This is an optimization exercise on Yosys and OpenROAD, whose aim is small area, not a production implementation.
Function was checked by simulation only, so behaviour that the tests miss may differ from the original.
Some runs may be left out. An edit can pass the tests and still lose a function that they never use.

[design/flow/design.v]
module video_uut (
    input  wire         clk_i           , 
    input  wire         cen_i           , 
    input  wire         rst_i           , 
    input  wire         vid_sel_i       , 
    input  wire [23:0]  vid_rgb_i       , 
    input  wire [1:0]   vh_blank_i      , 
    input  wire [2:0]   dvh_sync_i      , 
    output wire [2:0]   dvh_sync_o      , 
    output wire [23:0]  vid_rgb_o         
); 
reg HD, VD;   
wire HR, HF, VR, VF;   
reg [11:0] HCNT;   
reg [10:0] VCNT;   
assign HR = ~HD && vh_blank_i[0];   
assign HF = HD && ~vh_blank_i[0];   
assign VR = ~VD && vh_blank_i[1];   
assign VF = VD && ~vh_blank_i[1];   
reg [25:0] frame_counter;
localparam NUM_SNOWFLAKES = 12;
localparam SNOWFLAKE_SIZE = 16;   
reg [10:0] snowflake_x [0:NUM_SNOWFLAKES-1];   
reg [10:0] snowflake_y [0:NUM_SNOWFLAKES-1];   
reg [7:0]  snowflake_rot [0:NUM_SNOWFLAKES-1];   
reg [3:0]  snowflake_speed [0:NUM_SNOWFLAKES-1];   
localparam [23:0] COLOR_SNOWFLAKE = 24'hFF_FF_FF;   
localparam [23:0] COLOR_BG_DARK  = 24'h00_00_20;   
localparam [23:0] COLOR_BG       = 24'h00_00_40;   
localparam [23:0] COLOR_MAZE      = 24'h00_40_80;   
localparam [23:0] COLOR_LETTER_R      = 24'h00_00_FF;   
localparam [23:0] COLOR_LETTER_O      = 24'hFF_A5_00;   
localparam [23:0] COLOR_LETTER_S1     = 24'hFF_00_00;   
localparam [23:0] COLOR_LETTER_S2     = 24'h00_FF_00;   
localparam [23:0] COLOR_GHOST_BLUE   = 24'h00_80_FF;   
localparam [23:0] COLOR_GHOST_RED    = 24'hFF_00_00;   
localparam [23:0] COLOR_GHOST_PINK   = 24'hFF_B0_FF;   
localparam [23:0] COLOR_GHOST_GREEN  = 24'h00_FF_00;   
localparam [23:0] COLOR_GHOST_PURPLE = 24'h80_00_FF;   
localparam [23:0] COLOR_PACMAN    = 24'hFF_FF_00;   
reg [10:0] pixel_x, pixel_y;
reg [10:0] box_x, box_y;
reg        box_dir_x, box_dir_y;   
reg [23:0]  vid_rgb_d1;
reg [2:0]   dvh_sync_d1;
function [23:0] draw_snowflake;
    input [10:0] px, py;   
    input [10:0] sx, sy;   
    input [7:0]  rot;      
    reg [10:0] rel_x, rel_y;
    reg [10:0] abs_x, abs_y;
    begin
        if (px >= sx) begin
            rel_x = px - sx;
            abs_x = px - sx;
        end else begin
            rel_x = sx - px;
            abs_x = sx - px;
        end
        if (py >= sy) begin
            rel_y = py - sy;
            abs_y = py - sy;
        end else begin
            rel_y = sy - py;
            abs_y = sy - py;
        end
        if (abs_x > SNOWFLAKE_SIZE/2 || abs_y > SNOWFLAKE_SIZE/2) begin
            draw_snowflake = 24'h0;   
        end else begin
            if (abs_x < 2 && abs_y < 2) begin
                draw_snowflake = COLOR_SNOWFLAKE;
            end
            else if (abs_y < 2 && abs_x < SNOWFLAKE_SIZE/2) begin
                draw_snowflake = COLOR_SNOWFLAKE;
            end
            else if (abs_x < 2 && abs_y < SNOWFLAKE_SIZE/2) begin
                draw_snowflake = COLOR_SNOWFLAKE;
            end
            else if (abs_x == abs_y && abs_x < SNOWFLAKE_SIZE/2) begin
                draw_snowflake = COLOR_SNOWFLAKE;
            end
            else if ((abs_x + abs_y < 3) && (abs_x > 1 || abs_y > 1)) begin
                draw_snowflake = COLOR_SNOWFLAKE;
            end
            else begin
                draw_snowflake = 24'h0;   
            end
        end
    end
endfunction
wire [23:0] snowflake_color [0:NUM_SNOWFLAKES-1];
genvar i;
generate
    for (i = 0; i < NUM_SNOWFLAKES; i = i + 1) begin : gen_snowflakes
        assign snowflake_color[i] = draw_snowflake(HCNT, VCNT, snowflake_x[i], snowflake_y[i], snowflake_rot[i]);
    end
endgenerate
function [23:0] draw_maze;
    input [10:0] px, py;   
    input signed [10:0] offset_y;   
    reg [10:0] center_x, center_y;
    reg [10:0] letter_start_x;
    reg [10:0] letter_width, letter_height;
    reg [10:0] thickness_outer, thickness_inner, thickness_gap;
    reg [10:0] border_thickness;
    reg [10:0] corner_size;
    begin
        center_x = 960;   
        center_y = 540;   
        draw_maze = 24'h0;   
        border_thickness = 15;   
        corner_size = 30;   
        if (py < border_thickness && px >= corner_size && px < 1920 - corner_size) begin
            draw_maze = COLOR_MAZE;
        end
        if (py >= 1080 - border_thickness && px >= corner_size && px < 1920 - corner_size) begin
            draw_maze = COLOR_MAZE;
        end
        if (px < border_thickness && py >= corner_size && py < 1080 - corner_size) begin
            draw_maze = COLOR_MAZE;
        end
        if (px >= 1920 - border_thickness && py >= corner_size && py < 1080 - corner_size) begin
            draw_maze = COLOR_MAZE;
        end
        if (py >= border_thickness + 10 && py < border_thickness + 15 && px >= corner_size + 10 && px < 1920 - corner_size - 10) begin
            draw_maze = COLOR_MAZE;
        end
        if (py >= 1080 - border_thickness - 15 && py < 1080 - border_thickness - 10 && px >= corner_size + 10 && px < 1920 - corner_size - 10) begin
            draw_maze = COLOR_MAZE;
        end
        if (px >= border_thickness + 10 && px < border_thickness + 15 && py >= corner_size + 10 && py < 1080 - corner_size - 10) begin
            draw_maze = COLOR_MAZE;
        end
        if (px >= 1920 - border_thickness - 15 && px < 1920 - border_thickness - 10 && py >= corner_size + 10 && py < 1080 - corner_size - 10) begin
            draw_maze = COLOR_MAZE;
        end
        if ((px < corner_size && py < border_thickness) || (px < border_thickness && py < corner_size)) begin
            draw_maze = COLOR_MAZE;
        end
        if ((px >= border_thickness + 10 && px < corner_size + 10 && py >= border_thickness + 10 && py < border_thickness + 15) ||
            (px >= border_thickness + 10 && px < border_thickness + 15 && py >= border_thickness + 10 && py < corner_size + 10)) begin
            draw_maze = COLOR_MAZE;
        end
        if ((px >= 1920 - corner_size && py < border_thickness) || (px >= 1920 - border_thickness && py < corner_size)) begin
            draw_maze = COLOR_MAZE;
        end
        if ((px >= 1920 - corner_size - 10 && px < 1920 - border_thickness - 10 && py >= border_thickness + 10 && py < border_thickness + 15) ||
            (px >= 1920 - border_thickness - 15 && px < 1920 - border_thickness - 10 && py >= border_thickness + 10 && py < corner_size + 10)) begin
            draw_maze = COLOR_MAZE;
        end
        if ((px < corner_size && py >= 1080 - border_thickness) || (px < border_thickness && py >= 1080 - corner_size)) begin
            draw_maze = COLOR_MAZE;
        end
        if ((px >= border_thickness + 10 && px < corner_size + 10 && py >= 1080 - border_thickness - 15 && py < 1080 - border_thickness - 10) ||
            (px >= border_thickness + 10 && px < border_thickness + 15 && py >= 1080 - corner_size - 10 && py < 1080 - border_thickness - 10)) begin
            draw_maze = COLOR_MAZE;
        end
        if ((px >= 1920 - corner_size && py >= 1080 - border_thickness) || (px >= 1920 - border_thickness && py >= 1080 - corner_size)) begin
            draw_maze = COLOR_MAZE;
        end
        if ((px >= 1920 - corner_size - 10 && px < 1920 - border_thickness - 10 && py >= 1080 - border_thickness - 15 && py < 1080 - border_thickness - 10) ||
            (px >= 1920 - border_thickness - 15 && px < 1920 - border_thickness - 10 && py >= 1080 - corner_size - 10 && py < 1080 - border_thickness - 10)) begin
            draw_maze = COLOR_MAZE;
        end
        letter_start_x = 200;   
        letter_width = 350;   
        letter_height = 450;   
        thickness_outer = 16;   
        thickness_inner = 16;    
        thickness_gap = 20;      
        if (px >= letter_start_x && px < letter_start_x + letter_width && py >= center_y - letter_height/2 && py < center_y + letter_height/2) begin
            if (((px >= letter_start_x && px < letter_start_x + thickness_outer) ||  
                 (px >= letter_start_x + thickness_outer + thickness_gap && px < letter_start_x + thickness_outer + thickness_gap + thickness_inner)) &&
                (py >= center_y - letter_height/2 && py < center_y + letter_height/2)) begin
                draw_maze = COLOR_LETTER_R;
            end
            if (((py >= center_y - letter_height/2 && py < center_y - letter_height/2 + thickness_outer) ||  
                 (py >= center_y - letter_height/2 + thickness_outer + thickness_gap && py < center_y - letter_height/2 + thickness_outer + thickness_gap + thickness_inner)) &&
                (px >= letter_start_x && px < letter_start_x + letter_width)) begin
                draw_maze = COLOR_LETTER_R;
            end
            if (((px >= letter_start_x + letter_width - thickness_outer && px < letter_start_x + letter_width) ||  
                 (px >= letter_start_x + letter_width - thickness_outer - thickness_gap - thickness_inner && px < letter_start_x + letter_width - thickness_outer - thickness_gap)) &&
                (py >= center_y - letter_height/2 + thickness_outer && py < center_y)) begin
                draw_maze = COLOR_LETTER_R;
            end
            if (((py >= center_y && py < center_y + thickness_outer) ||  
                 (py >= center_y + thickness_outer + thickness_gap && py < center_y + thickness_outer + thickness_gap + thickness_inner)) &&
                (px >= letter_start_x && px < letter_start_x + letter_width)) begin
                draw_maze = COLOR_LETTER_R;
            end
            if (((px >= letter_start_x + letter_width - thickness_outer && px < letter_start_x + letter_width) ||  
                 (px >= letter_start_x + letter_width - thickness_outer - thickness_gap - thickness_inner && px < letter_start_x + letter_width - thickness_outer - thickness_gap)) &&
                (py >= center_y + thickness_outer && py < center_y + letter_height/2)) begin
                draw_maze = COLOR_LETTER_R;
            end
        end
        if (px >= letter_start_x + 430 && px < letter_start_x + 430 + letter_width && py >= center_y - letter_height/2 && py < center_y + letter_height/2) begin
            if (((px >= letter_start_x + 430 && px < letter_start_x + 430 + thickness_outer) ||  
                 (px >= letter_start_x + 430 + thickness_outer + thickness_gap && px < letter_start_x + 430 + thickness_outer + thickness_gap + thickness_inner)) &&
                (py >= center_y - letter_height/2 && py < center_y + letter_height/2)) begin
                draw_maze = COLOR_LETTER_O;
            end
            if (((px >= letter_start_x + 430 + letter_width - thickness_outer && px < letter_start_x + 430 + letter_width) ||  
                 (px >= letter_start_x + 430 + letter_width - thickness_outer - thickness_gap - thickness_inner && px < letter_start_x + 430 + letter_width - thickness_outer - thickness_gap)) &&
                (py >= center_y - letter_height/2 && py < center_y + letter_height/2)) begin
                draw_maze = COLOR_LETTER_O;
            end
            if (((py >= center_y - letter_height/2 && py < center_y - letter_height/2 + thickness_outer) ||  
                 (py >= center_y - letter_height/2 + thickness_outer + thickness_gap && py < center_y - letter_height/2 + thickness_outer + thickness_gap + thickness_inner)) &&
                (px >= letter_start_x + 430 + thickness_outer && px < letter_start_x + 430 + letter_width - thickness_outer)) begin
                draw_maze = COLOR_LETTER_O;
            end
            if (((py >= center_y + letter_height/2 - thickness_outer && py < center_y + letter_height/2) ||  
                 (py >= center_y + letter_height/2 - thickness_outer - thickness_gap - thickness_inner && py < center_y + letter_height/2 - thickness_outer - thickness_gap)) &&
                (px >= letter_start_x + 430 + thickness_outer && px < letter_start_x + 430 + letter_width - thickness_outer)) begin
                draw_maze = COLOR_LETTER_O;
            end
        end
        if (px >= letter_start_x + 860 && px < letter_start_x + 860 + letter_width && py >= center_y - letter_height/2 && py < center_y + letter_height/2) begin
            if (((px >= letter_start_x + 860 && px < letter_start_x + 860 + thickness_outer) ||  
                 (px >= letter_start_x + 860 + thickness_outer + thickness_gap && px < letter_start_x + 860 + thickness_outer + thickness_gap + thickness_inner)) &&
                (py >= center_y - letter_height/2 + thickness_outer && py < center_y)) begin
                draw_maze = COLOR_LETTER_S1;
            end
            if (((py >= center_y - letter_height/2 && py < center_y - letter_height/2 + thickness_outer) ||  
                 (py >= center_y - letter_height/2 + thickness_outer + thickness_gap && py < center_y - letter_height/2 + thickness_outer + thickness_gap + thickness_inner)) &&
                (px >= letter_start_x + 860 + thickness_outer && px < letter_start_x + 860 + letter_width - thickness_outer)) begin
                draw_maze = COLOR_LETTER_S1;
            end
            if (((px >= letter_start_x + 860 + letter_width - thickness_outer && px < letter_start_x + 860 + letter_width) ||  
                 (px >= letter_start_x + 860 + letter_width - thickness_outer - thickness_gap - thickness_inner && px < letter_start_x + 860 + letter_width - thickness_outer - thickness_gap)) &&
                (py >= center_y - letter_height/2 + thickness_outer && py < center_y - letter_height/2 + 60)) begin
                draw_maze = COLOR_LETTER_S1;
            end
            if (((py >= center_y && py < center_y + thickness_outer) ||  
                 (py >= center_y + thickness_outer + thickness_gap && py < center_y + thickness_outer + thickness_gap + thickness_inner)) &&
                (px >= letter_start_x + 860 && px < letter_start_x + 860 + letter_width)) begin
                draw_maze = COLOR_LETTER_S1;
            end
            if (((px >= letter_start_x + 860 + letter_width - thickness_outer && px < letter_start_x + 860 + letter_width) ||  
                 (px >= letter_start_x + 860 + letter_width - thickness_outer - thickness_gap - thickness_inner && px < letter_start_x + 860 + letter_width - thickness_outer - thickness_gap)) &&
                (py >= center_y + thickness_outer && py < center_y + letter_height/2)) begin
                draw_maze = COLOR_LETTER_S1;
            end
            if (((py >= center_y + letter_height/2 - thickness_outer && py < center_y + letter_height/2) ||  
                 (py >= center_y + letter_height/2 - thickness_outer - thickness_gap - thickness_inner && py < center_y + letter_height/2 - thickness_outer - thickness_gap)) &&
                (px >= letter_start_x + 860 && px < letter_start_x + 860 + letter_width - thickness_outer)) begin
                draw_maze = COLOR_LETTER_S1;
            end
        end
        if (px >= letter_start_x + 1290 && px < letter_start_x + 1290 + letter_width && py >= center_y - letter_height/2 && py < center_y + letter_height/2) begin
            if (((px >= letter_start_x + 1290 && px < letter_start_x + 1290 + thickness_outer) ||  
                 (px >= letter_start_x + 1290 + thickness_outer + thickness_gap && px < letter_start_x + 1290 + thickness_outer + thickness_gap + thickness_inner)) &&
                (py >= center_y - letter_height/2 + thickness_outer && py < center_y)) begin
                draw_maze = COLOR_LETTER_S2;
            end
            if (((py >= center_y - letter_height/2 && py < center_y - letter_height/2 + thickness_outer) ||  
                 (py >= center_y - letter_height/2 + thickness_outer + thickness_gap && py < center_y - letter_height/2 + thickness_outer + thickness_gap + thickness_inner)) &&
                (px >= letter_start_x + 1290 + thickness_outer && px < letter_start_x + 1290 + letter_width - thickness_outer)) begin
                draw_maze = COLOR_LETTER_S2;
            end
            if (((px >= letter_start_x + 1290 + letter_width - thickness_outer && px < letter_start_x + 1290 + letter_width) ||  
                 (px >= letter_start_x + 1290 + letter_width - thickness_outer - thickness_gap - thickness_inner && px < letter_start_x + 1290 + letter_width - thickness_outer - thickness_gap)) &&
                (py >= center_y - letter_height/2 + thickness_outer && py < center_y - letter_height/2 + 60)) begin
                draw_maze = COLOR_LETTER_S2;
            end
            if (((py >= center_y && py < center_y + thickness_outer) ||  
                 (py >= center_y + thickness_outer + thickness_gap && py < center_y + thickness_outer + thickness_gap + thickness_inner)) &&
                (px >= letter_start_x + 1290 && px < letter_start_x + 1290 + letter_width)) begin
                draw_maze = COLOR_LETTER_S2;
            end
            if (((px >= letter_start_x + 1290 + letter_width - thickness_outer && px < letter_start_x + 1290 + letter_width) ||  
                 (px >= letter_start_x + 1290 + letter_width - thickness_outer - thickness_gap - thickness_inner && px < letter_start_x + 1290 + letter_width - thickness_outer - thickness_gap)) &&
                (py >= center_y + thickness_outer && py < center_y + letter_height/2)) begin
                draw_maze = COLOR_LETTER_S2;
            end
            if (((py >= center_y + letter_height/2 - thickness_outer && py < center_y + letter_height/2) ||  
                 (py >= center_y + letter_height/2 - thickness_outer - thickness_gap - thickness_inner && py < center_y + letter_height/2 - thickness_outer - thickness_gap)) &&
                (px >= letter_start_x + 1290 && px < letter_start_x + 1290 + letter_width - thickness_outer)) begin
                draw_maze = COLOR_LETTER_S2;
            end
        end
    end
endfunction
function [23:0] draw_pacman;
    input [10:0] px, py;   
    input [10:0] pac_x, pac_y;   
    input [7:0]  mouth_angle;   
    reg signed [11:0] rel_x, rel_y;
    reg [10:0] abs_x, abs_y;
    reg [13:0] dist_sq;
    reg signed [11:0] mouth_slope;   
    begin
        rel_x = px - pac_x;
        rel_y = py - pac_y;
        if (rel_x >= 0) begin
            abs_x = rel_x;
        end else begin
            abs_x = -rel_x;
        end
        if (rel_y >= 0) begin
            abs_y = rel_y;
        end else begin
            abs_y = -rel_y;
        end
        dist_sq = rel_x * rel_x + rel_y * rel_y;
        if (dist_sq < 900) begin   
            if (rel_x > 0) begin
                if ((abs_y << 6) < (rel_x * mouth_angle)) begin   
                    draw_pacman = 24'h0;   
                end else begin
                    draw_pacman = COLOR_PACMAN;
                end
            end else begin
                draw_pacman = COLOR_PACMAN;
            end
        end else begin
            draw_pacman = 24'h0;   
        end
    end
endfunction
function [23:0] draw_ghost;
    input [10:0] px, py;   
    input [10:0] gx, gy;   
    input [23:0] ghost_color;   
    reg [10:0] rel_x, rel_y;
    reg [10:0] abs_x, abs_y;
    reg signed [10:0] signed_rel_x, signed_rel_y;
    reg [11:0] dist_sq;
    begin
        if (px >= gx) begin
            rel_x = px - gx;
            abs_x = px - gx;
            signed_rel_x = px - gx;
        end else begin
            rel_x = gx - px;
            abs_x = gx - px;
            signed_rel_x = -(gx - px);
        end
        if (py >= gy) begin
            rel_y = py - gy;
            abs_y = py - gy;
            signed_rel_y = py - gy;
        end else begin
            rel_y = gy - py;
            abs_y = gy - py;
            signed_rel_y = -(gy - py);
        end
        draw_ghost = 24'h0;   
        if (abs_x <= 20 && abs_y <= 25) begin
            if (signed_rel_y < -5) begin
                dist_sq = abs_x * abs_x + (signed_rel_y + 5) * (signed_rel_y + 5);
                if (dist_sq < 400) begin   
                    draw_ghost = ghost_color;
                end
            end
            else if (signed_rel_y >= -5 && signed_rel_y < 20) begin
                if (abs_x <= 20) begin
                    draw_ghost = ghost_color;
                end
            end
            else if (signed_rel_y >= 20 && signed_rel_y <= 25) begin
                if ((signed_rel_x >= -20 && signed_rel_x < -12 && signed_rel_y >= 20 && signed_rel_y < 22) ||
                    (signed_rel_x >= -12 && signed_rel_x < -4 && signed_rel_y >= 20 && signed_rel_y < 24) ||
                    (signed_rel_x >= -4 && signed_rel_x < 4 && signed_rel_y >= 20 && signed_rel_y < 25) ||
                    (signed_rel_x >= 4 && signed_rel_x < 12 && signed_rel_y >= 20 && signed_rel_y < 24) ||
                    (signed_rel_x >= 12 && signed_rel_x < 20 && signed_rel_y >= 20 && signed_rel_y < 22)) begin
                    draw_ghost = ghost_color;
                end
            end
            if (((signed_rel_x >= -12 && signed_rel_x <= -6) && (signed_rel_y >= -10 && signed_rel_y <= -4)) ||
                ((signed_rel_x >= 6 && signed_rel_x <= 12) && (signed_rel_y >= -10 && signed_rel_y <= -4))) begin
                draw_ghost = 24'hFF_FF_FF;   
            end
            if (((signed_rel_x >= -10 && signed_rel_x <= -8) && (signed_rel_y >= -8 && signed_rel_y <= -6)) ||
                ((signed_rel_x >= 8 && signed_rel_x <= 10) && (signed_rel_y >= -8 && signed_rel_y <= -6))) begin
                draw_ghost = 24'h00_00_00;   
            end
        end
    end
endfunction
wire [10:0] ghost_x [0:4];
wire [10:0] ghost_y_static;
wire [23:0] maze_color;
wire [23:0] ghost_color [0:4];
assign ghost_x[0] = 150;    
assign ghost_x[1] = 550;    
assign ghost_x[2] = 960;    
assign ghost_x[3] = 1180;   
assign ghost_x[4] = 1650;   
assign ghost_y_static = 150;   
assign maze_color = draw_maze(HCNT, VCNT, 0);   
assign ghost_color[0] = draw_ghost(HCNT, VCNT, ghost_x[0], ghost_y_static, COLOR_GHOST_PINK);    
assign ghost_color[1] = draw_ghost(HCNT, VCNT, ghost_x[1], ghost_y_static, COLOR_GHOST_RED);     
assign ghost_color[2] = draw_ghost(HCNT, VCNT, ghost_x[2], ghost_y_static, COLOR_GHOST_BLUE);    
assign ghost_color[3] = draw_ghost(HCNT, VCNT, ghost_x[3], ghost_y_static, COLOR_GHOST_GREEN);   
assign ghost_color[4] = draw_ghost(HCNT, VCNT, ghost_x[4], ghost_y_static, COLOR_GHOST_PURPLE);  
wire [10:0] pacman_x_static;
wire [10:0] pacman_y_static;
wire [7:0]  pacman_mouth_static;
wire [23:0] pacman_color_static;
assign pacman_x_static = 960;         
assign pacman_y_static = 250;         
assign pacman_mouth_static = 8'd45;   
assign pacman_color_static = draw_pacman(HCNT, VCNT, pacman_x_static, pacman_y_static, pacman_mouth_static);
function [23:0] draw_dots;
    input [10:0] px, py;   
    input [23:0] maze_pixel;   
    begin
        if (maze_pixel == 24'h0 &&   
            px >= 80 && px < 1840 &&   
            py >= 80 && py < 1000 &&
            (px % 50 >= 22 && px % 50 < 28) &&   
            (py % 50 >= 22 && py % 50 < 28)) begin   
            draw_dots = 24'hFF_FF_FF;   
        end else begin
            draw_dots = 24'h0;   
        end
    end
endfunction
wire [23:0] dot_color;
assign dot_color = draw_dots(HCNT, VCNT, maze_color);
integer j;
always @(posedge clk_i) begin
    if (rst_i) begin
        HD <= 1'b0;
        VD <= 1'b0;
        HCNT <= 12'd0;
        VCNT <= 11'd0;
        frame_counter <= 26'd0;
        for (j = 0; j < NUM_SNOWFLAKES; j = j + 1) begin
            snowflake_x[j] <= (j * 160) % 1920;   
            snowflake_y[j] <= (j * 90) % 1080;    
            snowflake_rot[j] <= j * 21;            
            snowflake_speed[j] <= (j % 8) + 1;     
        end
        vid_rgb_d1 <= 24'h00_00_00;
        dvh_sync_d1 <= 3'b000;
    end else if(cen_i) begin
        HD <= vh_blank_i[0];   
        VD <= vh_blank_i[1];   
        if (HF) begin   
            HCNT <= 12'd0;
        end else if (!vh_blank_i[0]) begin   
            HCNT <= HCNT + 1;
        end
        if (VF) begin   
            VCNT <= 11'd0;
            frame_counter <= frame_counter + 1;
            for (j = 0; j < NUM_SNOWFLAKES; j = j + 1) begin
                if (snowflake_y[j] + snowflake_speed[j] >= 1080) begin
                    snowflake_y[j] <= 11'd0;
                    snowflake_x[j] <= (snowflake_x[j] + 137) % 1920;   
                end else begin
                    snowflake_y[j] <= snowflake_y[j] + snowflake_speed[j];
                end
                snowflake_rot[j] <= snowflake_rot[j] + (j % 4) + 1;   
            end
        end else if (HR) begin   
            VCNT <= VCNT + 1;
        end
        vid_rgb_d1 <= 24'h00_00_00;   
        if (dot_color != 24'h0) begin
            vid_rgb_d1 <= dot_color;
        end
        if (maze_color != 24'h0) begin
            vid_rgb_d1 <= maze_color;
        end
        for (j = 0; j < 5; j = j + 1) begin
            if (ghost_color[j] != 24'h0) begin
                vid_rgb_d1 <= ghost_color[j];
            end
        end
        if (pacman_color_static != 24'h0) begin
            vid_rgb_d1 <= pacman_color_static;
        end
        for (j = 0; j < NUM_SNOWFLAKES; j = j + 1) begin
            if (snowflake_color[j] != 24'h0) begin
                vid_rgb_d1 <= snowflake_color[j];
            end
        end
        dvh_sync_d1 <= dvh_sync_i;
    end
end
assign dvh_sync_o  = dvh_sync_d1;
assign vid_rgb_o   = vid_rgb_d1;
endmodule
[design/flow/run.sh]
#!/bin/bash
# synth_recipe.tcl (not shown) runs the flow's synth.tcl, then flattens the netlist and writes it again
# the make line also repeats each setting of config.mk as NAME=value (left out here)
make -C /OpenROAD-flow-scripts/flow DESIGN_CONFIG=/design/flow/config.mk WORK_HOME=/design/flow/orfs CLKGATE_MAP_FILE= SYNTH_SCRIPT=/design/flow/synth_recipe.tcl finish
[design/flow/config.mk]
export PLATFORM = sky130hd
export DESIGN_NAME = video_uut
export DESIGN_NICKNAME = video_uut
export VERILOG_FILES = /design/flow/design.v
export SDC_FILE = /design/flow/constraint.sdc
export NUM_CORES = 4
export LEC_CHECK = 0
export CAP_MARGIN = 20
export CORE_MARGIN = 2
export CORE_UTILIZATION = 40
export SLEW_MARGIN = 20
[design/flow/constraint.sdc]
create_clock -name core_clock -period 13.0 [get_ports {clk_i}]
set_input_delay 2.6000 -clock core_clock [delete_from_list [all_inputs] [get_ports {clk_i}]]
set_output_delay 2.6000 -clock core_clock [all_outputs]
set_load 0.01 [all_outputs]
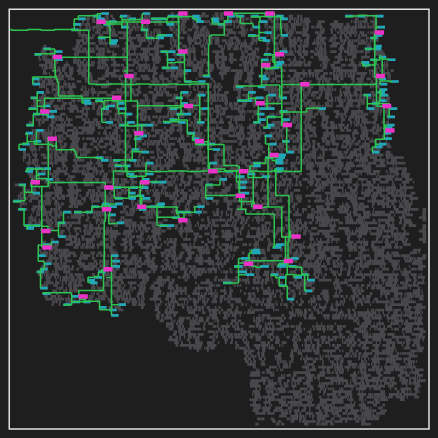
Figure 1: run 1, clock network drawn from the DEF.
Scale: 1 px per um.
[clock wires] green | length: 6090 um
[flip-flops] cyan | count: 294
[clock drivers] magenta | count: 41
routed clock nets: 42

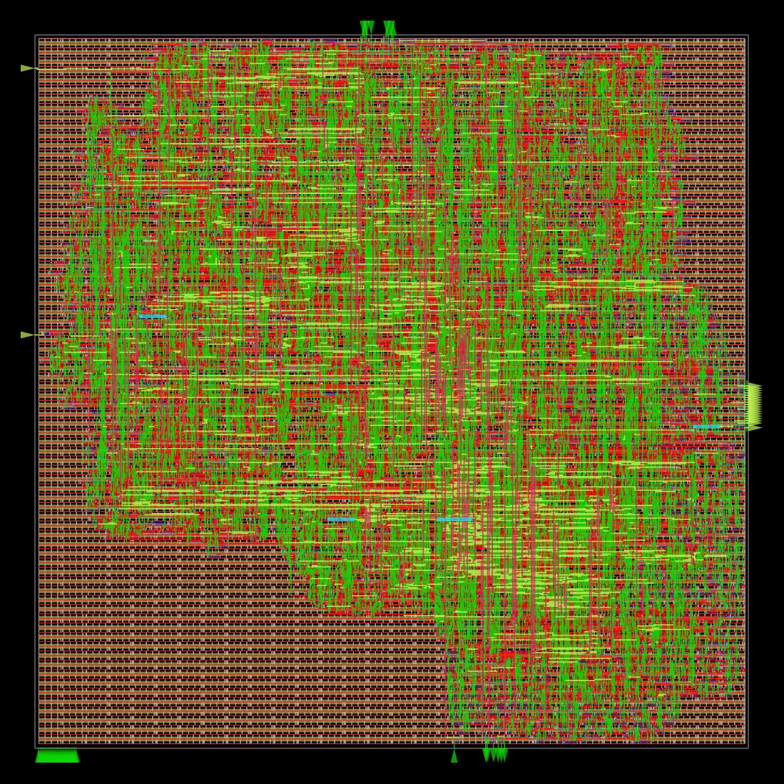
Figure 2: run 1, routing view.
drt wl/cell: 21.2 um
met2 wire length: 107000 um
Post-Route WL: 238000 um
Met3 Wirelength: 16900 um
Met1 Routed Length: 103000 um

==> flow_summary.json, run 1 <==
{
  "yosys-top-cells-area": "ha_1, fa_1, dfxtp_1",
  "ant_nets": 0,
  "cts.sinks": 294,
  "hold_end": "snowflake_x[10][10]",
  "top_layer": "met5",
  "clk_latency_ps": 620,
  "cp_slowest_stage_delay_ps": 690,
  "fin_ws_ps": 912,
  "cpMostUsedCell": "fa_1",
  "nNonClkInverters": 1110,
  "cp.required_ps": 13450,
  "ctsLongestPathBuffers": 3,
  "area_share_nonclk_buffers": 0.0201,
  "first_iter_violations": 5918,
  "status": "timing/DRC/antenna clean",
  "grtUsageTotal": 0.263,
  "worstRegToRegCells": 44,
  "async_flop_share": 0,
  "clkbuf_count": 60,
  "drc": 0,
  "grt_most_used_layer": "met2",
  "slew_violations": 0,
  "n_fill_cell": 17500,
  "nWellTaps": 2233,
  "seq_cells": 294,
  "die_height_um": 418,
  "synth_top_area_cell": "ha_1",
  "ys_seq_elements": 294,
  "grtUsageMet2": 0.431,
  "fin_worst_skew_ps": 32.3,
  "clock.fmax_mhz": 82.7,
  "avgSynthCellArea_um2": 7.57,
  "final_area_um2": 73000,
  "synth_simple_gate_area_frac": 0.178,
  "hold_depth": 2,
  "hp-class": "flip-flop to flip-flop",
  "yosys_most_used_dff": "dfxtp_1",
  "h-tree-depth": 2,
  "start_kind": "flip-flop",
  "critPathTopFamily": "adder cells",
  "yosysSeqAreaShare": 0.0857,
  "relSlewSlack": 0.244,
  "critPathLaunch": "VCNT[1]",
  "yosysTopAreaCellShare": 0.175,
  "crit_path_end": "vid_rgb_d1[10]",
  "multi_input_area_share": 0.785,
  "largest_class": "multi-input gates",
  "dp_cells": 11200,
  "clockRootBuffer": "clkbuf_16",
  "holdBufCountCts": 0,
  "syn_area_um2": 68700,
  "crit_cells": 44,
  "synth_xor_area_frac": 0.0872,
  "synthCells": 9075,
  "r2r_start": "VCNT[1]",
  "worst-r2r-setup-slack_ps": 910,
  "cp-end-kind": "flip-flop",
  "layout.area.seq_um2": 5950,
  "area_delta_synth_final_pct": 6.27,
  "numCtsBuffers": 41,
  "worstMarginPinSlew_ps": 1130,
  "via_count": 65900,
  "instances_no_fill": 11200,
  "ys_warn_count": 5,
  "holdWs_ps": 470,
  "nets": 10400,
  "setup_viol": 0,
  "core_area_um2": 171000,
  "viasPerCell": 5.87,
  "reg.largest.list": "snowflake_x x132, snowflake_y x125",
  "antennaDiodeCount": 5,
  "reg2reg_to": "vid_rgb_d1[10]",
  "antenna_found_initial": 16,
  "synth_compound_area_frac": 0.232,
  "start_util": 0.401,
  "largest_reg_flops": 132,
  "cp.arrival_ps": 12530,
  "firstDrtPassIters": 5,
  "placed_area_um2": 71600,
  "die_x_um": 418,
  "clk_pin_slew_ps": 60,
  "io_buffers": 34,
  "regMostFlops": "snowflake_x",
  "clk_share": 0.0180,
  "period_share": 0.930,
  "signal_buffers": 184,
  "finalSetupTns_ps": 0,
  "synth_adder_area_share": 0.300,
  "multi_input_gates": 7329,
  "grt_pass1_wl_um": 365000,
  "layout_commonest_cell": "inv_1",
  "grt_overflow": 0,
  "grtUsageMet1": 0.346,
  "synth_edf_count": 0,
  "grt_util_met3": 0.0399,
  "layout_min_cycle_time_ps": 12090,
  "place_congestion": 0.959,
  "min_from": "snowflake_x[10][10]",
  "grt_pass1_vias": 63400,
  "pre_cts_slack_ps": 864,
  "cts_tree": "done",
  "critPathSlowestCell": "o21ai_0",
  "multi_input_area_um2": 57300,
  "synth_top_family_by_area": "adder cells",
  "cp_max_fo": 14,
  "sh_seq_area": 0.0815,
  "grt_max_degree": 60,
  "hpwl_um": 181000,
  "drive_gt1_frac": 0.0497,
  "setup.worst_path.class": "flip-flop to flip-flop",
  "maxCapViolCount": 0,
  "io_pins": 60,
  "final_hold_viol_count": 0,
  "dieArea_um2": 175000,
  "layout_common_cells": "inv_1, ha_1, nand2_1",
  "fin_util": 0.426,
  "path_buf_inv": 8,
  "rsz0062_at_grt": "no",
  "synthDistinctLibCells": 128
}
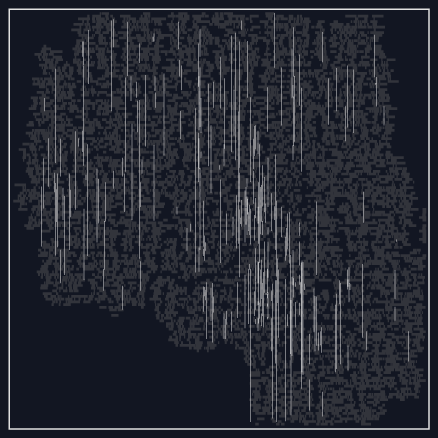
Figure 3: run 1, signal wires on met4.
Scale: 1 px per um.
share of all routed wire: 4.3%
nets with wire on the layer: 160
longest straight run: 164 um

run 1: synth_stat cells (20+ instances only):
cell type,number
dfxtp_1,294
inv_1,1095
nand4_1,85
nor4_1,100
buf_2,21
a21oi_1,631
or4_1,35
a31oi_1,124
mux2_2,56
nor3_1,174
and2_1,84
o21a_1,44
and3_1,67
a21o_1,249
a22oi_1,24
or3_1,37
o22ai_1,59
xor2_1,145
o31ai_1,68
a311oi_1,26
nor2b_1,107
o21bai_1,112
nand2b_1,74
a221oi_1,39
a221o_1,21
o31a_1,20
o21ai_0,576
fa_1,427
nor2_1,687
ha_1,963
nand2_1,764
nand3_1,196
o221ai_1,25
o211ai_1,50
clkbuf_1,257
mux2i_1,182
a211oi_1,51
buf_1,46
a2111oi_0,21
or2_2,46
xnor2_1,533
a21boi_0,72
o41ai_1,23
run 1: timing repair:
item	in CTS	in global routing
resized for setup	0	2
endpoints found under the setup margin	0	1
setup buffers	0	0
Figure 4. Top view of the die (run 1).
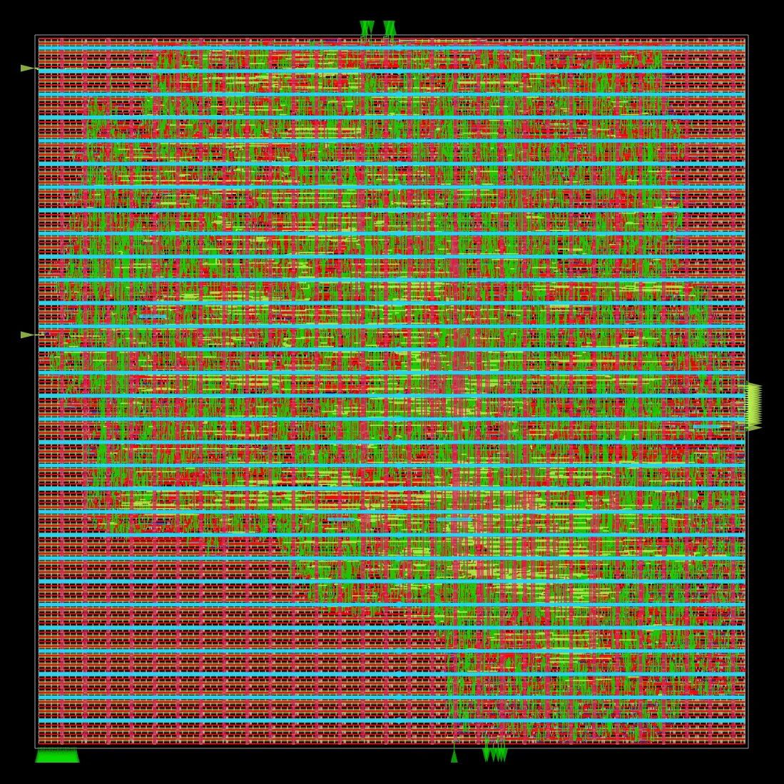

--- run 2 (changed files replaced; the others as in run 1) ---
==> design/flow/design.v <==
module video_uut (
    input  wire         clk_i           , 
    input  wire         cen_i           , 
    input  wire         rst_i           , 
    input  wire         vid_sel_i       , 
    input  wire [23:0]  vid_rgb_i       , 
    input  wire [1:0]   vh_blank_i      , 
    input  wire [2:0]   dvh_sync_i      , 
    output wire [2:0]   dvh_sync_o      , 
    output wire [23:0]  vid_rgb_o         
);
localparam [3:0] C_BLACK  = 4'd0;    
localparam [3:0] C_WHITE  = 4'd1;    
localparam [3:0] C_MAZE   = 4'd2;    
localparam [3:0] C_BLUE   = 4'd3;    
localparam [3:0] C_ORANGE = 4'd4;    
localparam [3:0] C_RED    = 4'd5;    
localparam [3:0] C_GREEN  = 4'd6;    
localparam [3:0] C_GBLUE  = 4'd7;    
localparam [3:0] C_PINK   = 4'd8;    
localparam [3:0] C_PURPLE = 4'd9;    
localparam [3:0] C_YELLOW = 4'd10;   
reg         HD, VD;
reg  [10:0] HCNT;      
reg  [10:0] VCNT;
wire HR = ~HD &  vh_blank_i[0];
wire HF =  HD & ~vh_blank_i[0];
wire VR = ~VD &  vh_blank_i[1];
wire VF =  VD & ~vh_blank_i[1];
wire [10:0] px = HCNT;
wire [10:0] py = VCNT;
localparam NSF = 12;
reg [10:0] sf_x [0:NSF-1];
reg [10:0] sf_y [0:NSF-1];
function automatic [10:0] sf_x0(input integer j); sf_x0 = (j * 160) % 1920; endfunction
function automatic [10:0] sf_y0(input integer j); sf_y0 = (j * 90) % 1080; endfunction
function automatic sf_hit(input [10:0] px, input [10:0] py, input [10:0] sx, input [10:0] sy);
    reg [11:0] ux, uy;
    reg [3:0]  tx, ty;
    reg [2:0]  ax, ay;
    begin
        ux = {1'b0, px} + 12'd7 - {1'b0, sx};
        uy = {1'b0, py} + 12'd7 - {1'b0, sy};
        tx = ux[3:0] - 4'd7;
        ty = uy[3:0] - 4'd7;
        ax = tx[3] ? -tx[2:0] : tx[2:0];
        ay = ty[3] ? -ty[2:0] : ty[2:0];
        sf_hit = (ux[11:4] == 8'd0) && (ux[3:0] != 4'd15) &&
                 (uy[11:4] == 8'd0) && (uy[3:0] != 4'd15) &&
                 (ax < 3'd2 || ay < 3'd2 || ax == ay);
    end
endfunction
wire [NSF-1:0] sf_on;
genvar gi;
generate
    for (gi = 0; gi < NSF; gi = gi + 1) begin : g_sf
        assign sf_on[gi] = sf_hit(px, py, sf_x[gi], sf_y[gi]);
    end
endgenerate
reg  [13:0] SX, SY;
localparam [13:0] SX0 = 14'd4096;    
localparam [13:0] SY0 = 14'd13348;   
wire [13:0] dist_sq = SX + SY;
wire signed [11:0] rel_x = {1'b0, px} - 12'd960;
wire signed [11:0] rel_y = {1'b0, py} - 12'd250;
wire [10:0] abs_y = rel_y[11] ? -rel_y : rel_y;
wire [11:0] mouth_r = rel_x * 8'd45;
wire pac_on = (dist_sq < 14'd900) &&
              !((rel_x > 0) && ({abs_y[5:0], 6'd0} < mouth_r));
wire g_row = (py >= 11'd125) && (py <= 11'd175);
wire g0 = (px >= 11'd130)  && (px <= 11'd170);
wire g1 = (px >= 11'd530)  && (px <= 11'd570);
wire g2 = (px >= 11'd940)  && (px <= 11'd980);
wire g3 = (px >= 11'd1160) && (px <= 11'd1200);
wire g4 = (px >= 11'd1650-11'd20) && (px <= 11'd1670);
wire [10:0] gx = g0 ? 11'd150 : g1 ? 11'd550 : g2 ? 11'd960 : g3 ? 11'd1180 : 11'd1650;
wire [3:0]  gcol = g0 ? C_PINK : g1 ? C_RED : g2 ? C_GBLUE : g3 ? C_GREEN : C_PURPLE;
wire signed [6:0] gdx = px[6:0] - gx[6:0];
wire signed [6:0] gdy = py[6:0] - 7'd22;        
wire [1:0] gshape;   
function automatic [1:0] ghost_shape(input signed [6:0] rx, input signed [6:0] ry);
    reg [6:0] ax;
    reg [11:0] d;
    reg [6:0] t;
    begin
        ax = rx[6] ? -rx : rx;
        t  = ry + 7'sd5;
        t  = t[6] ? -t : t;
        d  = ax * ax + t * t;
        ghost_shape = 2'd0;
        if (ry < -7'sd5) begin
            if (d < 12'd400) ghost_shape = 2'd1;
        end else if (ry < 7'sd20) begin
            ghost_shape = 2'd1;
        end else begin
            if ((rx >= -7'sd20 && rx < -7'sd12 && ry < 7'sd22) ||
                (rx >= -7'sd12 && rx < -7'sd4  && ry < 7'sd24) ||
                (rx >= -7'sd4  && rx <  7'sd4  && ry < 7'sd25) ||
                (rx >=  7'sd4  && rx <  7'sd12 && ry < 7'sd24) ||
                (rx >=  7'sd12 && rx <  7'sd20 && ry < 7'sd22))
                ghost_shape = 2'd1;
        end
        if (((rx >= -7'sd12 && rx <= -7'sd6) || (rx >= 7'sd6 && rx <= 7'sd12)) &&
            (ry >= -7'sd10 && ry <= -7'sd4))
            ghost_shape = 2'd2;
        if (((rx >= -7'sd10 && rx <= -7'sd8) || (rx >= 7'sd8 && rx <= 7'sd10)) &&
            (ry >= -7'sd8 && ry <= -7'sd6))
            ghost_shape = 2'd3;
    end
endfunction
assign gshape = (g_row && (g0 | g1 | g2 | g3 | g4)) ? ghost_shape(gdx, gdy) : 2'd0;
function [3:0] draw_maze;
    input [10:0] px, py;   
    input signed [10:0] offset_y;   
    reg [10:0] center_x, center_y;
    reg [10:0] letter_start_x;
    reg [10:0] letter_width, letter_height;
    reg [10:0] thickness_outer, thickness_inner, thickness_gap;
    reg [10:0] border_thickness;
    reg [10:0] corner_size;
    begin
        center_x = 960;   
        center_y = 540;   
        draw_maze = 4'd0;   
        border_thickness = 15;   
        corner_size = 30;   
        if (py < border_thickness && px >= corner_size && px < 1920 - corner_size) begin
            draw_maze = 4'd2;
        end
        if (py >= 1080 - border_thickness && px >= corner_size && px < 1920 - corner_size) begin
            draw_maze = 4'd2;
        end
        if (px < border_thickness && py >= corner_size && py < 1080 - corner_size) begin
            draw_maze = 4'd2;
        end
        if (px >= 1920 - border_thickness && py >= corner_size && py < 1080 - corner_size) begin
            draw_maze = 4'd2;
        end
        if (py >= border_thickness + 10 && py < border_thickness + 15 && px >= corner_size + 10 && px < 1920 - corner_size - 10) begin
            draw_maze = 4'd2;
        end
        if (py >= 1080 - border_thickness - 15 && py < 1080 - border_thickness - 10 && px >= corner_size + 10 && px < 1920 - corner_size - 10) begin
            draw_maze = 4'd2;
        end
        if (px >= border_thickness + 10 && px < border_thickness + 15 && py >= corner_size + 10 && py < 1080 - corner_size - 10) begin
            draw_maze = 4'd2;
        end
        if (px >= 1920 - border_thickness - 15 && px < 1920 - border_thickness - 10 && py >= corner_size + 10 && py < 1080 - corner_size - 10) begin
            draw_maze = 4'd2;
        end
        if ((px < corner_size && py < border_thickness) || (px < border_thickness && py < corner_size)) begin
            draw_maze = 4'd2;
        end
        if ((px >= border_thickness + 10 && px < corner_size + 10 && py >= border_thickness + 10 && py < border_thickness + 15) ||
            (px >= border_thickness + 10 && px < border_thickness + 15 && py >= border_thickness + 10 && py < corner_size + 10)) begin
            draw_maze = 4'd2;
        end
        if ((px >= 1920 - corner_size && py < border_thickness) || (px >= 1920 - border_thickness && py < corner_size)) begin
            draw_maze = 4'd2;
        end
        if ((px >= 1920 - corner_size - 10 && px < 1920 - border_thickness - 10 && py >= border_thickness + 10 && py < border_thickness + 15) ||
            (px >= 1920 - border_thickness - 15 && px < 1920 - border_thickness - 10 && py >= border_thickness + 10 && py < corner_size + 10)) begin
            draw_maze = 4'd2;
        end
        if ((px < corner_size && py >= 1080 - border_thickness) || (px < border_thickness && py >= 1080 - corner_size)) begin
            draw_maze = 4'd2;
        end
        if ((px >= border_thickness + 10 && px < corner_size + 10 && py >= 1080 - border_thickness - 15 && py < 1080 - border_thickness - 10) ||
            (px >= border_thickness + 10 && px < border_thickness + 15 && py >= 1080 - corner_size - 10 && py < 1080 - border_thickness - 10)) begin
            draw_maze = 4'd2;
        end
        if ((px >= 1920 - corner_size && py >= 1080 - border_thickness) || (px >= 1920 - border_thickness && py >= 1080 - corner_size)) begin
            draw_maze = 4'd2;
        end
        if ((px >= 1920 - corner_size - 10 && px < 1920 - border_thickness - 10 && py >= 1080 - border_thickness - 15 && py < 1080 - border_thickness - 10) ||
            (px >= 1920 - border_thickness - 15 && px < 1920 - border_thickness - 10 && py >= 1080 - corner_size - 10 && py < 1080 - border_thickness - 10)) begin
            draw_maze = 4'd2;
        end
        letter_start_x = 200;   
        letter_width = 350;   
        letter_height = 450;   
        thickness_outer = 16;   
        thickness_inner = 16;    
        thickness_gap = 20;      
        if (px >= letter_start_x && px < letter_start_x + letter_width && py >= center_y - letter_height/2 && py < center_y + letter_height/2) begin
            if (((px >= letter_start_x && px < letter_start_x + thickness_outer) ||  
                 (px >= letter_start_x + thickness_outer + thickness_gap && px < letter_start_x + thickness_outer + thickness_gap + thickness_inner)) &&
                (py >= center_y - letter_height/2 && py < center_y + letter_height/2)) begin
                draw_maze = 4'd3;
            end
            if (((py >= center_y - letter_height/2 && py < center_y - letter_height/2 + thickness_outer) ||  
                 (py >= center_y - letter_height/2 + thickness_outer + thickness_gap && py < center_y - letter_height/2 + thickness_outer + thickness_gap + thickness_inner)) &&
                (px >= letter_start_x && px < letter_start_x + letter_width)) begin
                draw_maze = 4'd3;
            end
            if (((px >= letter_start_x + letter_width - thickness_outer && px < letter_start_x + letter_width) ||  
                 (px >= letter_start_x + letter_width - thickness_outer - thickness_gap - thickness_inner && px < letter_start_x + letter_width - thickness_outer - thickness_gap)) &&
                (py >= center_y - letter_height/2 + thickness_outer && py < center_y)) begin
                draw_maze = 4'd3;
            end
            if (((py >= center_y && py < center_y + thickness_outer) ||  
                 (py >= center_y + thickness_outer + thickness_gap && py < center_y + thickness_outer + thickness_gap + thickness_inner)) &&
                (px >= letter_start_x && px < letter_start_x + letter_width)) begin
                draw_maze = 4'd3;
            end
            if (((px >= letter_start_x + letter_width - thickness_outer && px < letter_start_x + letter_width) ||  
                 (px >= letter_start_x + letter_width - thickness_outer - thickness_gap - thickness_inner && px < letter_start_x + letter_width - thickness_outer - thickness_gap)) &&
                (py >= center_y + thickness_outer && py < center_y + letter_height/2)) begin
                draw_maze = 4'd3;
            end
        end
        if (px >= letter_start_x + 430 && px < letter_start_x + 430 + letter_width && py >= center_y - letter_height/2 && py < center_y + letter_height/2) begin
            if (((px >= letter_start_x + 430 && px < letter_start_x + 430 + thickness_outer) ||  
                 (px >= letter_start_x + 430 + thickness_outer + thickness_gap && px < letter_start_x + 430 + thickness_outer + thickness_gap + thickness_inner)) &&
                (py >= center_y - letter_height/2 && py < center_y + letter_height/2)) begin
                draw_maze = 4'd4;
            end
            if (((px >= letter_start_x + 430 + letter_width - thickness_outer && px < letter_start_x + 430 + letter_width) ||  
                 (px >= letter_start_x + 430 + letter_width - thickness_outer - thickness_gap - thickness_inner && px < letter_start_x + 430 + letter_width - thickness_outer - thickness_gap)) &&
                (py >= center_y - letter_height/2 && py < center_y + letter_height/2)) begin
                draw_maze = 4'd4;
            end
            if (((py >= center_y - letter_height/2 && py < center_y - letter_height/2 + thickness_outer) ||  
                 (py >= center_y - letter_height/2 + thickness_outer + thickness_gap && py < center_y - letter_height/2 + thickness_outer + thickness_gap + thickness_inner)) &&
                (px >= letter_start_x + 430 + thickness_outer && px < letter_start_x + 430 + letter_width - thickness_outer)) begin
                draw_maze = 4'd4;
            end
            if (((py >= center_y + letter_height/2 - thickness_outer && py < center_y + letter_height/2) ||  
                 (py >= center_y + letter_height/2 - thickness_outer - thickness_gap - thickness_inner && py < center_y + letter_height/2 - thickness_outer - thickness_gap)) &&
                (px >= letter_start_x + 430 + thickness_outer && px < letter_start_x + 430 + letter_width - thickness_outer)) begin
                draw_maze = 4'd4;
            end
        end
        if (px >= letter_start_x + 860 && px < letter_start_x + 860 + letter_width && py >= center_y - letter_height/2 && py < center_y + letter_height/2) begin
            if (((px >= letter_start_x + 860 && px < letter_start_x + 860 + thickness_outer) ||  
                 (px >= letter_start_x + 860 + thickness_outer + thickness_gap && px < letter_start_x + 860 + thickness_outer + thickness_gap + thickness_inner)) &&
                (py >= center_y - letter_height/2 + thickness_outer && py < center_y)) begin
                draw_maze = 4'd5;
            end
            if (((py >= center_y - letter_height/2 && py < center_y - letter_height/2 + thickness_outer) ||  
                 (py >= center_y - letter_height/2 + thickness_outer + thickness_gap && py < center_y - letter_height/2 + thickness_outer + thickness_gap + thickness_inner)) &&
                (px >= letter_start_x + 860 + thickness_outer && px < letter_start_x + 860 + letter_width - thickness_outer)) begin
                draw_maze = 4'd5;
            end
            if (((px >= letter_start_x + 860 + letter_width - thickness_outer && px < letter_start_x + 860 + letter_width) ||  
                 (px >= letter_start_x + 860 + letter_width - thickness_outer - thickness_gap - thickness_inner && px < letter_start_x + 860 + letter_width - thickness_outer - thickness_gap)) &&
                (py >= center_y - letter_height/2 + thickness_outer && py < center_y - letter_height/2 + 60)) begin
                draw_maze = 4'd5;
            end
            if (((py >= center_y && py < center_y + thickness_outer) ||  
                 (py >= center_y + thickness_outer + thickness_gap && py < center_y + thickness_outer + thickness_gap + thickness_inner)) &&
                (px >= letter_start_x + 860 && px < letter_start_x + 860 + letter_width)) begin
                draw_maze = 4'd5;
            end
            if (((px >= letter_start_x + 860 + letter_width - thickness_outer && px < letter_start_x + 860 + letter_width) ||  
                 (px >= letter_start_x + 860 + letter_width - thickness_outer - thickness_gap - thickness_inner && px < letter_start_x + 860 + letter_width - thickness_outer - thickness_gap)) &&
                (py >= center_y + thickness_outer && py < center_y + letter_height/2)) begin
                draw_maze = 4'd5;
            end
            if (((py >= center_y + letter_height/2 - thickness_outer && py < center_y + letter_height/2) ||  
                 (py >= center_y + letter_height/2 - thickness_outer - thickness_gap - thickness_inner && py < center_y + letter_height/2 - thickness_outer - thickness_gap)) &&
                (px >= letter_start_x + 860 && px < letter_start_x + 860 + letter_width - thickness_outer)) begin
                draw_maze = 4'd5;
            end
        end
        if (px >= letter_start_x + 1290 && px < letter_start_x + 1290 + letter_width && py >= center_y - letter_height/2 && py < center_y + letter_height/2) begin
            if (((px >= letter_start_x + 1290 && px < letter_start_x + 1290 + thickness_outer) ||  
                 (px >= letter_start_x + 1290 + thickness_outer + thickness_gap && px < letter_start_x + 1290 + thickness_outer + thickness_gap + thickness_inner)) &&
                (py >= center_y - letter_height/2 + thickness_outer && py < center_y)) begin
                draw_maze = 4'd6;
            end
            if (((py >= center_y - letter_height/2 && py < center_y - letter_height/2 + thickness_outer) ||  
                 (py >= center_y - letter_height/2 + thickness_outer + thickness_gap && py < center_y - letter_height/2 + thickness_outer + thickness_gap + thickness_inner)) &&
                (px >= letter_start_x + 1290 + thickness_outer && px < letter_start_x + 1290 + letter_width - thickness_outer)) begin
                draw_maze = 4'd6;
            end
            if (((px >= letter_start_x + 1290 + letter_width - thickness_outer && px < letter_start_x + 1290 + letter_width) ||  
                 (px >= letter_start_x + 1290 + letter_width - thickness_outer - thickness_gap - thickness_inner && px < letter_start_x + 1290 + letter_width - thickness_outer - thickness_gap)) &&
                (py >= center_y - letter_height/2 + thickness_outer && py < center_y - letter_height/2 + 60)) begin
                draw_maze = 4'd6;
            end
            if (((py >= center_y && py < center_y + thickness_outer) ||  
                 (py >= center_y + thickness_outer + thickness_gap && py < center_y + thickness_outer + thickness_gap + thickness_inner)) &&
                (px >= letter_start_x + 1290 && px < letter_start_x + 1290 + letter_width)) begin
                draw_maze = 4'd6;
            end
            if (((px >= letter_start_x + 1290 + letter_width - thickness_outer && px < letter_start_x + 1290 + letter_width) ||  
                 (px >= letter_start_x + 1290 + letter_width - thickness_outer - thickness_gap - thickness_inner && px < letter_start_x + 1290 + letter_width - thickness_outer - thickness_gap)) &&
                (py >= center_y + thickness_outer && py < center_y + letter_height/2)) begin
                draw_maze = 4'd6;
            end
            if (((py >= center_y + letter_height/2 - thickness_outer && py < center_y + letter_height/2) ||  
                 (py >= center_y + letter_height/2 - thickness_outer - thickness_gap - thickness_inner && py < center_y + letter_height/2 - thickness_outer - thickness_gap)) &&
                (px >= letter_start_x + 1290 && px < letter_start_x + 1290 + letter_width - thickness_outer)) begin
                draw_maze = 4'd6;
            end
        end
    end
endfunction
wire [3:0] maze_c = draw_maze(px, py, 11'd0);
wire dot_on = (maze_c == 4'd0) &&
              px >= 80 && px < 1840 && py >= 80 && py < 1000 &&
              (px % 50 >= 22 && px % 50 < 28) && (py % 50 >= 22 && py % 50 < 28);
reg [3:0] pix_c;
always @* begin
    pix_c = C_BLACK;
    if (dot_on)               pix_c = C_WHITE;
    if (maze_c != 4'd0)       pix_c = maze_c;
    if (gshape == 2'd1)       pix_c = gcol;
    if (gshape == 2'd2)       pix_c = C_WHITE;
    if (pac_on)               pix_c = C_YELLOW;
    if (|sf_on)               pix_c = C_WHITE;
end
reg [3:0] col_q;
reg [2:0] dvh_sync_d1;
integer j;
always @(posedge clk_i) begin
    if (rst_i) begin
        HD <= 1'b0;
        VD <= 1'b0;
        HCNT <= 11'd0;
        VCNT <= 11'd0;
        SX <= SX0;
        SY <= SY0;
        for (j = 0; j < NSF; j = j + 1) begin
            sf_x[j] <= sf_x0(j);
            sf_y[j] <= sf_y0(j);
        end
        col_q <= C_BLACK;
        dvh_sync_d1 <= 3'b000;
    end else if (cen_i) begin
        HD <= vh_blank_i[0];
        VD <= vh_blank_i[1];
        if (HF || (!vh_blank_i[0] && HCNT == 11'd2047)) begin
            HCNT <= 11'd0;
            SX <= SX0;
        end else if (!vh_blank_i[0]) begin
            HCNT <= HCNT + 11'd1;
            SX <= SX + {2'b0, HCNT, 1'b0} - 14'd1919;
        end
        if (VF || (HR && VCNT == 11'd2047)) begin
            VCNT <= 11'd0;
            SY <= SY0;
        end else if (HR) begin
            VCNT <= VCNT + 11'd1;
            SY <= SY + {2'b0, VCNT, 1'b0} - 14'd499;
        end
        if (VF) begin
            for (j = 0; j < NSF; j = j + 1) begin
                if (sf_y[j] + ((j % 8) + 1) >= 1080) begin
                    sf_y[j] <= 11'd0;
                    sf_x[j] <= ({1'b0, sf_x[j]} + 12'd137 >= 12'd1920) ? sf_x[j] - 11'd1783 : sf_x[j] + 11'd137;
                end else begin
                    sf_y[j] <= sf_y[j] + ((j % 8) + 1);
                end
            end
        end
        col_q <= pix_c;
        dvh_sync_d1 <= dvh_sync_i;
    end
end
reg [23:0] rgb;
always @* begin
    case (col_q)
        C_WHITE:  rgb = 24'hFF_FF_FF;
        C_MAZE:   rgb = 24'h00_40_80;
        C_BLUE:   rgb = 24'h00_00_FF;
        C_ORANGE: rgb = 24'hFF_A5_00;
        C_RED:    rgb = 24'hFF_00_00;
        C_GREEN:  rgb = 24'h00_FF_00;
        C_GBLUE:  rgb = 24'h00_80_FF;
        C_PINK:   rgb = 24'hFF_B0_FF;
        C_PURPLE: rgb = 24'h80_00_FF;
        C_YELLOW: rgb = 24'hFF_FF_00;
        default:  rgb = 24'h00_00_00;
    endcase
end
assign dvh_sync_o = dvh_sync_d1;
assign vid_rgb_o  = rgb;
endmodule
==> design/flow/config.mk <==
export PLATFORM = sky130hd
export DESIGN_NAME = video_uut
export DESIGN_NICKNAME = video_uut
export VERILOG_FILES = /design/flow/design.v
export SDC_FILE = /design/flow/constraint.sdc
export NUM_CORES = 4
export LEC_CHECK = 0
export ABC_AREA = 1
export CAP_MARGIN = 20
export CORE_MARGIN = 2
export CORE_UTILIZATION = 40
export SLEW_MARGIN = 20
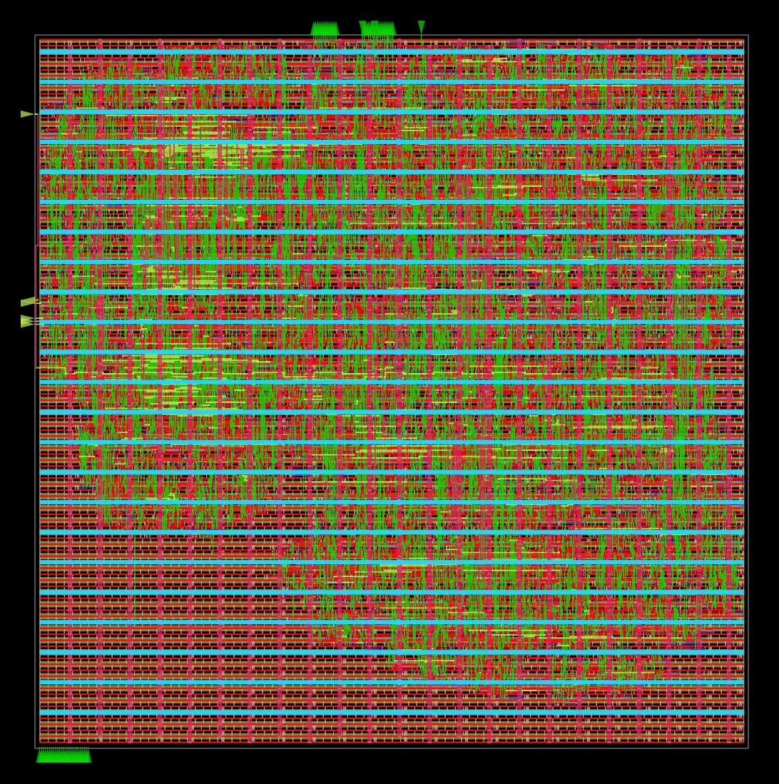
Figure 5: run 2, top view of the die.
Die Span Y: 323 um
overall die width: 323 um
DIE AREA: 104000 um2
Core Util, Final: 0.438

==> flow_summary.json, run 2 <==
{
  "cts_tree": "done",
  "clock.fmax_mhz": 85.0,
  "place_congestion": 0.945,
  "layout_common_cells": "nand2_1, inv_1, nor2_1",
  "layout_min_cycle_time_ps": 11770,
  "grt_pass1_wl_um": 193000,
  "layout_commonest_cell": "nand2_1",
  "final_area_um2": 44500,
  "wl_met1_um": 55200,
  "cp-end-kind": "flip-flop",
  "grt_util_met3": 0.0227,
  "synth_top_area_cell": "ha_1",
  "largest_reg_flops": 132,
  "start_util": 0.402,
  "ys_warn_count": 3,
  "clockRootBuffer": "clkbuf_16",
  "placed_area_um2": 43000,
  "yosys_most_used_dff": "dfxtp_1",
  "grt_most_used_layer": "met2",
  "antennaDiodeCount": 0,
  "firstDrtPassIters": 6,
  "critPathTopFamily": "adder cells",
  "clk_pin_slew_ps": 60,
  "grt_overflow": 0,
  "hold_depth": 2,
  "yosys-top-cells-count": "nand2_1, inv_1, nor2_1",
  "pre_cts_slack_ps": 1350,
  "via_count": 39100,
  "syn_area_um2": 40700,
  "status": "timing/DRC/antenna clean",
  "cp.arrival_ps": 12280,
  "ys_seq_elements": 326,
  "yosys-top-cells-area": "ha_1, dfxtp_1, nand2_1",
  "synth_top_family_by_area": "simple AND/OR/NAND/NOR gates",
  "slew_violations": 0,
  "h-tree-depth": 2,
  "regMostFlops": "sf_x",
  "crit_path_end": "vid_rgb_o[23]",
  "grt_max_degree": 101,
  "post_cts_buffers": 0,
  "synthDistinctLibCells": 67,
  "antenna_found_initial": 0,
  "critPathSlowestCell": "dfxtp_1",
  "yosysTopAreaCellShare": 0.160,
  "cp_max_fo": 13,
  "reg2reg_to": "vid_rgb_o[23]",
  "path_buf_inv": 9,
  "grtUsageTotal": 0.230,
  "rsz0062_at_grt": "no",
  "crit_cells": 56,
  "holdBufCountCts": 0,
  "ctsLongestPathBuffers": 3,
  "maxCapViolCount": 0,
  "synth_edf_count": 0,
  "first_iter_violations": 2349,
  "setup.worst_path.class": "flip-flop to flip-flop",
  "r2r_start": "HCNT[8]",
  "grt_pass1_vias": 37200,
  "hp-class": "flip-flop to flip-flop",
  "setup_viol": 0,
  "synthCells": 6143,
  "synth_compound_area_frac": 0.172
}
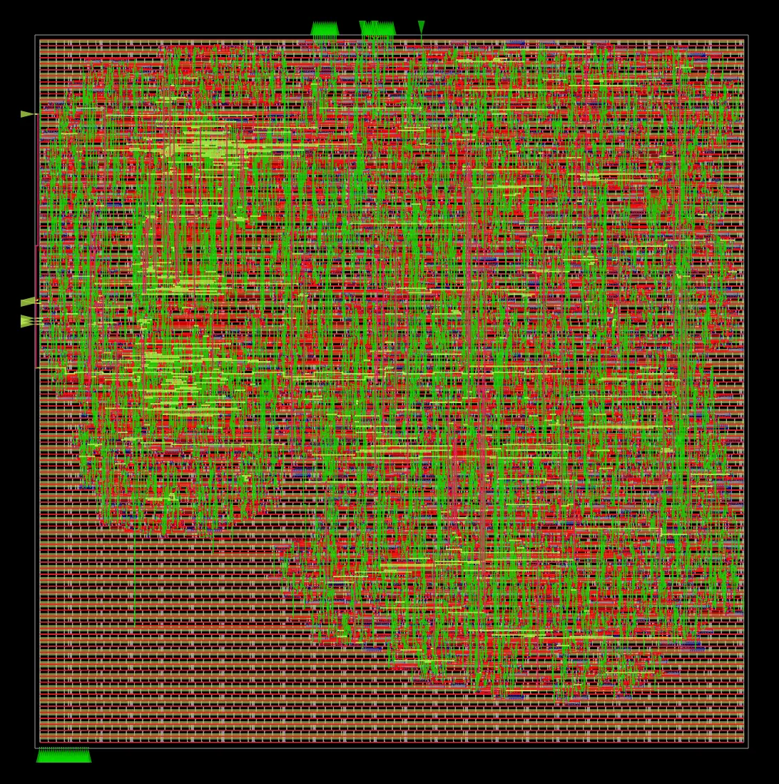
Figure 6: run 2, routing view.
uppermost layer routed: met4
drt wl/cell: 16.1 um
Post-Route WL: 122000 um

==> run 2: changes by cell type after synthesis, sizes merged, moves of 97 or more <==
cell / delta
a21o: -236
clkbuf: -189
fa: -347
ha: -441
mux2i: -181
nand2: +320
nor2: -97
nor2b: -107
o21ai: -266
xnor2: -390
xor2: +202
==> run 2: cell type report <==
class | count | area [um2]
Fill cell | 10600 | 57000
Sequential cell | 326 | 6530
Clock inverter | 23 | 343
Clock buffer | 56 | 1160
Inverter | 1069 | 4020
Timing Repair Buffer | 100 | 833
Tap cell | 1368 | 1710
Multi-Input combinational cell | 4638 | 29900
==> run 2: worst min path at each step <==
stage,from,slack [ps],to
after CTS,VD,460,VD
after global routing,sf_y[8][10],470,sf_y[8][10]
after detailed placement,VD,450,VD
final,VD,460,VD
after floorplan,VD,430,VD
after global placement,VD,450,VD
==> run 2: tightest hold or removal path: stages (launching register included) <==
cell and delay [ps]:
dfxtp_1 300, inv_1 60, a21oi_1 60
Figure 7. Clock network drawn from the DEF (run 2).
Scale: 1.5 px per um.
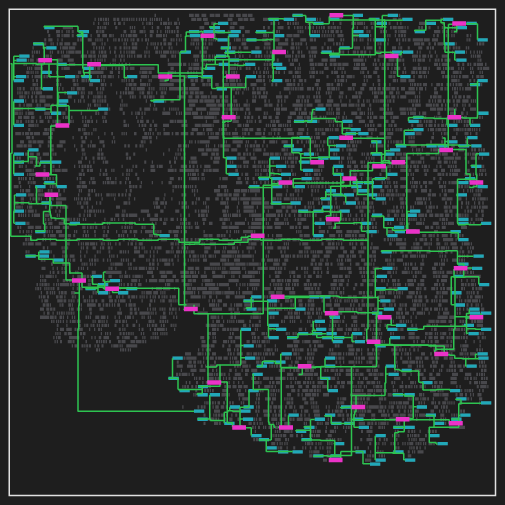

==> inputs of run 3 (changes only) <==
--- a/design/flow/design.v
+++ b/design/flow/design.v
@@ -30,31 +30,72 @@
 wire [10:0] px = HCNT;
 wire [10:0] py = VCNT;
 localparam NSF = 12;
-reg [10:0] sf_x [0:NSF-1];
-reg [10:0] sf_y [0:NSF-1];
-function automatic [10:0] sf_x0(input integer j); sf_x0 = (j * 160) % 1920; endfunction
-function automatic [10:0] sf_y0(input integer j); sf_y0 = (j * 90) % 1080; endfunction
-function automatic sf_hit(input [10:0] px, input [10:0] py, input [10:0] sx, input [10:0] sy);
-    reg [11:0] ux, uy;
-    reg [3:0]  tx, ty;
-    reg [2:0]  ax, ay;
+function automatic [3:0] sf_win(input [11:0] u);
+    reg [3:0] t;
     begin
-        ux = {1'b0, px} + 12'd7 - {1'b0, sx};
-        uy = {1'b0, py} + 12'd7 - {1'b0, sy};
-        tx = ux[3:0] - 4'd7;
-        ty = uy[3:0] - 4'd7;
-        ax = tx[3] ? -tx[2:0] : tx[2:0];
-        ay = ty[3] ? -ty[2:0] : ty[2:0];
-        sf_hit = (ux[11:4] == 8'd0) && (ux[3:0] != 4'd15) &&
-                 (uy[11:4] == 8'd0) && (uy[3:0] != 4'd15) &&
-                 (ax < 3'd2 || ay < 3'd2 || ax == ay);
+        t = u[3:0] - 4'd7;
+        sf_win[3]   = (u[11:4] == 8'd0) && (u[3:0] != 4'd15);
+        sf_win[2:0] = t[3] ? -t[2:0] : t[2:0];
     end
 endfunction
+function automatic sf_pat(input [3:0] wx, input [3:0] wy);
+    sf_pat = wx[3] && wy[3] && (wx[2:0] < 3'd2 || wy[2:0] < 3'd2 || wx[2:0] == wy[2:0]);
+endfunction
+wire [11:0] px7 = {1'b0, px} + 12'd7;
+wire [11:0] py7 = {1'b0, py} + 12'd7;
 wire [NSF-1:0] sf_on;
+wire [11:0] sf_ux [0:NSF-1];
+wire [11:0] sf_uy [0:NSF-1];
+wire [10:0] sf_xv [0:NSF-1];
+wire [10:0] sf_yv [0:NSF-1];
 genvar gi;
 generate
     for (gi = 0; gi < NSF; gi = gi + 1) begin : g_sf
-        assign sf_on[gi] = sf_hit(px, py, sf_x[gi], sf_y[gi]);
+        localparam integer S  = (gi % 8) + 1;
+        localparam [10:0]  X0 = (gi * 160) % 1920;
+        localparam [10:0]  Y0 = (gi * 90) % 1080;
+        if (gi >= 8) begin : g_derived
+            wire [10:0] xb = sf_xv[gi-8];
+            wire [10:0] yb = sf_yv[gi-8];
+            wire c = (yb >= 11'd360);
+            wire w = c ? (xb >= 11'd503) : (xb >= 11'd640);
+            wire [11:0] uyb = sf_uy[gi-8];
+            wire [11:0] uxb = sf_ux[gi-8];
+            wire [11:0] uy_lo = uyb - 12'd720;
+            wire [11:0] uy_hi = (gi == 11 && yb[1]) ? uyb + 12'd362 : uyb + 12'd360;
+            wire [11:0] ux_00 = uxb - 12'd1280;
+            wire [11:0] ux_01 = uxb + 12'd640;
+            wire [11:0] ux_10 = uxb - 12'd1417;
+            wire [11:0] ux_11 = uxb + 12'd503;
+            wire [3:0] wy = c ? sf_win(uy_hi) : sf_win(uy_lo);
+            wire [3:0] wx = c ? (w ? sf_win(ux_11) : sf_win(ux_10)) : (w ? sf_win(ux_01) : sf_win(ux_00));
+            assign sf_on[gi] = sf_pat(wx, wy);
+            assign sf_ux[gi] = 12'd0;
+            assign sf_uy[gi] = 12'd0;
+            assign sf_xv[gi] = 11'd0;
+            assign sf_yv[gi] = 11'd0;
+        end else begin : g_stored
+            reg [10:0] x, y;
+            wire [10:0] yv = (S % 2 == 0 && Y0[0] == 1'b0) ? {y[10:1], 1'b0} : y;
+            always @(posedge clk_i) begin
+                if (rst_i) begin
+                    x <= X0;
+                    y <= Y0;
+                end else if (cen_i && VF) begin
+                    if (yv >= 11'd1080 - S) begin
+                        y <= 11'd0;
+                        x <= (x >= 11'd1783) ? x - 11'd1783 : x + 11'd137;
+                    end else begin
+                        y <= yv + S;
+                    end
+                end
+            end
+            assign sf_xv[gi] = x;
+            assign sf_yv[gi] = yv;
+            assign sf_ux[gi] = px7 - {1'b0, x};
+            assign sf_uy[gi] = py7 - {1'b0, yv};
+            assign sf_on[gi] = sf_pat(sf_win(sf_ux[gi]), sf_win(sf_uy[gi]));
+        end
     end
 endgenerate
 reg  [13:0] SX, SY;
@@ -313,7 +354,6 @@
 end
 reg [3:0] col_q;
 reg [2:0] dvh_sync_d1;
-integer j;
 always @(posedge clk_i) begin
     if (rst_i) begin
         HD <= 1'b0;
@@ -322,10 +362,6 @@
         VCNT <= 11'd0;
         SX <= SX0;
         SY <= SY0;
-        for (j = 0; j < NSF; j = j + 1) begin
-            sf_x[j] <= sf_x0(j);
-            sf_y[j] <= sf_y0(j);
-        end
         col_q <= C_BLACK;
         dvh_sync_d1 <= 3'b000;
     end else if (cen_i) begin
@@ -345,16 +381,6 @@
             VCNT <= VCNT + 11'd1;
             SY <= SY + {2'b0, VCNT, 1'b0} - 14'd499;
         end
-        if (VF) begin
-            for (j = 0; j < NSF; j = j + 1) begin
-                if (sf_y[j] + ((j % 8) + 1) >= 1080) begin
-                    sf_y[j] <= 11'd0;
-                    sf_x[j] <= ({1'b0, sf_x[j]} + 12'd137 >= 12'd1920) ? sf_x[j] - 11'd1783 : sf_x[j] + 11'd137;
-                end else begin
-                    sf_y[j] <= sf_y[j] + ((j % 8) + 1);
-                end
-            end
-        end
         col_q <= pix_c;
         dvh_sync_d1 <= dvh_sync_i;
     end
==> design/flow/flow/run.sh (new file) <==
#!/bin/bash
# The standard layout (standard.sh), with one change to synthesis: adders are
# left to ABC as plain logic (no full/half-adder cell extraction, no
# Kogge-Stone carry network), mapped with ABC's area script. Registers, their
# names and cell types are those of the standard synthesis.
set -euo pipefail
bash standard.sh ABC_AREA=1 ADDER_MAP_FILE= SYNTH_OPERATIONS_ARGS=-nofsm finish > make_finish.log 2>&1
==> design/flow/standard.sh (new file) <==
#!/bin/bash
# synth_recipe.tcl (not shown) runs the flow's synth.tcl, then flattens the netlist and writes it again
# the make line also repeats each setting of config.mk as NAME=value (left out here)
make -C /OpenROAD-flow-scripts/flow DESIGN_CONFIG=/design/flow/config.mk WORK_HOME=/design/flow/orfs CLKGATE_MAP_FILE= SYNTH_SCRIPT=/design/flow/synth_recipe.tcl "${@:-finish}"
removed: design/flow/run.sh
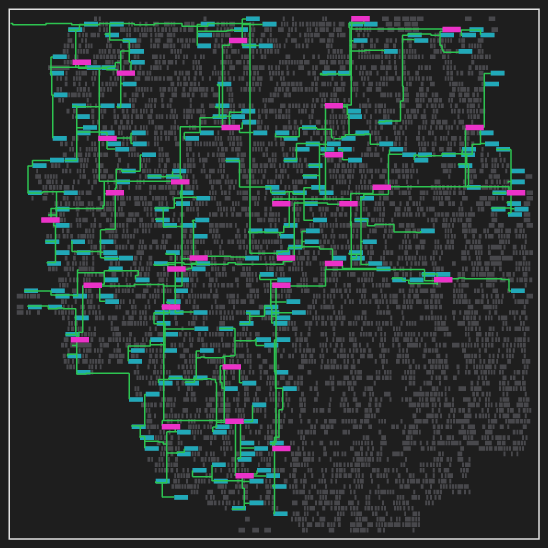
Figure 8: run 3, clock network drawn from the DEF.
Scale: 2 px per um.
[clock wires] green | length: 4230 um
[flip-flops] cyan | count: 240
[clock drivers] magenta | count: 31
flops lie: widely spread
routed clock nets: 32
clk latency of the worst-skew pair: 610 ps

==> flow_summary.json, run 3 <==
{
  "min_from": "VD",
  "wl_per_cell_um": 16.0,
  "start_util": 0.404,
  "holdWs_ps": 458,
  "setup_viol": 0,
  "synthCells": 4857,
  "first_iter_violations": 2435,
  "synth_compound_area_frac": 0.178,
  "grt_util_met3": 0.0265,
  "largest_reg_flops": 88,
  "status": "timing/DRC/antenna clean",
  "viasPerCell": 5.22,
  "fin_util": 0.436,
  "avgSynthCellArea_um2": 5.57,
  "wl_met3_um": 5520,
  "cp.required_ps": 13540,
  "grtUsageMet1": 0.353,
  "synth_top_family_by_area": "simple AND/OR/NAND/NOR gates",
  "post_cts_buffers": 0,
  "layout_min_cycle_time_ps": 7760,
  "finalSetupTns_ps": 0,
  "layout_commonest_cell": "nand2_1",
  "grtUsageMet2": 0.427,
  "cp.arrival_ps": 8300,
  "fin_worst_skew_ps": 14.0,
  "hpwl_um": 68700,
  "yosys-top-cells-area": "nand2_1, dfxtp_1, inv_1",
  "grt_most_used_layer": "met2",
  "firstDrtPassIters": 6,
  "numCtsBuffers": 31,
  "grt_max_degree": 43,
  "path_buf_inv": 5,
  "final_area_um2": 29200,
  "fin_ws_ps": 5240,
  "dp_cells": 5700,
  "place_congestion": 0.972,
  "nets": 4893,
  "grt_pass1_vias": 26700,
  "cp_max_fo": 12,
  "final_hold_viol_count": 0,
  "dieArea_um2": 69800,
  "holdBufCountCts": 0,
  "core_area_um2": 67000,
  "area_delta_synth_final_pct": 7.97,
  "top_layer": "met4",
  "pre_cts_slack_ps": 5480,
  "io_buffers": 34,
  "synth_xor_area_frac": 0.0864,
  "wl_met2_um": 40900,
  "placed_area_um2": 28200,
  "syn_area_um2": 27100,
  "cp-end-kind": "flip-flop",
  "drc": 0,
  "antenna_found_initial": 4,
  "critPathTopFamily": "simple AND/OR/NAND/NOR gates",
  "grt_overflow": 0
}
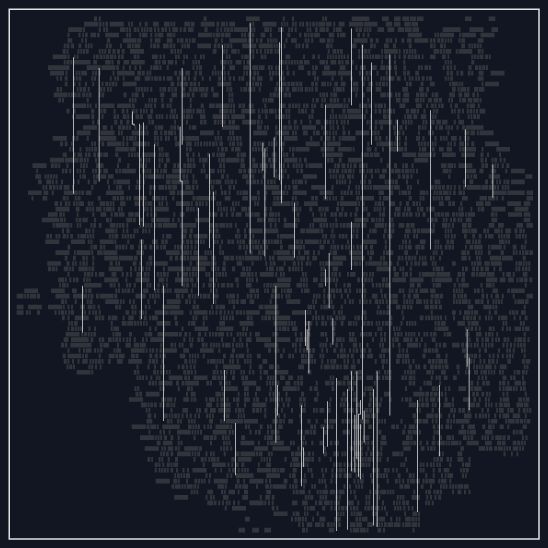
Figure 9: run 3, signal wires on met4.
Scale: 2 px per um.
main direction: vertical
wire length on this layer: 2740 um
longest straight run: 187 um
nets with wire on the layer: 44
share of all routed wire: 3.0%

-- run 3: changes by cell type after synthesis, moves of 80 or more --
cell and change:
inv_1 -329, a21oi_1 -334, dfxtp_1 -86, xor2_1 -163, fa_1 -80, ha_1 -522, nor2_1 +94, nand2_1 +264
-- run 3: layout make-up --
cell class / instances / area, um2 / area share
tap: 873 / 1090 / 0.0374
sequential: 240 / 4810 / 0.165
clock inverter: 14 / 146 / 0.00501
multi-input combinational: 3755 / 18800 / 0.645
inverter: 769 / 2900 / 0.0994
clock buffer: 43 / 881 / 0.0301
timing repair buffer: 63 / 553 / 0.0189
-- run 3: logic make-up after synthesis --
family	after synthesis
xor gates and xnor gates	261
and+or+nand+nor	2678
DFF	240
AOI/OAI and AO/OA	811
buffers and inverters	862
muxes	1
adders and majority gates	4
-- run 3: final timing paths --
kind / end / slack [ps] / cells past startpoint
worst max-delay path: vid_rgb_o[11] / 5240 / 34
worst min-delay path: VD / 460 / 2
worst max register to register: vid_rgb_o[11] / 5240 / 34
worst min register to register: VD / 460 / 2
-- run 3: worst min-delay path, delay by kind of cell, from the launching register on --
kind                   cells  cell delay [ps]
AO/OA/AOI/OAI              1               60
buffers and inverters      1               60
flip-flops                 1              300
Figure 10. Routed metal per tile (run 3).
Scale: 1.5 px per um. 26 x 26 tiles, from dark blue (low) to red (high), scaled to the fullest tile. Values are wire area over tile area, all layers added.
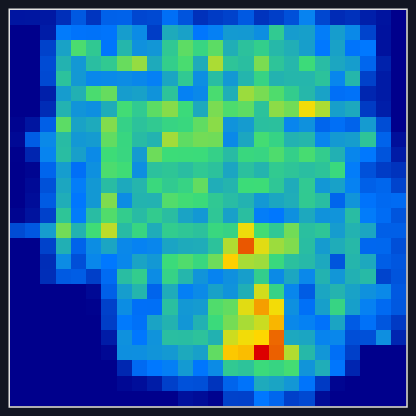

==> inputs of run 4 (changes only) <==
==> design/flow/flow/run.sh (replaced) <==
#!/bin/bash
# The standard layout (standard.sh) with a different combinational mapping in
# synthesis:
#  - adders are left to ABC as plain logic (no full/half-adder cell
#    extraction, no Kogge-Stone carry network);
#  - ABC runs flow/deep.abc (deepsyn restructuring, then area-recovering
#    mapping) instead of ORFS's abc script.
# flow/synth.tcl is synth_recipe.tcl with an abc wrapper that swaps the script;
# registers, their names and cell types are those of the standard synthesis.
set -euo pipefail
export MY_ABC_SCRIPT="$PWD/flow/deep.abc"
bash standard.sh SYNTH_SCRIPT="$PWD/flow/synth.tcl" ADDER_MAP_FILE= SYNTH_OPERATIONS_ARGS=-nofsm CTS_ARGS="-sink_clustering_enable -repair_clock_nets -dont_use_dummy_load -sink_clustering_size 25 -sink_clustering_max_diameter 60" finish > make_finish.log 2>&1
==> design/flow/flow/deep.abc (new file) <==
strash
&get -n
&fraig -x
&deepsyn -T 100
&deepsyn -T 100
&put
strash
&get -n
&dch -f
&nf -R 1000
&put
==> design/flow/flow/synth.tcl (new file) <==
# synth_recipe.tcl with an abc wrapper: the ABC script is replaced by $MY_ABC_SCRIPT
proc synth {args} { yosys synth -nofsm -noshare {*}$args }
proc abc {args} {
  set out {}
  set skip 0
  foreach a $args {
    if {$skip} { set skip 0; continue }
    if {$a eq "-script"} { set skip 1; continue }
    lappend out $a
  }
  if {[info exists ::env(MY_ABC_SCRIPT)] && $::env(MY_ABC_SCRIPT) ne ""} {
    set out [linsert $out 0 -script $::env(MY_ABC_SCRIPT)]
  }
  yosys abc {*}$out
}
source $::env(SCRIPTS_DIR)/synth.tcl
# left out here: clear keep_hierarchy, flatten, clean up, hide names made inside functions, write 1_2_yosys.v
--- a/design/flow/config.mk
+++ b/design/flow/config.mk
@@ -5,7 +5,6 @@
 export SDC_FILE = /design/flow/constraint.sdc
 export NUM_CORES = 4
 export LEC_CHECK = 0
-export ABC_AREA = 1
 export CAP_MARGIN = 20
 export CORE_MARGIN = 2
 export CORE_UTILIZATION = 40
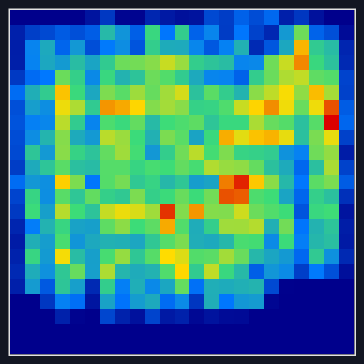
Figure 11: run 4, routed metal per tile.
Scale: 1.5 px per um. 23 x 23 tiles, from dark blue (low) to red (high), scaled to the fullest tile. Values are wire area over tile area, all layers added.
densest ninth of the die: middle
emptiest ninth of the die: bottom right
tiles over half the peak: 30%
fullest tile: 0.63
mean over tiles: 0.22
Post-Route WL: 70900 um
via count: 21900
GRT Overall Usage: 0.261
drt wl/cell: 19.4 um

==> flow_summary.json, run 4 <==
{
  "status": "timing/DRC/antenna clean",
  "setup_viol": 0,
  "multi_input_area_share": 0.675,
  "sh_seq_area": 0.212,
  "regMostFlops": "g_sf.g_stored.x",
  "cts-resized-gates": 0,
  "numCtsBuffers": 30,
  "critPathSlowestCell": "nor3_1",
  "signal_buffers": 89,
  "placed_area_um2": 21900,
  "maxCapViolCount": 0,
  "instances_no_fill": 3660,
  "avgSynthCellArea_um2": 7.06,
  "ys_seq_elements": 240,
  "first_iter_violations": 1739,
  "fin_util": 0.452,
  "cp_max_fo": 28,
  "dp_cells": 3630,
  "layout_common_cells": "nand2_1, nor2_1, a21oi_1",
  "largest_reg_flops": 88,
  "clockRootBuffer": "clkbuf_16",
  "nWellTaps": 672,
  "hpwl_um": 50300,
  "ctsLongestPathBuffers": 3,
  "pre_cts_slack_ps": 4450,
  "clk_share": 0.0331,
  "layout_commonest_cell": "nand2_1",
  "cts_tree": "done",
  "holdWs_ps": 488,
  "seq_cells": 240,
  "yosysTopAreaCellShare": 0.236,
  "final_area_um2": 22700,
  "grt_pass1_wl_um": 112000,
  "yosys-top-cells-area": "dfxtp_1, xnor2_1, a21oi_1",
  "start_util": 0.406,
  "largest_class": "multi-input gates",
  "place_congestion": 0.952,
  "viasPerCell": 5.99,
  "multi_input_area_um2": 15300,
  "cp-end-kind": "flip-flop",
  "antennaDiodeCount": 0,
  "async_flop_share": 0,
  "ant_nets": 0,
  "rows": 82,
  "cts.sinks": 240,
  "relSlewSlack": 0.283,
  "firstDrtPassIters": 5,
  "synth_top_area_cell": "dfxtp_1",
  "multi_input_gates": 2571,
  "clk_latency_ps": 610,
  "syn_area_um2": 20400,
  "fin_worst_skew_ps": 45.7,
  "yosysSeqAreaShare": 0.236,
  "yosysMostFrequentCell": "nand2_1",
  "finalSetupTns_ps": 0,
  "grt_overflow": 0,
  "cpMostUsedCell": "nor2_1",
  "clock.fmax_mhz": 112,
  "layout.area.seq_um2": 4810,
  "clkbuf_count": 30,
  "yosys_most_used_dff": "dfxtp_1",
  "critPathTopFamily": "compound AO/OA/AOI/OAI gates",
  "fin_ws_ps": 4110,
  "dieArea_um2": 52700,
  "rsz0062_at_grt": "no",
  "area_share_nonclk_buffers": 0.0331,
  "holdBufCountCts": 0,
  "nNonClkInverters": 58,
  "cp_slowest_stage_delay_ps": 650,
  "slew_violations": 0,
  "io_buffers": 34,
  "yosys-top-cells-count": "nand2_1, nor2_1, a21oi_1",
  "drc": 0,
  "h-tree-depth": 1,
  "cp.required_ps": 13450,
  "hp-class": "flip-flop to flip-flop",
  "grt_max_degree": 50,
  "cp.arrival_ps": 9340,
  "worstMarginPinSlew_ps": 1070,
  "area_delta_synth_final_pct": 11.5,
  "synth_edf_count": 0,
  "start_kind": "flip-flop",
  "die_x_um": 230,
  "layout_min_cycle_time_ps": 8890,
  "grt_pass1_vias": 20800,
  "drive_gt1_frac": 0.0345,
  "setup.worst_path.class": "flip-flop to flip-flop",
  "clk_pin_slew_ps": 70,
  "die_height_um": 230,
  "reg.largest.list": "g_sf.g_stored.x x88, g_sf.g_stored.y x83",
  "final_hold_viol_count": 0,
  "n_fill_cell": 5047,
  "synthCells": 2883,
  "ys_warn_count": 1,
  "synthDistinctLibCells": 68,
  "core_area_um2": 50200,
  "post_cts_buffers": 0,
  "antenna_found_initial": 0,
  "nets": 3023,
  "io_pins": 60,
  "path_buf_inv": 3,
  "period_share": 0.684
}
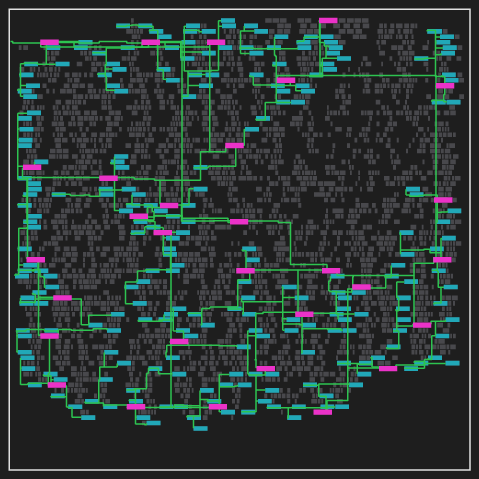
Figure 12: run 4, clock network drawn from the DEF.
Scale: 2 px per um.
[flip-flops] cyan | count: 240
[clock wires] green | length: 3760 um
[clock drivers] magenta | count: 30
routed clock nets: 31

## run 4: worst paths after layout
| path | endpoint | depth (start not counted) | slack (ps) | start |
|---|---|---|---|---|
| hold reg to reg | dvh_sync_d1[2] | 1 | 490 | dvh_sync_d1[2] |
| setup / recovery | vid_rgb_o[13] | 37 | 4110 | HCNT[6] |
| setup reg to reg | vid_rgb_o[13] | 37 | 4110 | HCNT[6] |
| hold / removal | dvh_sync_d1[2] | 1 | 490 | dvh_sync_d1[2] |
## run 4: metal layers
layer / global-route usage / vias to the layer above / wire (um)
met2: 0.439 / 760 / 32600
met4: 0.118 / 0 / 3240
li1: - / 10600 / -
met1: 0.331 / 10300 / 30300
met3: 0.0356 / 172 / 4710
met5: 0 / - / 0
## run 4: cells by family after synthesis
kind of cell	after synthesis	share of synthesized area
AND/OR/NAND/NOR	1225	0.283
AO/OA/AOI/OAI	862	0.254
XOR/XNOR	433	0.186
flip-flops	240	0.236
buffers and inverters	72	0.0159
adder cells (fa/ha/maj)	34	0.0167
multiplexers	17	0.00854
Figure 13. Local utilization (run 4).
Scale: 1.5 px per um. 23 x 23 tiles, from dark blue (low) to red (high), 0 to 100% covered.
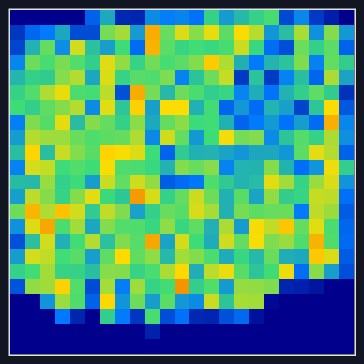

==> inputs of run 5 (changes only) <==
--- a/design/flow/flow/run.sh
+++ b/design/flow/flow/run.sh
@@ -9,4 +9,4 @@
 # registers, their names and cell types are those of the standard synthesis.
 set -euo pipefail
 export MY_ABC_SCRIPT="$PWD/flow/deep.abc"
-bash standard.sh SYNTH_SCRIPT="$PWD/flow/synth.tcl" ADDER_MAP_FILE= SYNTH_OPERATIONS_ARGS=-nofsm CTS_ARGS="-sink_clustering_enable -repair_clock_nets -dont_use_dummy_load -sink_clustering_size 25 -sink_clustering_max_diameter 60" finish > make_finish.log 2>&1
+bash standard.sh SYNTH_SCRIPT="$PWD/flow/synth.tcl" ADDER_MAP_FILE= SYNTH_OPERATIONS_ARGS=-nofsm finish > make_finish.log 2>&1
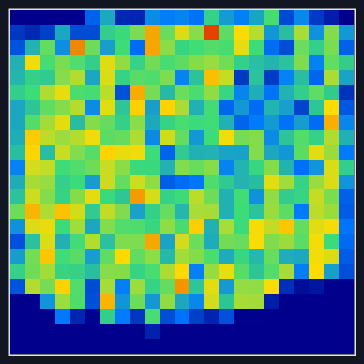
Figure 14: run 5, local utilization.
Scale: 1.5 px per um. 23 x 23 tiles, from dark blue (low) to red (high), 0 to 100% covered.
nearly empty tiles: 14%
tiles over 75% full: 4.5%
densest ninth of the die: left middle
emptiest ninth of the die: bottom right
fullest tile: 93%
mean over tiles: 42%
Core Util, Final: 0.456
Core ar.: 50200 um2

==> flow_summary.json, run 5 <==
{
  "clk_latency_ps": 580,
  "layout_common_cells": "nand2_1, nor2_1, a21oi_1",
  "grt_overflow": 0,
  "place_congestion": 0.952,
  "r2r_start": "HCNT[6]",
  "synth_top_area_cell": "dfxtp_1",
  "regMostFlops": "g_sf.g_stored.x",
  "grtUsageMet1": 0.330,
  "grt_max_degree": 50,
  "cp_slowest_stage_delay_ps": 670,
  "syn_area_um2": 20400,
  "min_from": "dvh_sync_d1[2]",
  "cts-resized-gates": 0,
  "die_height_um": 230,
  "worstMarginPinSlew_ps": 1090,
  "cts.sinks": 240,
  "cp-end-kind": "flip-flop",
  "hold_end": "dvh_sync_d1[2]",
  "clock.fmax_mhz": 113,
  "rows": 82,
  "start_kind": "flip-flop",
  "layout.area.seq_um2": 4810,
  "worst-r2r-setup-slack_ps": 4150,
  "first_iter_violations": 1639,
  "grt_pass1_vias": 20900,
  "post_cts_buffers": 0,
  "largest_class": "multi-input gates",
  "instances_no_fill": 3682,
  "wl_met3_um": 4640,
  "drive_gt1_frac": 0.0402,
  "maxCapViolCount": 0,
  "clkbuf_count": 39,
  "yosys-top-cells-area": "dfxtp_1, xnor2_1, a21oi_1",
  "pre_cts_slack_ps": 4450,
  "avgSynthCellArea_um2": 7.06,
  "status": "timing/DRC/antenna clean",
  "layout_commonest_cell": "nand2_1",
  "seq_cells": 240,
  "h-tree-depth": 1,
  "yosys-top-cells-count": "nand2_1, nor2_1, a21oi_1",
  "cpMostUsedCell": "nor2_1",
  "slew_violations": 0,
  "io_pins": 60,
  "hp-class": "flip-flop to flip-flop",
  "start_util": 0.406,
  "setup_viol": 0,
  "wl_met1_um": 30300,
  "finalSetupTns_ps": 0,
  "grt_pass1_wl_um": 112000,
  "area_delta_synth_final_pct": 12.4,
  "yosys_most_used_dff": "dfxtp_1",
  "reg.largest.list": "g_sf.g_stored.x x88, g_sf.g_stored.y x83",
  "rsz0062_at_grt": "no",
  "area_share_nonclk_buffers": 0.0328,
  "path_buf_inv": 3,
  "synthCells": 2883,
  "numCtsBuffers": 29,
  "viasPerCell": 5.95,
  "setup.worst_path.class": "flip-flop to flip-flop",
  "wl_per_cell_um": 19.2,
  "antenna_found_initial": 0,
  "cp.arrival_ps": 9300,
  "ys_warn_count": 1,
  "wl_met2_um": 32700,
  "drc": 0,
  "fin_ws_ps": 4150,
  "cts_tree": "done",
  "multi_input_area_um2": 15300,
  "grt_util_met3": 0.0385,
  "die_x_um": 230,
  "relSlewSlack": 0.269,
  "cp.required_ps": 13450,
  "yosysTopAreaCellShare": 0.236,
  "fin_worst_skew_ps": 15.5,
  "grtUsageMet2": 0.440,
  "ctsLongestPathBuffers": 3,
  "signal_buffers": 89,
  "ys_seq_elements": 240,
  "nets": 3022,
  "firstDrtPassIters": 6,
  "grt_most_used_layer": "met2",
  "yosysSeqAreaShare": 0.236,
  "n_fill_cell": 5041,
  "clockRootBuffer": "clkbuf_16",
  "holdBufCountCts": 0,
  "period_share": 0.681,
  "io_buffers": 34,
  "dieArea_um2": 52700,
  "final_hold_viol_count": 0,
  "yosysMostFrequentCell": "nand2_1",
  "cp_max_fo": 28,
  "multi_input_gates": 2571,
  "layout_min_cycle_time_ps": 8850,
  "hpwl_um": 50300,
  "reg2reg_to": "vid_rgb_o[13]",
  "hold_depth": 1,
  "async_flop_share": 0,
  "largest_reg_flops": 88,
  "top_layer": "met4",
  "dp_cells": 3630,
  "critPathSlowestCell": "nor3_1",
  "multi_input_area_share": 0.670,
  "sh_seq_area": 0.210,
  "critPathTopFamily": "compound AO/OA/AOI/OAI gates",
  "nWellTaps": 672,
  "clk_share": 0.0414,
  "worstRegToRegCells": 37,
  "nNonClkInverters": 58,
  "synth_edf_count": 0,
  "clk_pin_slew_ps": 60,
  "synthDistinctLibCells": 68,
  "ant_nets": 0,
  "holdWs_ps": 485,
  "antennaDiodeCount": 0
}
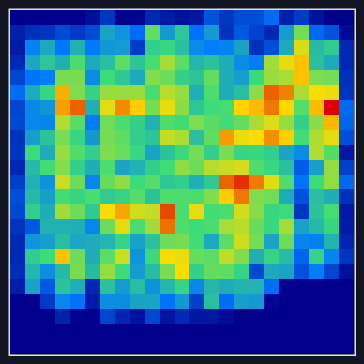
Figure 15: run 5, routed metal per tile.
Scale: 1.5 px per um. 23 x 23 tiles, from dark blue (low) to red (high), scaled to the fullest tile. Values are wire area over tile area, all layers added.
tiles over half the peak: 32%
densest ninth of the die: middle
fullest tile: 0.61
nearly empty tiles: 15%
mean over tiles: 0.22
emptiest ninth of the die: bottom right
via count: 21900
GRT Overall Usage: 0.261
Post-Route WL: 70900 um

[run 5: cell counts after synthesis]
Identical to the previous run, type by type.
[run 5: kinds of logic after synthesis]
logic type | after synthesis | share of synthesized area
AND/OR/NAND/NOR | 1225 | 0.283
AO/OA/AOI/OAI | 862 | 0.254
XOR/XNOR | 433 | 0.186
flip-flops | 240 | 0.236
buffers and inverters | 72 | 0.0159
adder cells (fa/ha/maj) | 34 | 0.0167
multiplexers | 17 | 0.00854
[run 5: per-stage QoR]
step	cell area (um2)
finish	22900
global route	22900
CTS	22900
detailed placement	21900
global placement	21900
floorplan	20400
[run 5: worst max-delay path by stage]
stage	cells after the start	endpoint	start	slack, ps
6_report	37	vid_rgb_o[13]	HCNT[6]	4150
4_1_cts	37	vid_rgb_o[10]	HCNT[6]	4380
2_1_floorplan	35	vid_rgb_o[10]	HCNT[8]	5590
5_1_grt	37	vid_rgb_o[10]	HCNT[6]	3480
3_5_place_dp	37	vid_rgb_o[10]	HCNT[6]	4450
3_3_place_gp	37	vid_rgb_o[10]	HCNT[6]	4490
Figure 16. Top view of the die (run 5).
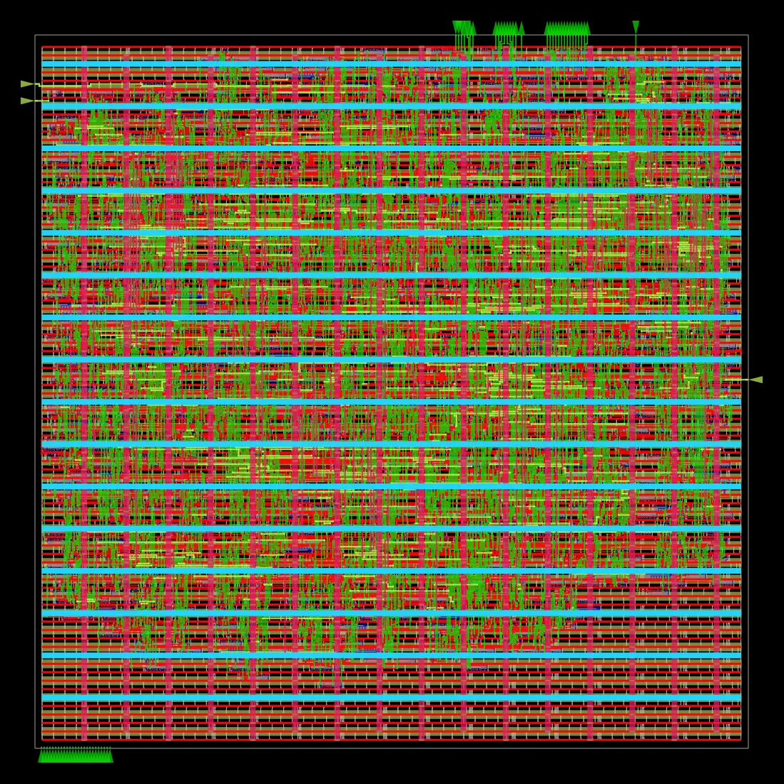

==> inputs of run 6 (changes only) <==
--- a/design/flow/design.v
+++ b/design/flow/design.v
@@ -48,6 +48,7 @@
 wire [11:0] sf_uy [0:NSF-1];
 wire [10:0] sf_xv [0:NSF-1];
 wire [10:0] sf_yv [0:NSF-1];
+wire [10:0] sf_yg [0:NSF-1];    
 genvar gi;
 generate
     for (gi = 0; gi < NSF; gi = gi + 1) begin : g_sf
@@ -74,6 +75,38 @@
             assign sf_uy[gi] = 12'd0;
             assign sf_xv[gi] = 11'd0;
             assign sf_yv[gi] = 11'd0;
+            assign sf_yg[gi] = 11'd0;
+        end else if (gi == 1 || gi == 3 || gi == 5 || gi == 7) begin : g_double
+            localparam integer B  = (gi - 1) / 2;
+            localparam [11:0]  K  = (gi == 1 || gi == 5) ? 12'd90 : 12'd88;
+            localparam [10:0]  PH = (gi == 3) ? 11'd2 : (gi == 7) ? 11'd6 : 11'd0;
+            localparam [10:0]  WR = (gi == 3) ? 11'd1076 : 11'd1072;
+            wire [10:0] xb = sf_xv[B];
+            wire [10:0] yb = sf_yg[B];
+            wire [11:0] ys = {yb, 1'b0} + K;
+            wire [1:0]  e  = (ys >= 12'd2160) ? 2'd2 : (ys >= 12'd1080) ? 2'd1 : 2'd0;
+            wire [10:0] yg = (e == 2'd2) ? ys - 12'd2160 : (e == 2'd1) ? ys - 12'd1080 : ys;
+            wire [12:0] xs = {1'b0, xb, 1'b0} + 13'd160 + ((e == 2'd2) ? 13'd274 : (e == 2'd1) ? 13'd137 : 13'd0);
+            wire [10:0] xd = (xs >= 13'd3840) ? xs - 13'd3840 : (xs >= 13'd1920) ? xs - 13'd1920 : xs;
+            wire [10:0] yd;
+            if (PH != 0) begin : g_phase
+                reg p;
+                always @(posedge clk_i) begin
+                    if (rst_i)
+                        p <= 1'b1;
+                    else if (cen_i && VF && yd >= WR)
+                        p <= 1'b0;
+                end
+                assign yd = p ? yg + PH : yg;
+            end else begin : g_nophase
+                assign yd = yg;
+            end
+            assign sf_xv[gi] = xd;
+            assign sf_yv[gi] = yd;
+            assign sf_yg[gi] = yg;
+            assign sf_ux[gi] = px7 - {1'b0, xd};
+            assign sf_uy[gi] = py7 - {1'b0, yd};
+            assign sf_on[gi] = sf_pat(sf_win(sf_ux[gi]), sf_win(sf_uy[gi]));
         end else begin : g_stored
             reg [10:0] x, y;
             wire [10:0] yv = (S % 2 == 0 && Y0[0] == 1'b0) ? {y[10:1], 1'b0} : y;
@@ -92,20 +125,37 @@
             end
             assign sf_xv[gi] = x;
             assign sf_yv[gi] = yv;
+            assign sf_yg[gi] = yv;
             assign sf_ux[gi] = px7 - {1'b0, x};
             assign sf_uy[gi] = py7 - {1'b0, yv};
             assign sf_on[gi] = sf_pat(sf_win(sf_ux[gi]), sf_win(sf_uy[gi]));
         end
     end
 endgenerate
-reg  [13:0] SX, SY;
+reg  [13:6] SXh, SYh;
 localparam [13:0] SX0 = 14'd4096;    
 localparam [13:0] SY0 = 14'd13348;   
+function automatic [5:0] sq_lo(input [4:0] r);
+    reg [9:0] q;
+    begin
+        q = r * r;
+        sq_lo = q[5:0];
+    end
+endfunction
+wire [4:0]  ry5 = py[4:0] - 5'd26;    
+wire [13:0] SX = {SXh, sq_lo(px[4:0])};
+wire [13:0] SY = {SYh, sq_lo(ry5)};
+wire [13:0] SX_inc = SX + {2'b0, HCNT, 1'b0} - 14'd1919;
+wire [13:0] SY_inc = SY + {2'b0, VCNT, 1'b0} - 14'd499;
 wire [13:0] dist_sq = SX + SY;
 wire signed [11:0] rel_x = {1'b0, px} - 12'd960;
 wire signed [11:0] rel_y = {1'b0, py} - 12'd250;
 wire [10:0] abs_y = rel_y[11] ? -rel_y : rel_y;
-wire [11:0] mouth_r = rel_x * 8'd45;
+reg  [11:6] MRh;
+localparam [11:0] MR0 = 12'd1856;
+wire [11:0] mr_lo = {6'd0, px[5:0]} * 12'd45 + MR0;
+wire [11:0] mouth_r = {MRh, mr_lo[5:0]};
+wire [11:0] mouth_inc = mouth_r + 12'd45;
 wire pac_on = (dist_sq < 14'd900) &&
               !((rel_x > 0) && ({abs_y[5:0], 6'd0} < mouth_r));
 wire g_row = (py >= 11'd125) && (py <= 11'd175);
@@ -360,8 +410,9 @@
         VD <= 1'b0;
         HCNT <= 11'd0;
         VCNT <= 11'd0;
-        SX <= SX0;
-        SY <= SY0;
+        SXh <= SX0[13:6];
+        SYh <= SY0[13:6];
+        MRh <= MR0[11:6];
         col_q <= C_BLACK;
         dvh_sync_d1 <= 3'b000;
     end else if (cen_i) begin
@@ -369,17 +420,19 @@
         VD <= vh_blank_i[1];
         if (HF || (!vh_blank_i[0] && HCNT == 11'd2047)) begin
             HCNT <= 11'd0;
-            SX <= SX0;
+            SXh <= SX0[13:6];
+            MRh <= MR0[11:6];
         end else if (!vh_blank_i[0]) begin
             HCNT <= HCNT + 11'd1;
-            SX <= SX + {2'b0, HCNT, 1'b0} - 14'd1919;
+            SXh <= SX_inc[13:6];
+            MRh <= mouth_inc[11:6];
         end
         if (VF || (HR && VCNT == 11'd2047)) begin
             VCNT <= 11'd0;
-            SY <= SY0;
+            SYh <= SY0[13:6];
         end else if (HR) begin
             VCNT <= VCNT + 11'd1;
-            SY <= SY + {2'b0, VCNT, 1'b0} - 14'd499;
+            SYh <= SY_inc[13:6];
         end
         col_q <= pix_c;
         dvh_sync_d1 <= dvh_sync_i;
--- a/design/flow/flow/run.sh
+++ b/design/flow/flow/run.sh
@@ -9,4 +9,4 @@
 # registers, their names and cell types are those of the standard synthesis.
 set -euo pipefail
 export MY_ABC_SCRIPT="$PWD/flow/deep.abc"
-bash standard.sh SYNTH_SCRIPT="$PWD/flow/synth.tcl" ADDER_MAP_FILE= SYNTH_OPERATIONS_ARGS=-nofsm finish > make_finish.log 2>&1
+bash standard.sh SYNTH_SCRIPT="$PWD/flow/synth.tcl" ADDER_MAP_FILE= SYNTH_OPERATIONS_ARGS=-nofsm CTS_ARGS="-sink_clustering_enable -repair_clock_nets -dont_use_dummy_load -sink_clustering_size 20 -sink_clustering_max_diameter 60 -buf_list {sky130_fd_sc_hd__clkbuf_8}" finish > make_finish.log 2>&1
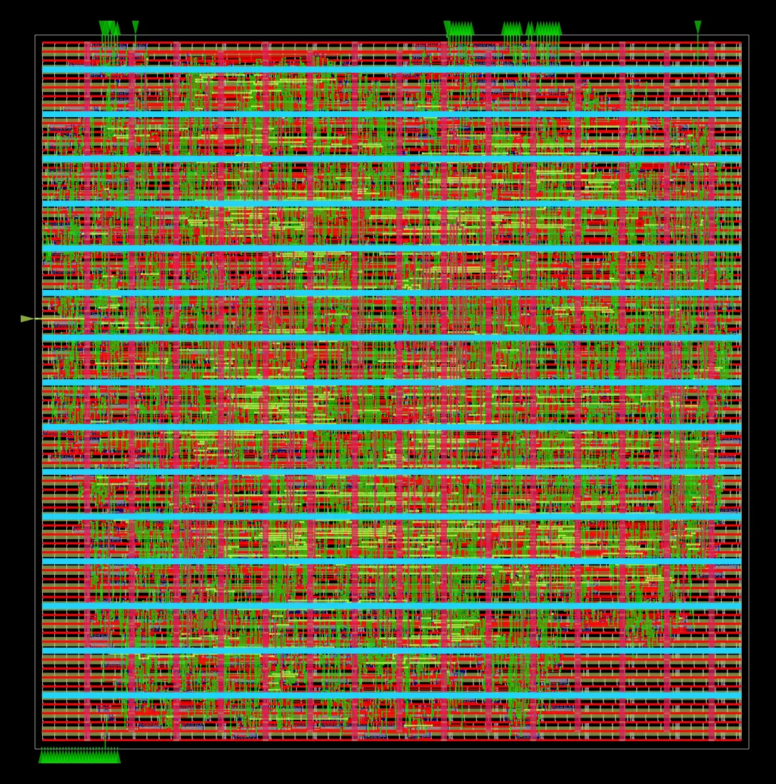
Figure 17: run 6, top view of the die.
DIE AREA: 47200 um2
Non-Filler Instances: 3409
overall die width: 217 um

==> flow_summary.json, run 6 <==
{
  "layout_commonest_cell": "nor2_1",
  "yosysSeqAreaShare": 0.168,
  "place_congestion": 0.947,
  "setup.worst_path.class": "flip-flop to flip-flop",
  "wl_met3_um": 5090,
  "via_count": 20700,
  "nets": 2843,
  "crit_path_end": "vid_rgb_o[7]",
  "fin_util": 0.446,
  "hpwl_um": 55300,
  "yosys-top-cells-count": "nor2_1, nand2_1, xnor2_1",
  "grt_overflow": 0,
  "ys_seq_elements": 153,
  "syn_area_um2": 18200,
  "cpMostUsedCell": "nor2_1",
  "critPathLaunch": "g_sf[0].genblk1.g_stored.y[1]",
  "final_hold_viol_count": 0,
  "synth_top_area_cell": "dfxtp_1",
  "cp.required_ps": 13470,
  "grt_util_met3": 0.0467,
  "setup_viol": 0,
  "hp-class": "flip-flop to flip-flop",
  "relSlewSlack": 0.309,
  "post_cts_buffers": 0,
  "viasPerCell": 6.07,
  "cts_tree": "done",
  "cp-end-kind": "flip-flop",
  "synth_edf_count": 0,
  "worst-r2r-setup-slack_ps": 980,
  "grtUsageMet1": 0.401,
  "start_util": 0.403,
  "clk_latency_ps": 590,
  "synthCells": 2692,
  "pre_cts_slack_ps": 532,
  "holdBufCountCts": 0,
  "reg.largest.list": "g_sf.genblk1.g_stored.x x44, g_sf.genblk1.g_stored.y x44",
  "crit_cells": 65,
  "finalSetupTns_ps": 0,
  "critPathTopFamily": "simple AND/OR/NAND/NOR gates",
  "grt_pass1_wl_um": 113000,
  "yosys_most_used_dff": "dfxtp_1",
  "clock.fmax_mhz": 83.2,
  "avgSynthCellArea_um2": 6.75,
  "status": "timing/DRC/antenna clean",
  "async_flop_share": 0,
  "grtUsageMet2": 0.490,
  "reg2reg_to": "vid_rgb_o[7]",
  "core_area_um2": 45100,
  "clockRootBuffer": "clkbuf_8",
  "io_buffers": 34,
  "h-tree-depth": 4,
  "drc": 0,
  "ctsLongestPathBuffers": 2,
  "n_fill_cell": 4709,
  "drt-total-wl_um": 73700,
  "critPathSlowestCell": "or4_1",
  "placed_area_um2": 19800
}
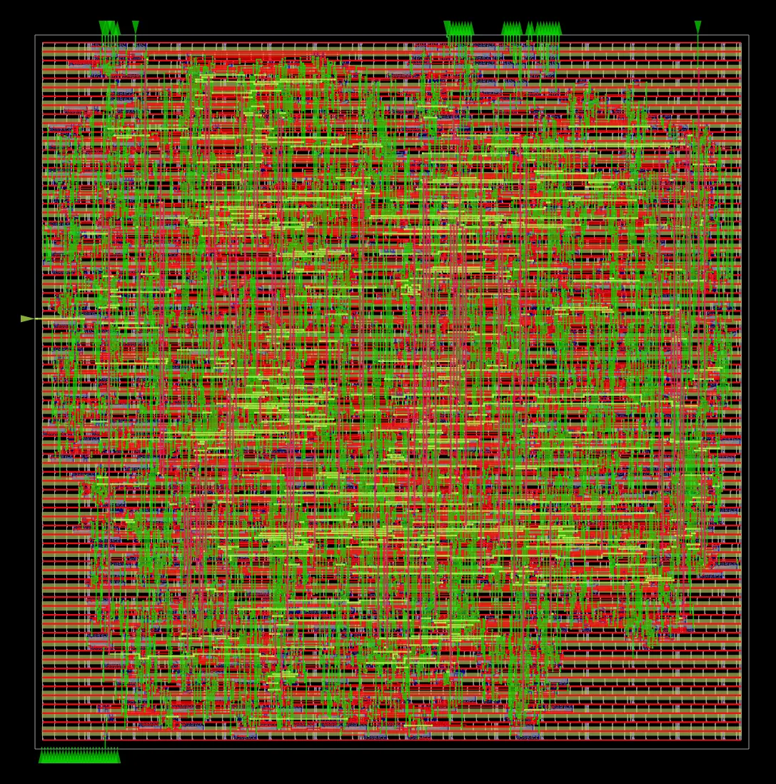
Figure 18: run 6, routing view.
met2 wire length: 32500 um
drt wl/cell: 21.6 um
GRT Overall Usage: 0.310

[run 6: changes by cell type in the layout (fill, tap and decap cells not counted), moves of 13 or more]
cell,previous run,this run
a21oi_1,332,237
nor2_1,341,380
dfxtp_1,238,152
buf_4,54,79
and3_1,57,43
mux2i_1,14,27
clkbuf_16,29,0
o21ai_0,230,204
nand2_1,353,306
[run 6: cell type report]
cell class / instances / area (um2) / share of cell area
antenna: 1 / 2.50 / 0.000124
clock buffer: 17 / 234 / 0.0116
inverter: 64 / 240 / 0.0119
multi-input combinational: 2461 / 14900 / 0.740
sequential: 153 / 3060 / 0.152
tap: 600 / 751 / 0.0373
timing repair buffer: 113 / 928 / 0.0462
[run 6: logic make-up (layout without fill, tap and decap cells)]
group / count (synthesis) / count (layout) / synth area share
xor+xnor: 435 / 435 / 0.210
simple gates: 1192 / 1192 / 0.307
compound gates: 770 / 770 / 0.260
flops: 153 / 153 / 0.168
other cells: 0 / 1 / 0
mux: 33 / 33 / 0.0186
fa+ha+maj: 31 / 31 / 0.0171
buf+inv: 78 / 194 / 0.0190
Figure 19. Signal wires on met4 (run 6).
Scale: 2 px per um.
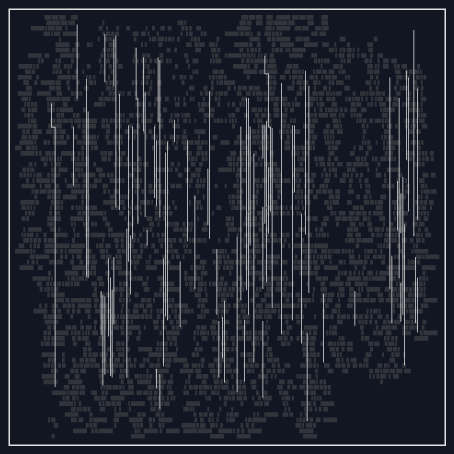

==> inputs of run 7 (changes only) <==
--- a/design/flow/flow/run.sh
+++ b/design/flow/flow/run.sh
@@ -1,5 +1,7 @@
 #!/bin/bash
-# The standard layout (standard.sh) with a different combinational mapping in
+# The standard layout (standard.sh) with a different clock tree (clkbuf_8 only,
+# clusters of up to 20 sinks within 60 um, no dummy loads) and a different
+# combinational mapping in
 # synthesis:
 #  - adders are left to ABC as plain logic (no full/half-adder cell
 #    extraction, no Kogge-Stone carry network);
--- a/design/flow/config.mk
+++ b/design/flow/config.mk
@@ -7,5 +7,5 @@
 export LEC_CHECK = 0
 export CAP_MARGIN = 20
 export CORE_MARGIN = 2
-export CORE_UTILIZATION = 40
+export CORE_UTILIZATION = 60
 export SLEW_MARGIN = 20
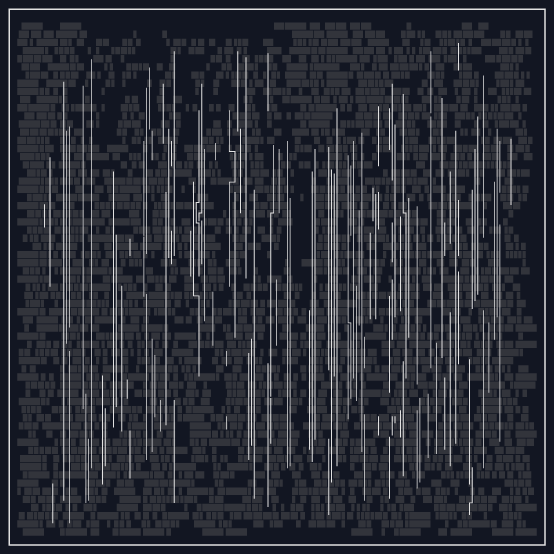
Figure 20: run 7, signal wires on met4.
Scale: 3 px per um.
nets with wire on the layer: 89
share of all routed wire: 7.8%
wire length on this layer: 5400 um
longest straight run: 139 um
via count: 21200
Post-Route WL: 69200 um

==> flow_summary.json, run 7 <==
{
  "area_delta_synth_final_pct": 8.92,
  "cp.required_ps": 13400,
  "wl_met1_um": 27100,
  "yosys-top-cells-count": "nor2_1, nand2_1, xnor2_1",
  "cp_slowest_stage_delay_ps": 550,
  "final_hold_viol_count": 0,
  "die_x_um": 178,
  "pre_cts_slack_ps": 406,
  "grt_pass1_vias": 19400,
  "critPathLaunch": "g_sf[0].genblk1.g_stored.y[1]",
  "wl_met3_um": 7370,
  "grtUsageMet1": 0.535,
  "setup_viol": 0,
  "start_kind": "flip-flop",
  "cp-end-kind": "flip-flop",
  "clk_latency_ps": 530,
  "synth_top_area_cell": "dfxtp_1",
  "grt_most_used_layer": "met2",
  "die_height_um": 178,
  "grt_util_met3": 0.0963,
  "avgSynthCellArea_um2": 6.75,
  "clockRootBuffer": "clkbuf_8",
  "reg2reg_to": "vid_rgb_o[7]",
  "first_iter_violations": 2370,
  "grtUsageTotal": 0.429,
  "clock.fmax_mhz": 83.1,
  "fin_worst_skew_ps": 33.9,
  "worst-r2r-setup-slack_ps": 970,
  "ant_nets": 0,
  "status": "timing/DRC/antenna clean",
  "grt_pass1_wl_um": 106000,
  "yosys_most_used_dff": "dfxtp_1",
  "cpMostUsedCell": "nand2_1",
  "drive_gt1_frac": 0.0400,
  "reg.largest.list": "g_sf.genblk1.g_stored.x x44, g_sf.genblk1.g_stored.y x44",
  "fin_ws_ps": 972,
  "rows": 63,
  "syn_area_um2": 18200,
  "worstRegToRegCells": 65,
  "grt_max_degree": 47,
  "h-tree-depth": 4,
  "multi_input_area_um2": 14900,
  "setup.worst_path.class": "flip-flop to flip-flop",
  "wl_met2_um": 29300,
  "drc": 0,
  "numCtsBuffers": 17,
  "start_util": 0.612,
  "clk_pin_slew_ps": 80,
  "cp.arrival_ps": 12430,
  "synth_edf_count": 0,
  "firstDrtPassIters": 8,
  "hp-class": "flip-flop to flip-flop",
  "crit_cells": 65,
  "maxCapViolCount": 0,
  "grtUsageMet2": 0.648,
  "synthDistinctLibCells": 64,
  "cp_max_fo": 7,
  "io_buffers": 34,
  "relSlewSlack": 0.220,
  "post_cts_buffers": 0,
  "layout_common_cells": "nor2_1, nand2_1, xnor2_1",
  "io_pins": 60,
  "n_fill_cell": 2681,
  "hold_depth": 2,
  "wl_per_cell_um": 21.7,
  "antenna_found_initial": 0,
  "r2r_start": "g_sf[0].genblk1.g_stored.y[1]",
  "ys_seq_elements": 153,
  "top_layer": "met4",
  "layout_commonest_cell": "nor2_1",
  "dieArea_um2": 31700,
  "crit_path_end": "vid_rgb_o[7]",
  "critPathTopFamily": "simple AND/OR/NAND/NOR gates",
  "cts-resized-gates": 0,
  "place_congestion": 1.02,
  "layout.area.seq_um2": 3060,
  "layout_min_cycle_time_ps": 12030,
  "cts_tree": "done",
  "yosys-top-cells-area": "dfxtp_1, xnor2_1, nor2_1",
  "period_share": 0.925,
  "nets": 2835,
  "cts.sinks": 153,
  "min_from": "VD"
}
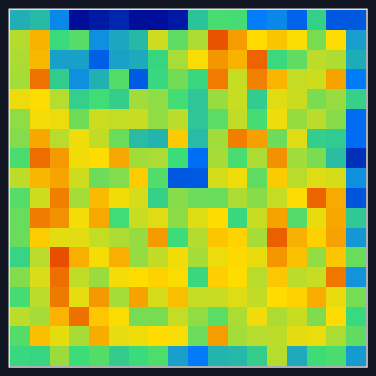
Figure 21: run 7, local utilization.
Scale: 2 px per um. 18 x 18 tiles, from dark blue (low) to red (high), 0 to 100% covered.
tiles over 75% full: 21%
fullest tile: 91%
mean over tiles: 61%

==> run 7: cell types whose count changed in the layout (fill, tap and decap cells not counted), sizes merged <==
cell   delta
buf       -8
diode     -1
==> run 7: kinds of logic after synthesis <==
kind of cell	share of synthesized area
flip-flops	0.168
multiplexers	0.0186
adder cells (fa/ha/maj)	0.0171
AO/OA/AOI/OAI	0.260
buffers and inverters	0.0190
AND/OR/NAND/NOR	0.307
XOR/XNOR	0.210
==> run 7: layout make-up <==
type                            count  area share
Clock buffer                       17      0.0118
Inverter                           64      0.0121
Multi-Input combinational cell   2461       0.753
Sequential cell                   153       0.155
Tap cell                          390      0.0246
Timing Repair Buffer              105      0.0438
==> run 7: per-stage QoR <==
| step | hold WS, ps | cells | utilization | instance area, um2 | setup TNS (ps) |
|---|---|---|---|---|---|
| 2_1_floorplan | 442 | 2692 | - | 18200 | 0 |
| 3_3_place_gp | 459 | 3169 | 0.654 | 19400 | 0 |
| 3_5_place_dp | 475 | 3169 | 0.654 | 19400 | 0 |
| 4_1_cts | 494 | 3186 | 0.662 | 19700 | 0 |
| 5_1_grt | 524 | 3190 | 0.666 | 19800 | -379 |
| 6_report | 495 | 3190 | 0.666 | 19800 | 0 |
==> inputs of run 8 (changes only) <==
--- a/design/flow/config.mk
+++ b/design/flow/config.mk
@@ -5,7 +5,7 @@
 export SDC_FILE = /design/flow/constraint.sdc
 export NUM_CORES = 4
 export LEC_CHECK = 0
-export CAP_MARGIN = 20
+export CAP_MARGIN = 10
 export CORE_MARGIN = 2
 export CORE_UTILIZATION = 60
-export SLEW_MARGIN = 20
+export SLEW_MARGIN = 10
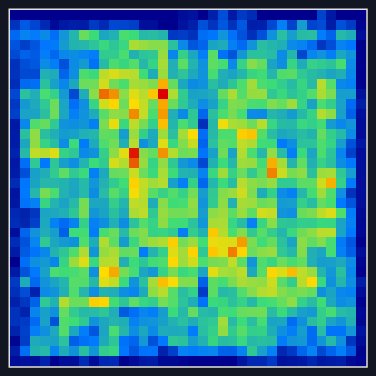
Figure 22: run 8, routed metal per tile.
Scale: 2 px per um. 36 x 36 tiles, from dark blue (low) to red (high), scaled to the fullest tile. Values are wire area over tile area, all layers added.
tiles over half the peak: 31%
mean over tiles: 0.39
nearly empty tiles: 4.4%
densest ninth of the die: middle
fullest tile: 0.99

==> flow_summary.json, run 8 <==
{
  "clockRootBuffer": "clkbuf_8",
  "layout_min_cycle_time_ps": 12030,
  "cts.sinks": 153,
  "start_util": 0.612,
  "first_iter_violations": 2370,
  "cp-end-kind": "flip-flop",
  "yosys-top-cells-count": "nor2_1, nand2_1, xnor2_1",
  "drc": 0,
  "grt_pass1_wl_um": 106000,
  "relSlewSlack": 0.220,
  "drive_gt1_frac": 0.0400,
  "layout_commonest_cell": "nor2_1",
  "path_buf_inv": 6,
  "crit_path_end": "vid_rgb_o[7]",
  "crit_cells": 65,
  "setup.worst_path.class": "flip-flop to flip-flop",
  "wl_met3_um": 7370,
  "yosys-top-cells-area": "dfxtp_1, xnor2_1, nor2_1",
  "numCtsBuffers": 17,
  "clk_pin_slew_ps": 80,
  "layout_common_cells": "nor2_1, nand2_1, xnor2_1",
  "finalSetupTns_ps": 0,
  "place_congestion": 1.02,
  "r2r_start": "g_sf[0].genblk1.g_stored.y[1]",
  "top_layer": "met4",
  "grt_pass1_vias": 19400,
  "ctsLongestPathBuffers": 2,
  "start_kind": "flip-flop",
  "grt_max_degree": 47,
  "fin_worst_skew_ps": 33.9,
  "cp.required_ps": 13400,
  "async_flop_share": 0,
  "hold_depth": 2,
  "cpMostUsedCell": "nand2_1",
  "hpwl_um": 50600,
  "yosysSeqAreaShare": 0.168,
  "period_share": 0.925,
  "hold_end": "VD",
  "antenna_found_initial": 0,
  "placed_area_um2": 19400,
  "synth_edf_count": 0,
  "critPathLaunch": "g_sf[0].genblk1.g_stored.y[1]",
  "yosys_most_used_dff": "dfxtp_1",
  "syn_area_um2": 18200,
  "drt-total-wl_um": 69200,
  "grtUsageMet1": 0.535,
  "via_count": 21200,
  "core_area_um2": 29700,
  "grt_util_met3": 0.0963,
  "grt_overflow": 0,
  "synthCells": 2692,
  "status": "timing/DRC/antenna clean",
  "yosysMostFrequentCell": "nor2_1",
  "critPathTopFamily": "simple AND/OR/NAND/NOR gates",
  "reg2reg_to": "vid_rgb_o[7]",
  "slew_violations": 0,
  "setup_viol": 0,
  "grt_most_used_layer": "met2",
  "io_pins": 60,
  "min_from": "VD",
  "worstRegToRegCells": 65,
  "nets": 2835
}
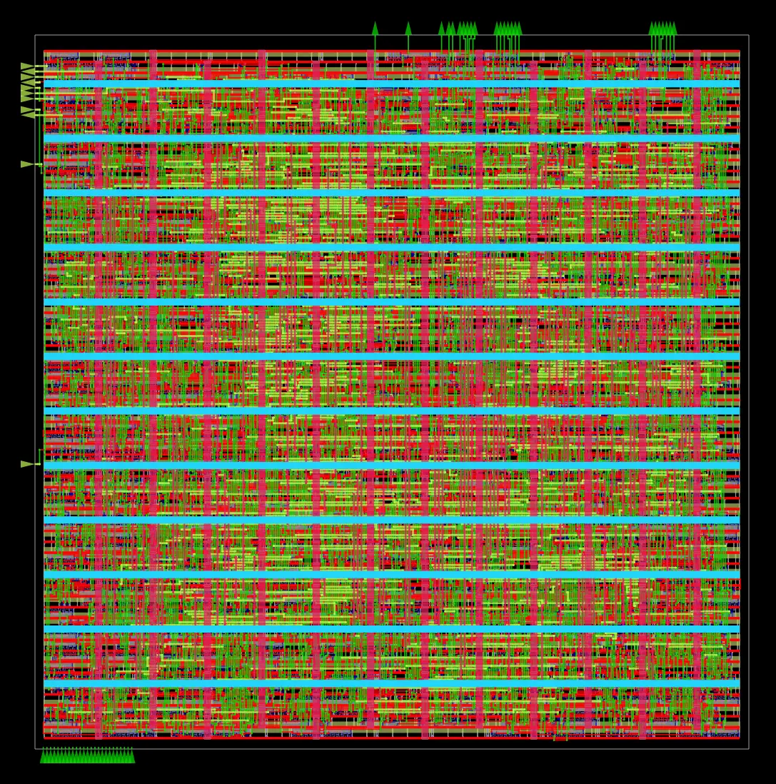
Figure 23: run 8, top view of the die.
Die Span Y: 178 um
overall die width: 178 um
Core Util, Final: 0.666
row count: 63
DIE AREA: 31700 um2

run 8: cell counts after synthesis:
No cell type changed its count.
run 8: cells by family after synthesis:
| logic type | Yosys count | share of synthesized area |
|---|---|---|
| multiplexers | 33 | 0.0186 |
| adder cells (fa/ha/maj) | 31 | 0.0171 |
| buffers and inverters | 78 | 0.0190 |
| AO/OA/AOI/OAI | 770 | 0.260 |
| flip-flops | 153 | 0.168 |
| XOR/XNOR | 435 | 0.210 |
| AND/OR/NAND/NOR | 1192 | 0.307 |
run 8: cell type report:
| cell class | instances | area [um2] | share of cell area |
|---|---|---|---|
| Clock buffer | 17 | 234 | 0.0118 |
| Multi-Input combinational cell | 2461 | 14900 | 0.753 |
| Timing Repair Buffer | 105 | 868 | 0.0438 |
| Inverter | 64 | 240 | 0.0121 |
| Tap cell | 390 | 488 | 0.0246 |
| Sequential cell | 153 | 3060 | 0.155 |
Figure 24. Clock network drawn from the DEF (run 8).
Scale: 3 px per um.
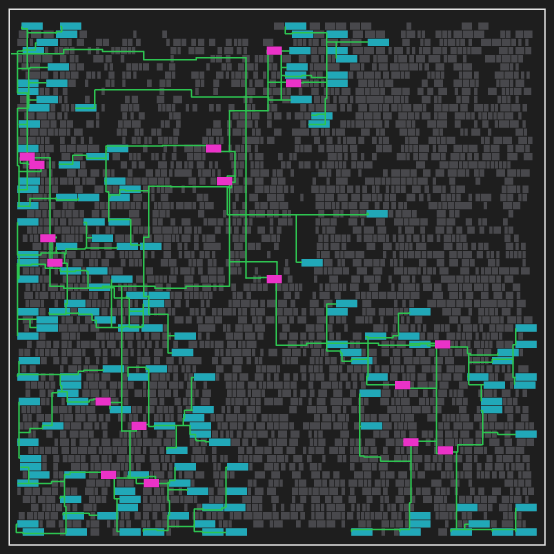

==> inputs of run 9 (changes only) <==
==> design/flow/config.mk (replaced) <==
export PLATFORM = sky130hd
export DESIGN_NAME = video_uut
export DESIGN_NICKNAME = video_uut
export VERILOG_FILES = /design/flow/design.v
export SDC_FILE = /design/flow/constraint.sdc
export NUM_CORES = 4
export LEC_CHECK = 0
export CAP_MARGIN = 20
export CORE_MARGIN = 2
export CORE_UTILIZATION = 40
export SLEW_MARGIN = 20
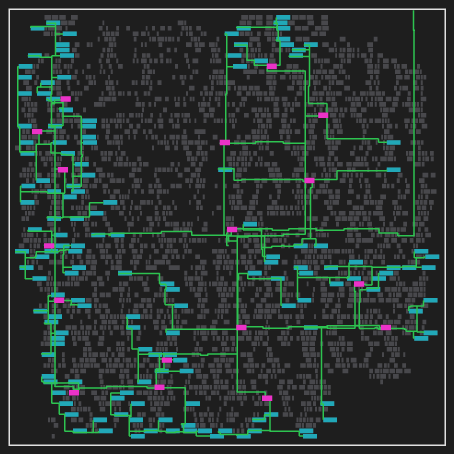
Figure 25: run 9, clock network drawn from the DEF.
Scale: 2 px per um.
[clock drivers] magenta | count: 17
[clock wires] green | length: 2940 um
[flip-flops] cyan | count: 153
flops lie: widely spread

==> flow_summary.json, run 9 <==
{
  "clock.fmax_mhz": 83.2,
  "status": "timing/DRC/antenna clean",
  "antenna_found_initial": 0,
  "holdBufCountCts": 0,
  "wl_met3_um": 5090,
  "avgSynthCellArea_um2": 6.75,
  "hp-class": "flip-flop to flip-flop",
  "maxCapViolCount": 0,
  "numCtsBuffers": 17,
  "area_delta_synth_final_pct": 10.6,
  "cp_max_fo": 12,
  "yosys-top-cells-count": "nor2_1, nand2_1, xnor2_1",
  "grtUsageMet1": 0.401,
  "setup_viol": 0,
  "final_hold_viol_count": 0,
  "grt_util_met3": 0.0467,
  "worstMarginPinSlew_ps": 1020,
  "setup.worst_path.class": "flip-flop to flip-flop",
  "dieArea_um2": 47200,
  "final_area_um2": 20100,
  "async_flop_share": 0,
  "reg.largest.list": "g_sf.genblk1.g_stored.x x44, g_sf.genblk1.g_stored.y x44",
  "layout_min_cycle_time_ps": 12020,
  "syn_area_um2": 18200,
  "multi_input_area_um2": 14900,
  "ctsLongestPathBuffers": 2,
  "period_share": 0.924,
  "cp_slowest_stage_delay_ps": 550,
  "clockRootBuffer": "clkbuf_8",
  "clk_latency_ps": 590,
  "die_height_um": 217,
  "yosysTopAreaCellShare": 0.168,
  "critPathSlowestCell": "or4_1",
  "hpwl_um": 55300,
  "nets": 2843,
  "cp.arrival_ps": 12480,
  "grtUsageMet2": 0.490,
  "synthDistinctLibCells": 64,
  "io_pins": 60,
  "fin_ws_ps": 984,
  "yosysMostFrequentCell": "nor2_1",
  "wl_met1_um": 31700,
  "slew_violations": 0,
  "start_util": 0.403,
  "core_area_um2": 45100,
  "start_kind": "flip-flop",
  "io_buffers": 34,
  "top_layer": "met4",
  "grt_most_used_layer": "met2",
  "layout_commonest_cell": "nor2_1",
  "h-tree-depth": 4,
  "cts-resized-gates": 0,
  "grt_pass1_wl_um": 113000,
  "wl_met2_um": 32500,
  "cp.required_ps": 13470,
  "layout.area.seq_um2": 3060,
  "wl_per_cell_um": 21.6,
  "relSlewSlack": 0.309,
  "fin_worst_skew_ps": 49.6,
  "ys_seq_elements": 153,
  "yosys-top-cells-area": "dfxtp_1, xnor2_1, nor2_1",
  "firstDrtPassIters": 6,
  "holdWs_ps": 478,
  "die_x_um": 217,
  "instances_no_fill": 3409,
  "synth_edf_count": 0,
  "drive_gt1_frac": 0.0410,
  "n_fill_cell": 4709,
  "ant_nets": 0,
  "layout_common_cells": "nor2_1, nand2_1, xnor2_1",
  "first_iter_violations": 1924,
  "placed_area_um2": 19800,
  "cts_tree": "done",
  "grt_overflow": 0,
  "yosys_most_used_dff": "dfxtp_1",
  "viasPerCell": 6.07,
  "rows": 78,
  "pre_cts_slack_ps": 532,
  "yosysSeqAreaShare": 0.168,
  "cpMostUsedCell": "nor2_1",
  "cts.sinks": 153,
  "synthCells": 2692,
  "clk_pin_slew_ps": 90,
  "grt_pass1_vias": 19300,
  "place_congestion": 0.947,
  "synth_top_area_cell": "dfxtp_1",
  "post_cts_buffers": 0,
  "cp-end-kind": "flip-flop",
  "drc": 0,
  "finalSetupTns_ps": 0,
  "grtUsageTotal": 0.310,
  "ys_warn_count": 1,
  "dp_cells": 3389,
  "grt_max_degree": 46,
  "fin_util": 0.446
}
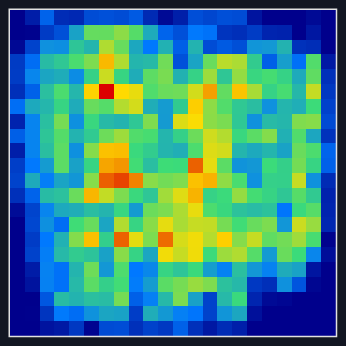
Figure 26: run 9, routed metal per tile.
Scale: 1.5 px per um. 22 x 22 tiles, from dark blue (low) to red (high), scaled to the fullest tile. Values are wire area over tile area, all layers added.
tiles over half the peak: 32%
densest ninth of the die: middle
fullest tile: 0.69
mean over tiles: 0.26
via count: 20700
Post-Route WL: 73700 um

-- run 9: cell counts after synthesis --
Identical to the previous run, type by type.
-- run 9: worst paths after layout --
kind	startpoint	end	slack, ps	cells past startpoint
setup / recovery	g_sf[0].genblk1.g_stored.y[1]	vid_rgb_o[7]	980	65
hold reg to reg	SXh[13]	SXh[13]	480	1
hold / removal	SXh[13]	SXh[13]	480	1
setup reg to reg	g_sf[0].genblk1.g_stored.y[1]	vid_rgb_o[7]	980	65
-- run 9: area by class of cell --
cell class	instances	area share
Inverter	64	0.0119
Sequential cell	153	0.152
Tap cell	600	0.0373
Clock buffer	17	0.0116
Antenna cell	1	0.000124
Multi-Input combinational cell	2461	0.740
Timing Repair Buffer	113	0.0462
-- run 9: critical path: cells and delay by family, from the launching register on --
kind	cells	cell delay, ps
multiplexers	3	910
AO/OA/AOI/OAI	20	3540
XOR/XNOR	6	1230
AND/OR/NAND/NOR	30	5020
buffers and inverters	6	890
flip-flops	1	320
-- run 9: logic make-up after synthesis --
logic type	count (synthesis)	synth area share
xor+xnor	435	0.210
buf+inv	78	0.0190
simple gates	1192	0.307
compound gates	770	0.260
mux	33	0.0186
fa+ha+maj	31	0.0171
flops	153	0.168

separate check: timing with driven ports:
No port has a modelled driver above. Below, the same layouts with a new extraction and two added sets of constraints. Step 1 (the two cells are an assumption about what drives the block):
set clk [get_ports {clk_i}]
set_driving_cell -lib_cell sky130_fd_sc_hd__clkbuf_16 $clk
set_driving_cell -lib_cell sky130_fd_sc_hd__buf_2 [delete_from_list [all_inputs] $clk]
Step 2 adds t to the input delays and takes it off the output delays; t is the mean of the earliest and latest rising clock arrival at the registers after step 1. Input paths then give back, and output paths get back, about the clock's delay inside the block. Slacks: ideal / step 1 / step 2; pairs: ideal / step 1.
run	t (ns)	setup WS [ns]	clock arrival spread, ns	worst data-port slew with drivers (ns)	cell pins on the clock port's net
run 1	0.691	0.912 / 0.912 / 0.912	0.038 / 0.038	0.04	1
run 2	0.700	1.229 / 1.229 / 1.229	0.026 / 0.027	0.04	1
run 3	0.668	5.242 / 5.242 / 5.242	0.014 / 0.014	0.03	1
run 4	0.637	4.109 / 4.109 / 4.109	0.060 / 0.060	0.04	1
run 5	0.630	4.153 / 4.153 / 4.153	0.016 / 0.016	0.04	1
run 6	0.619	0.984 / 0.984 / 0.984	0.052 / 0.052	0.04	1
run 7	0.566	0.972 / 0.972 / 0.972	0.036 / 0.036	0.03	1
run 8	0.566	0.972 / 0.972 / 0.972	0.036 / 0.036	0.03	1
run 9	0.619	0.984 / 0.984 / 0.984	0.052 / 0.052	0.04	1
After both steps setup and hold are still met in every run listed.
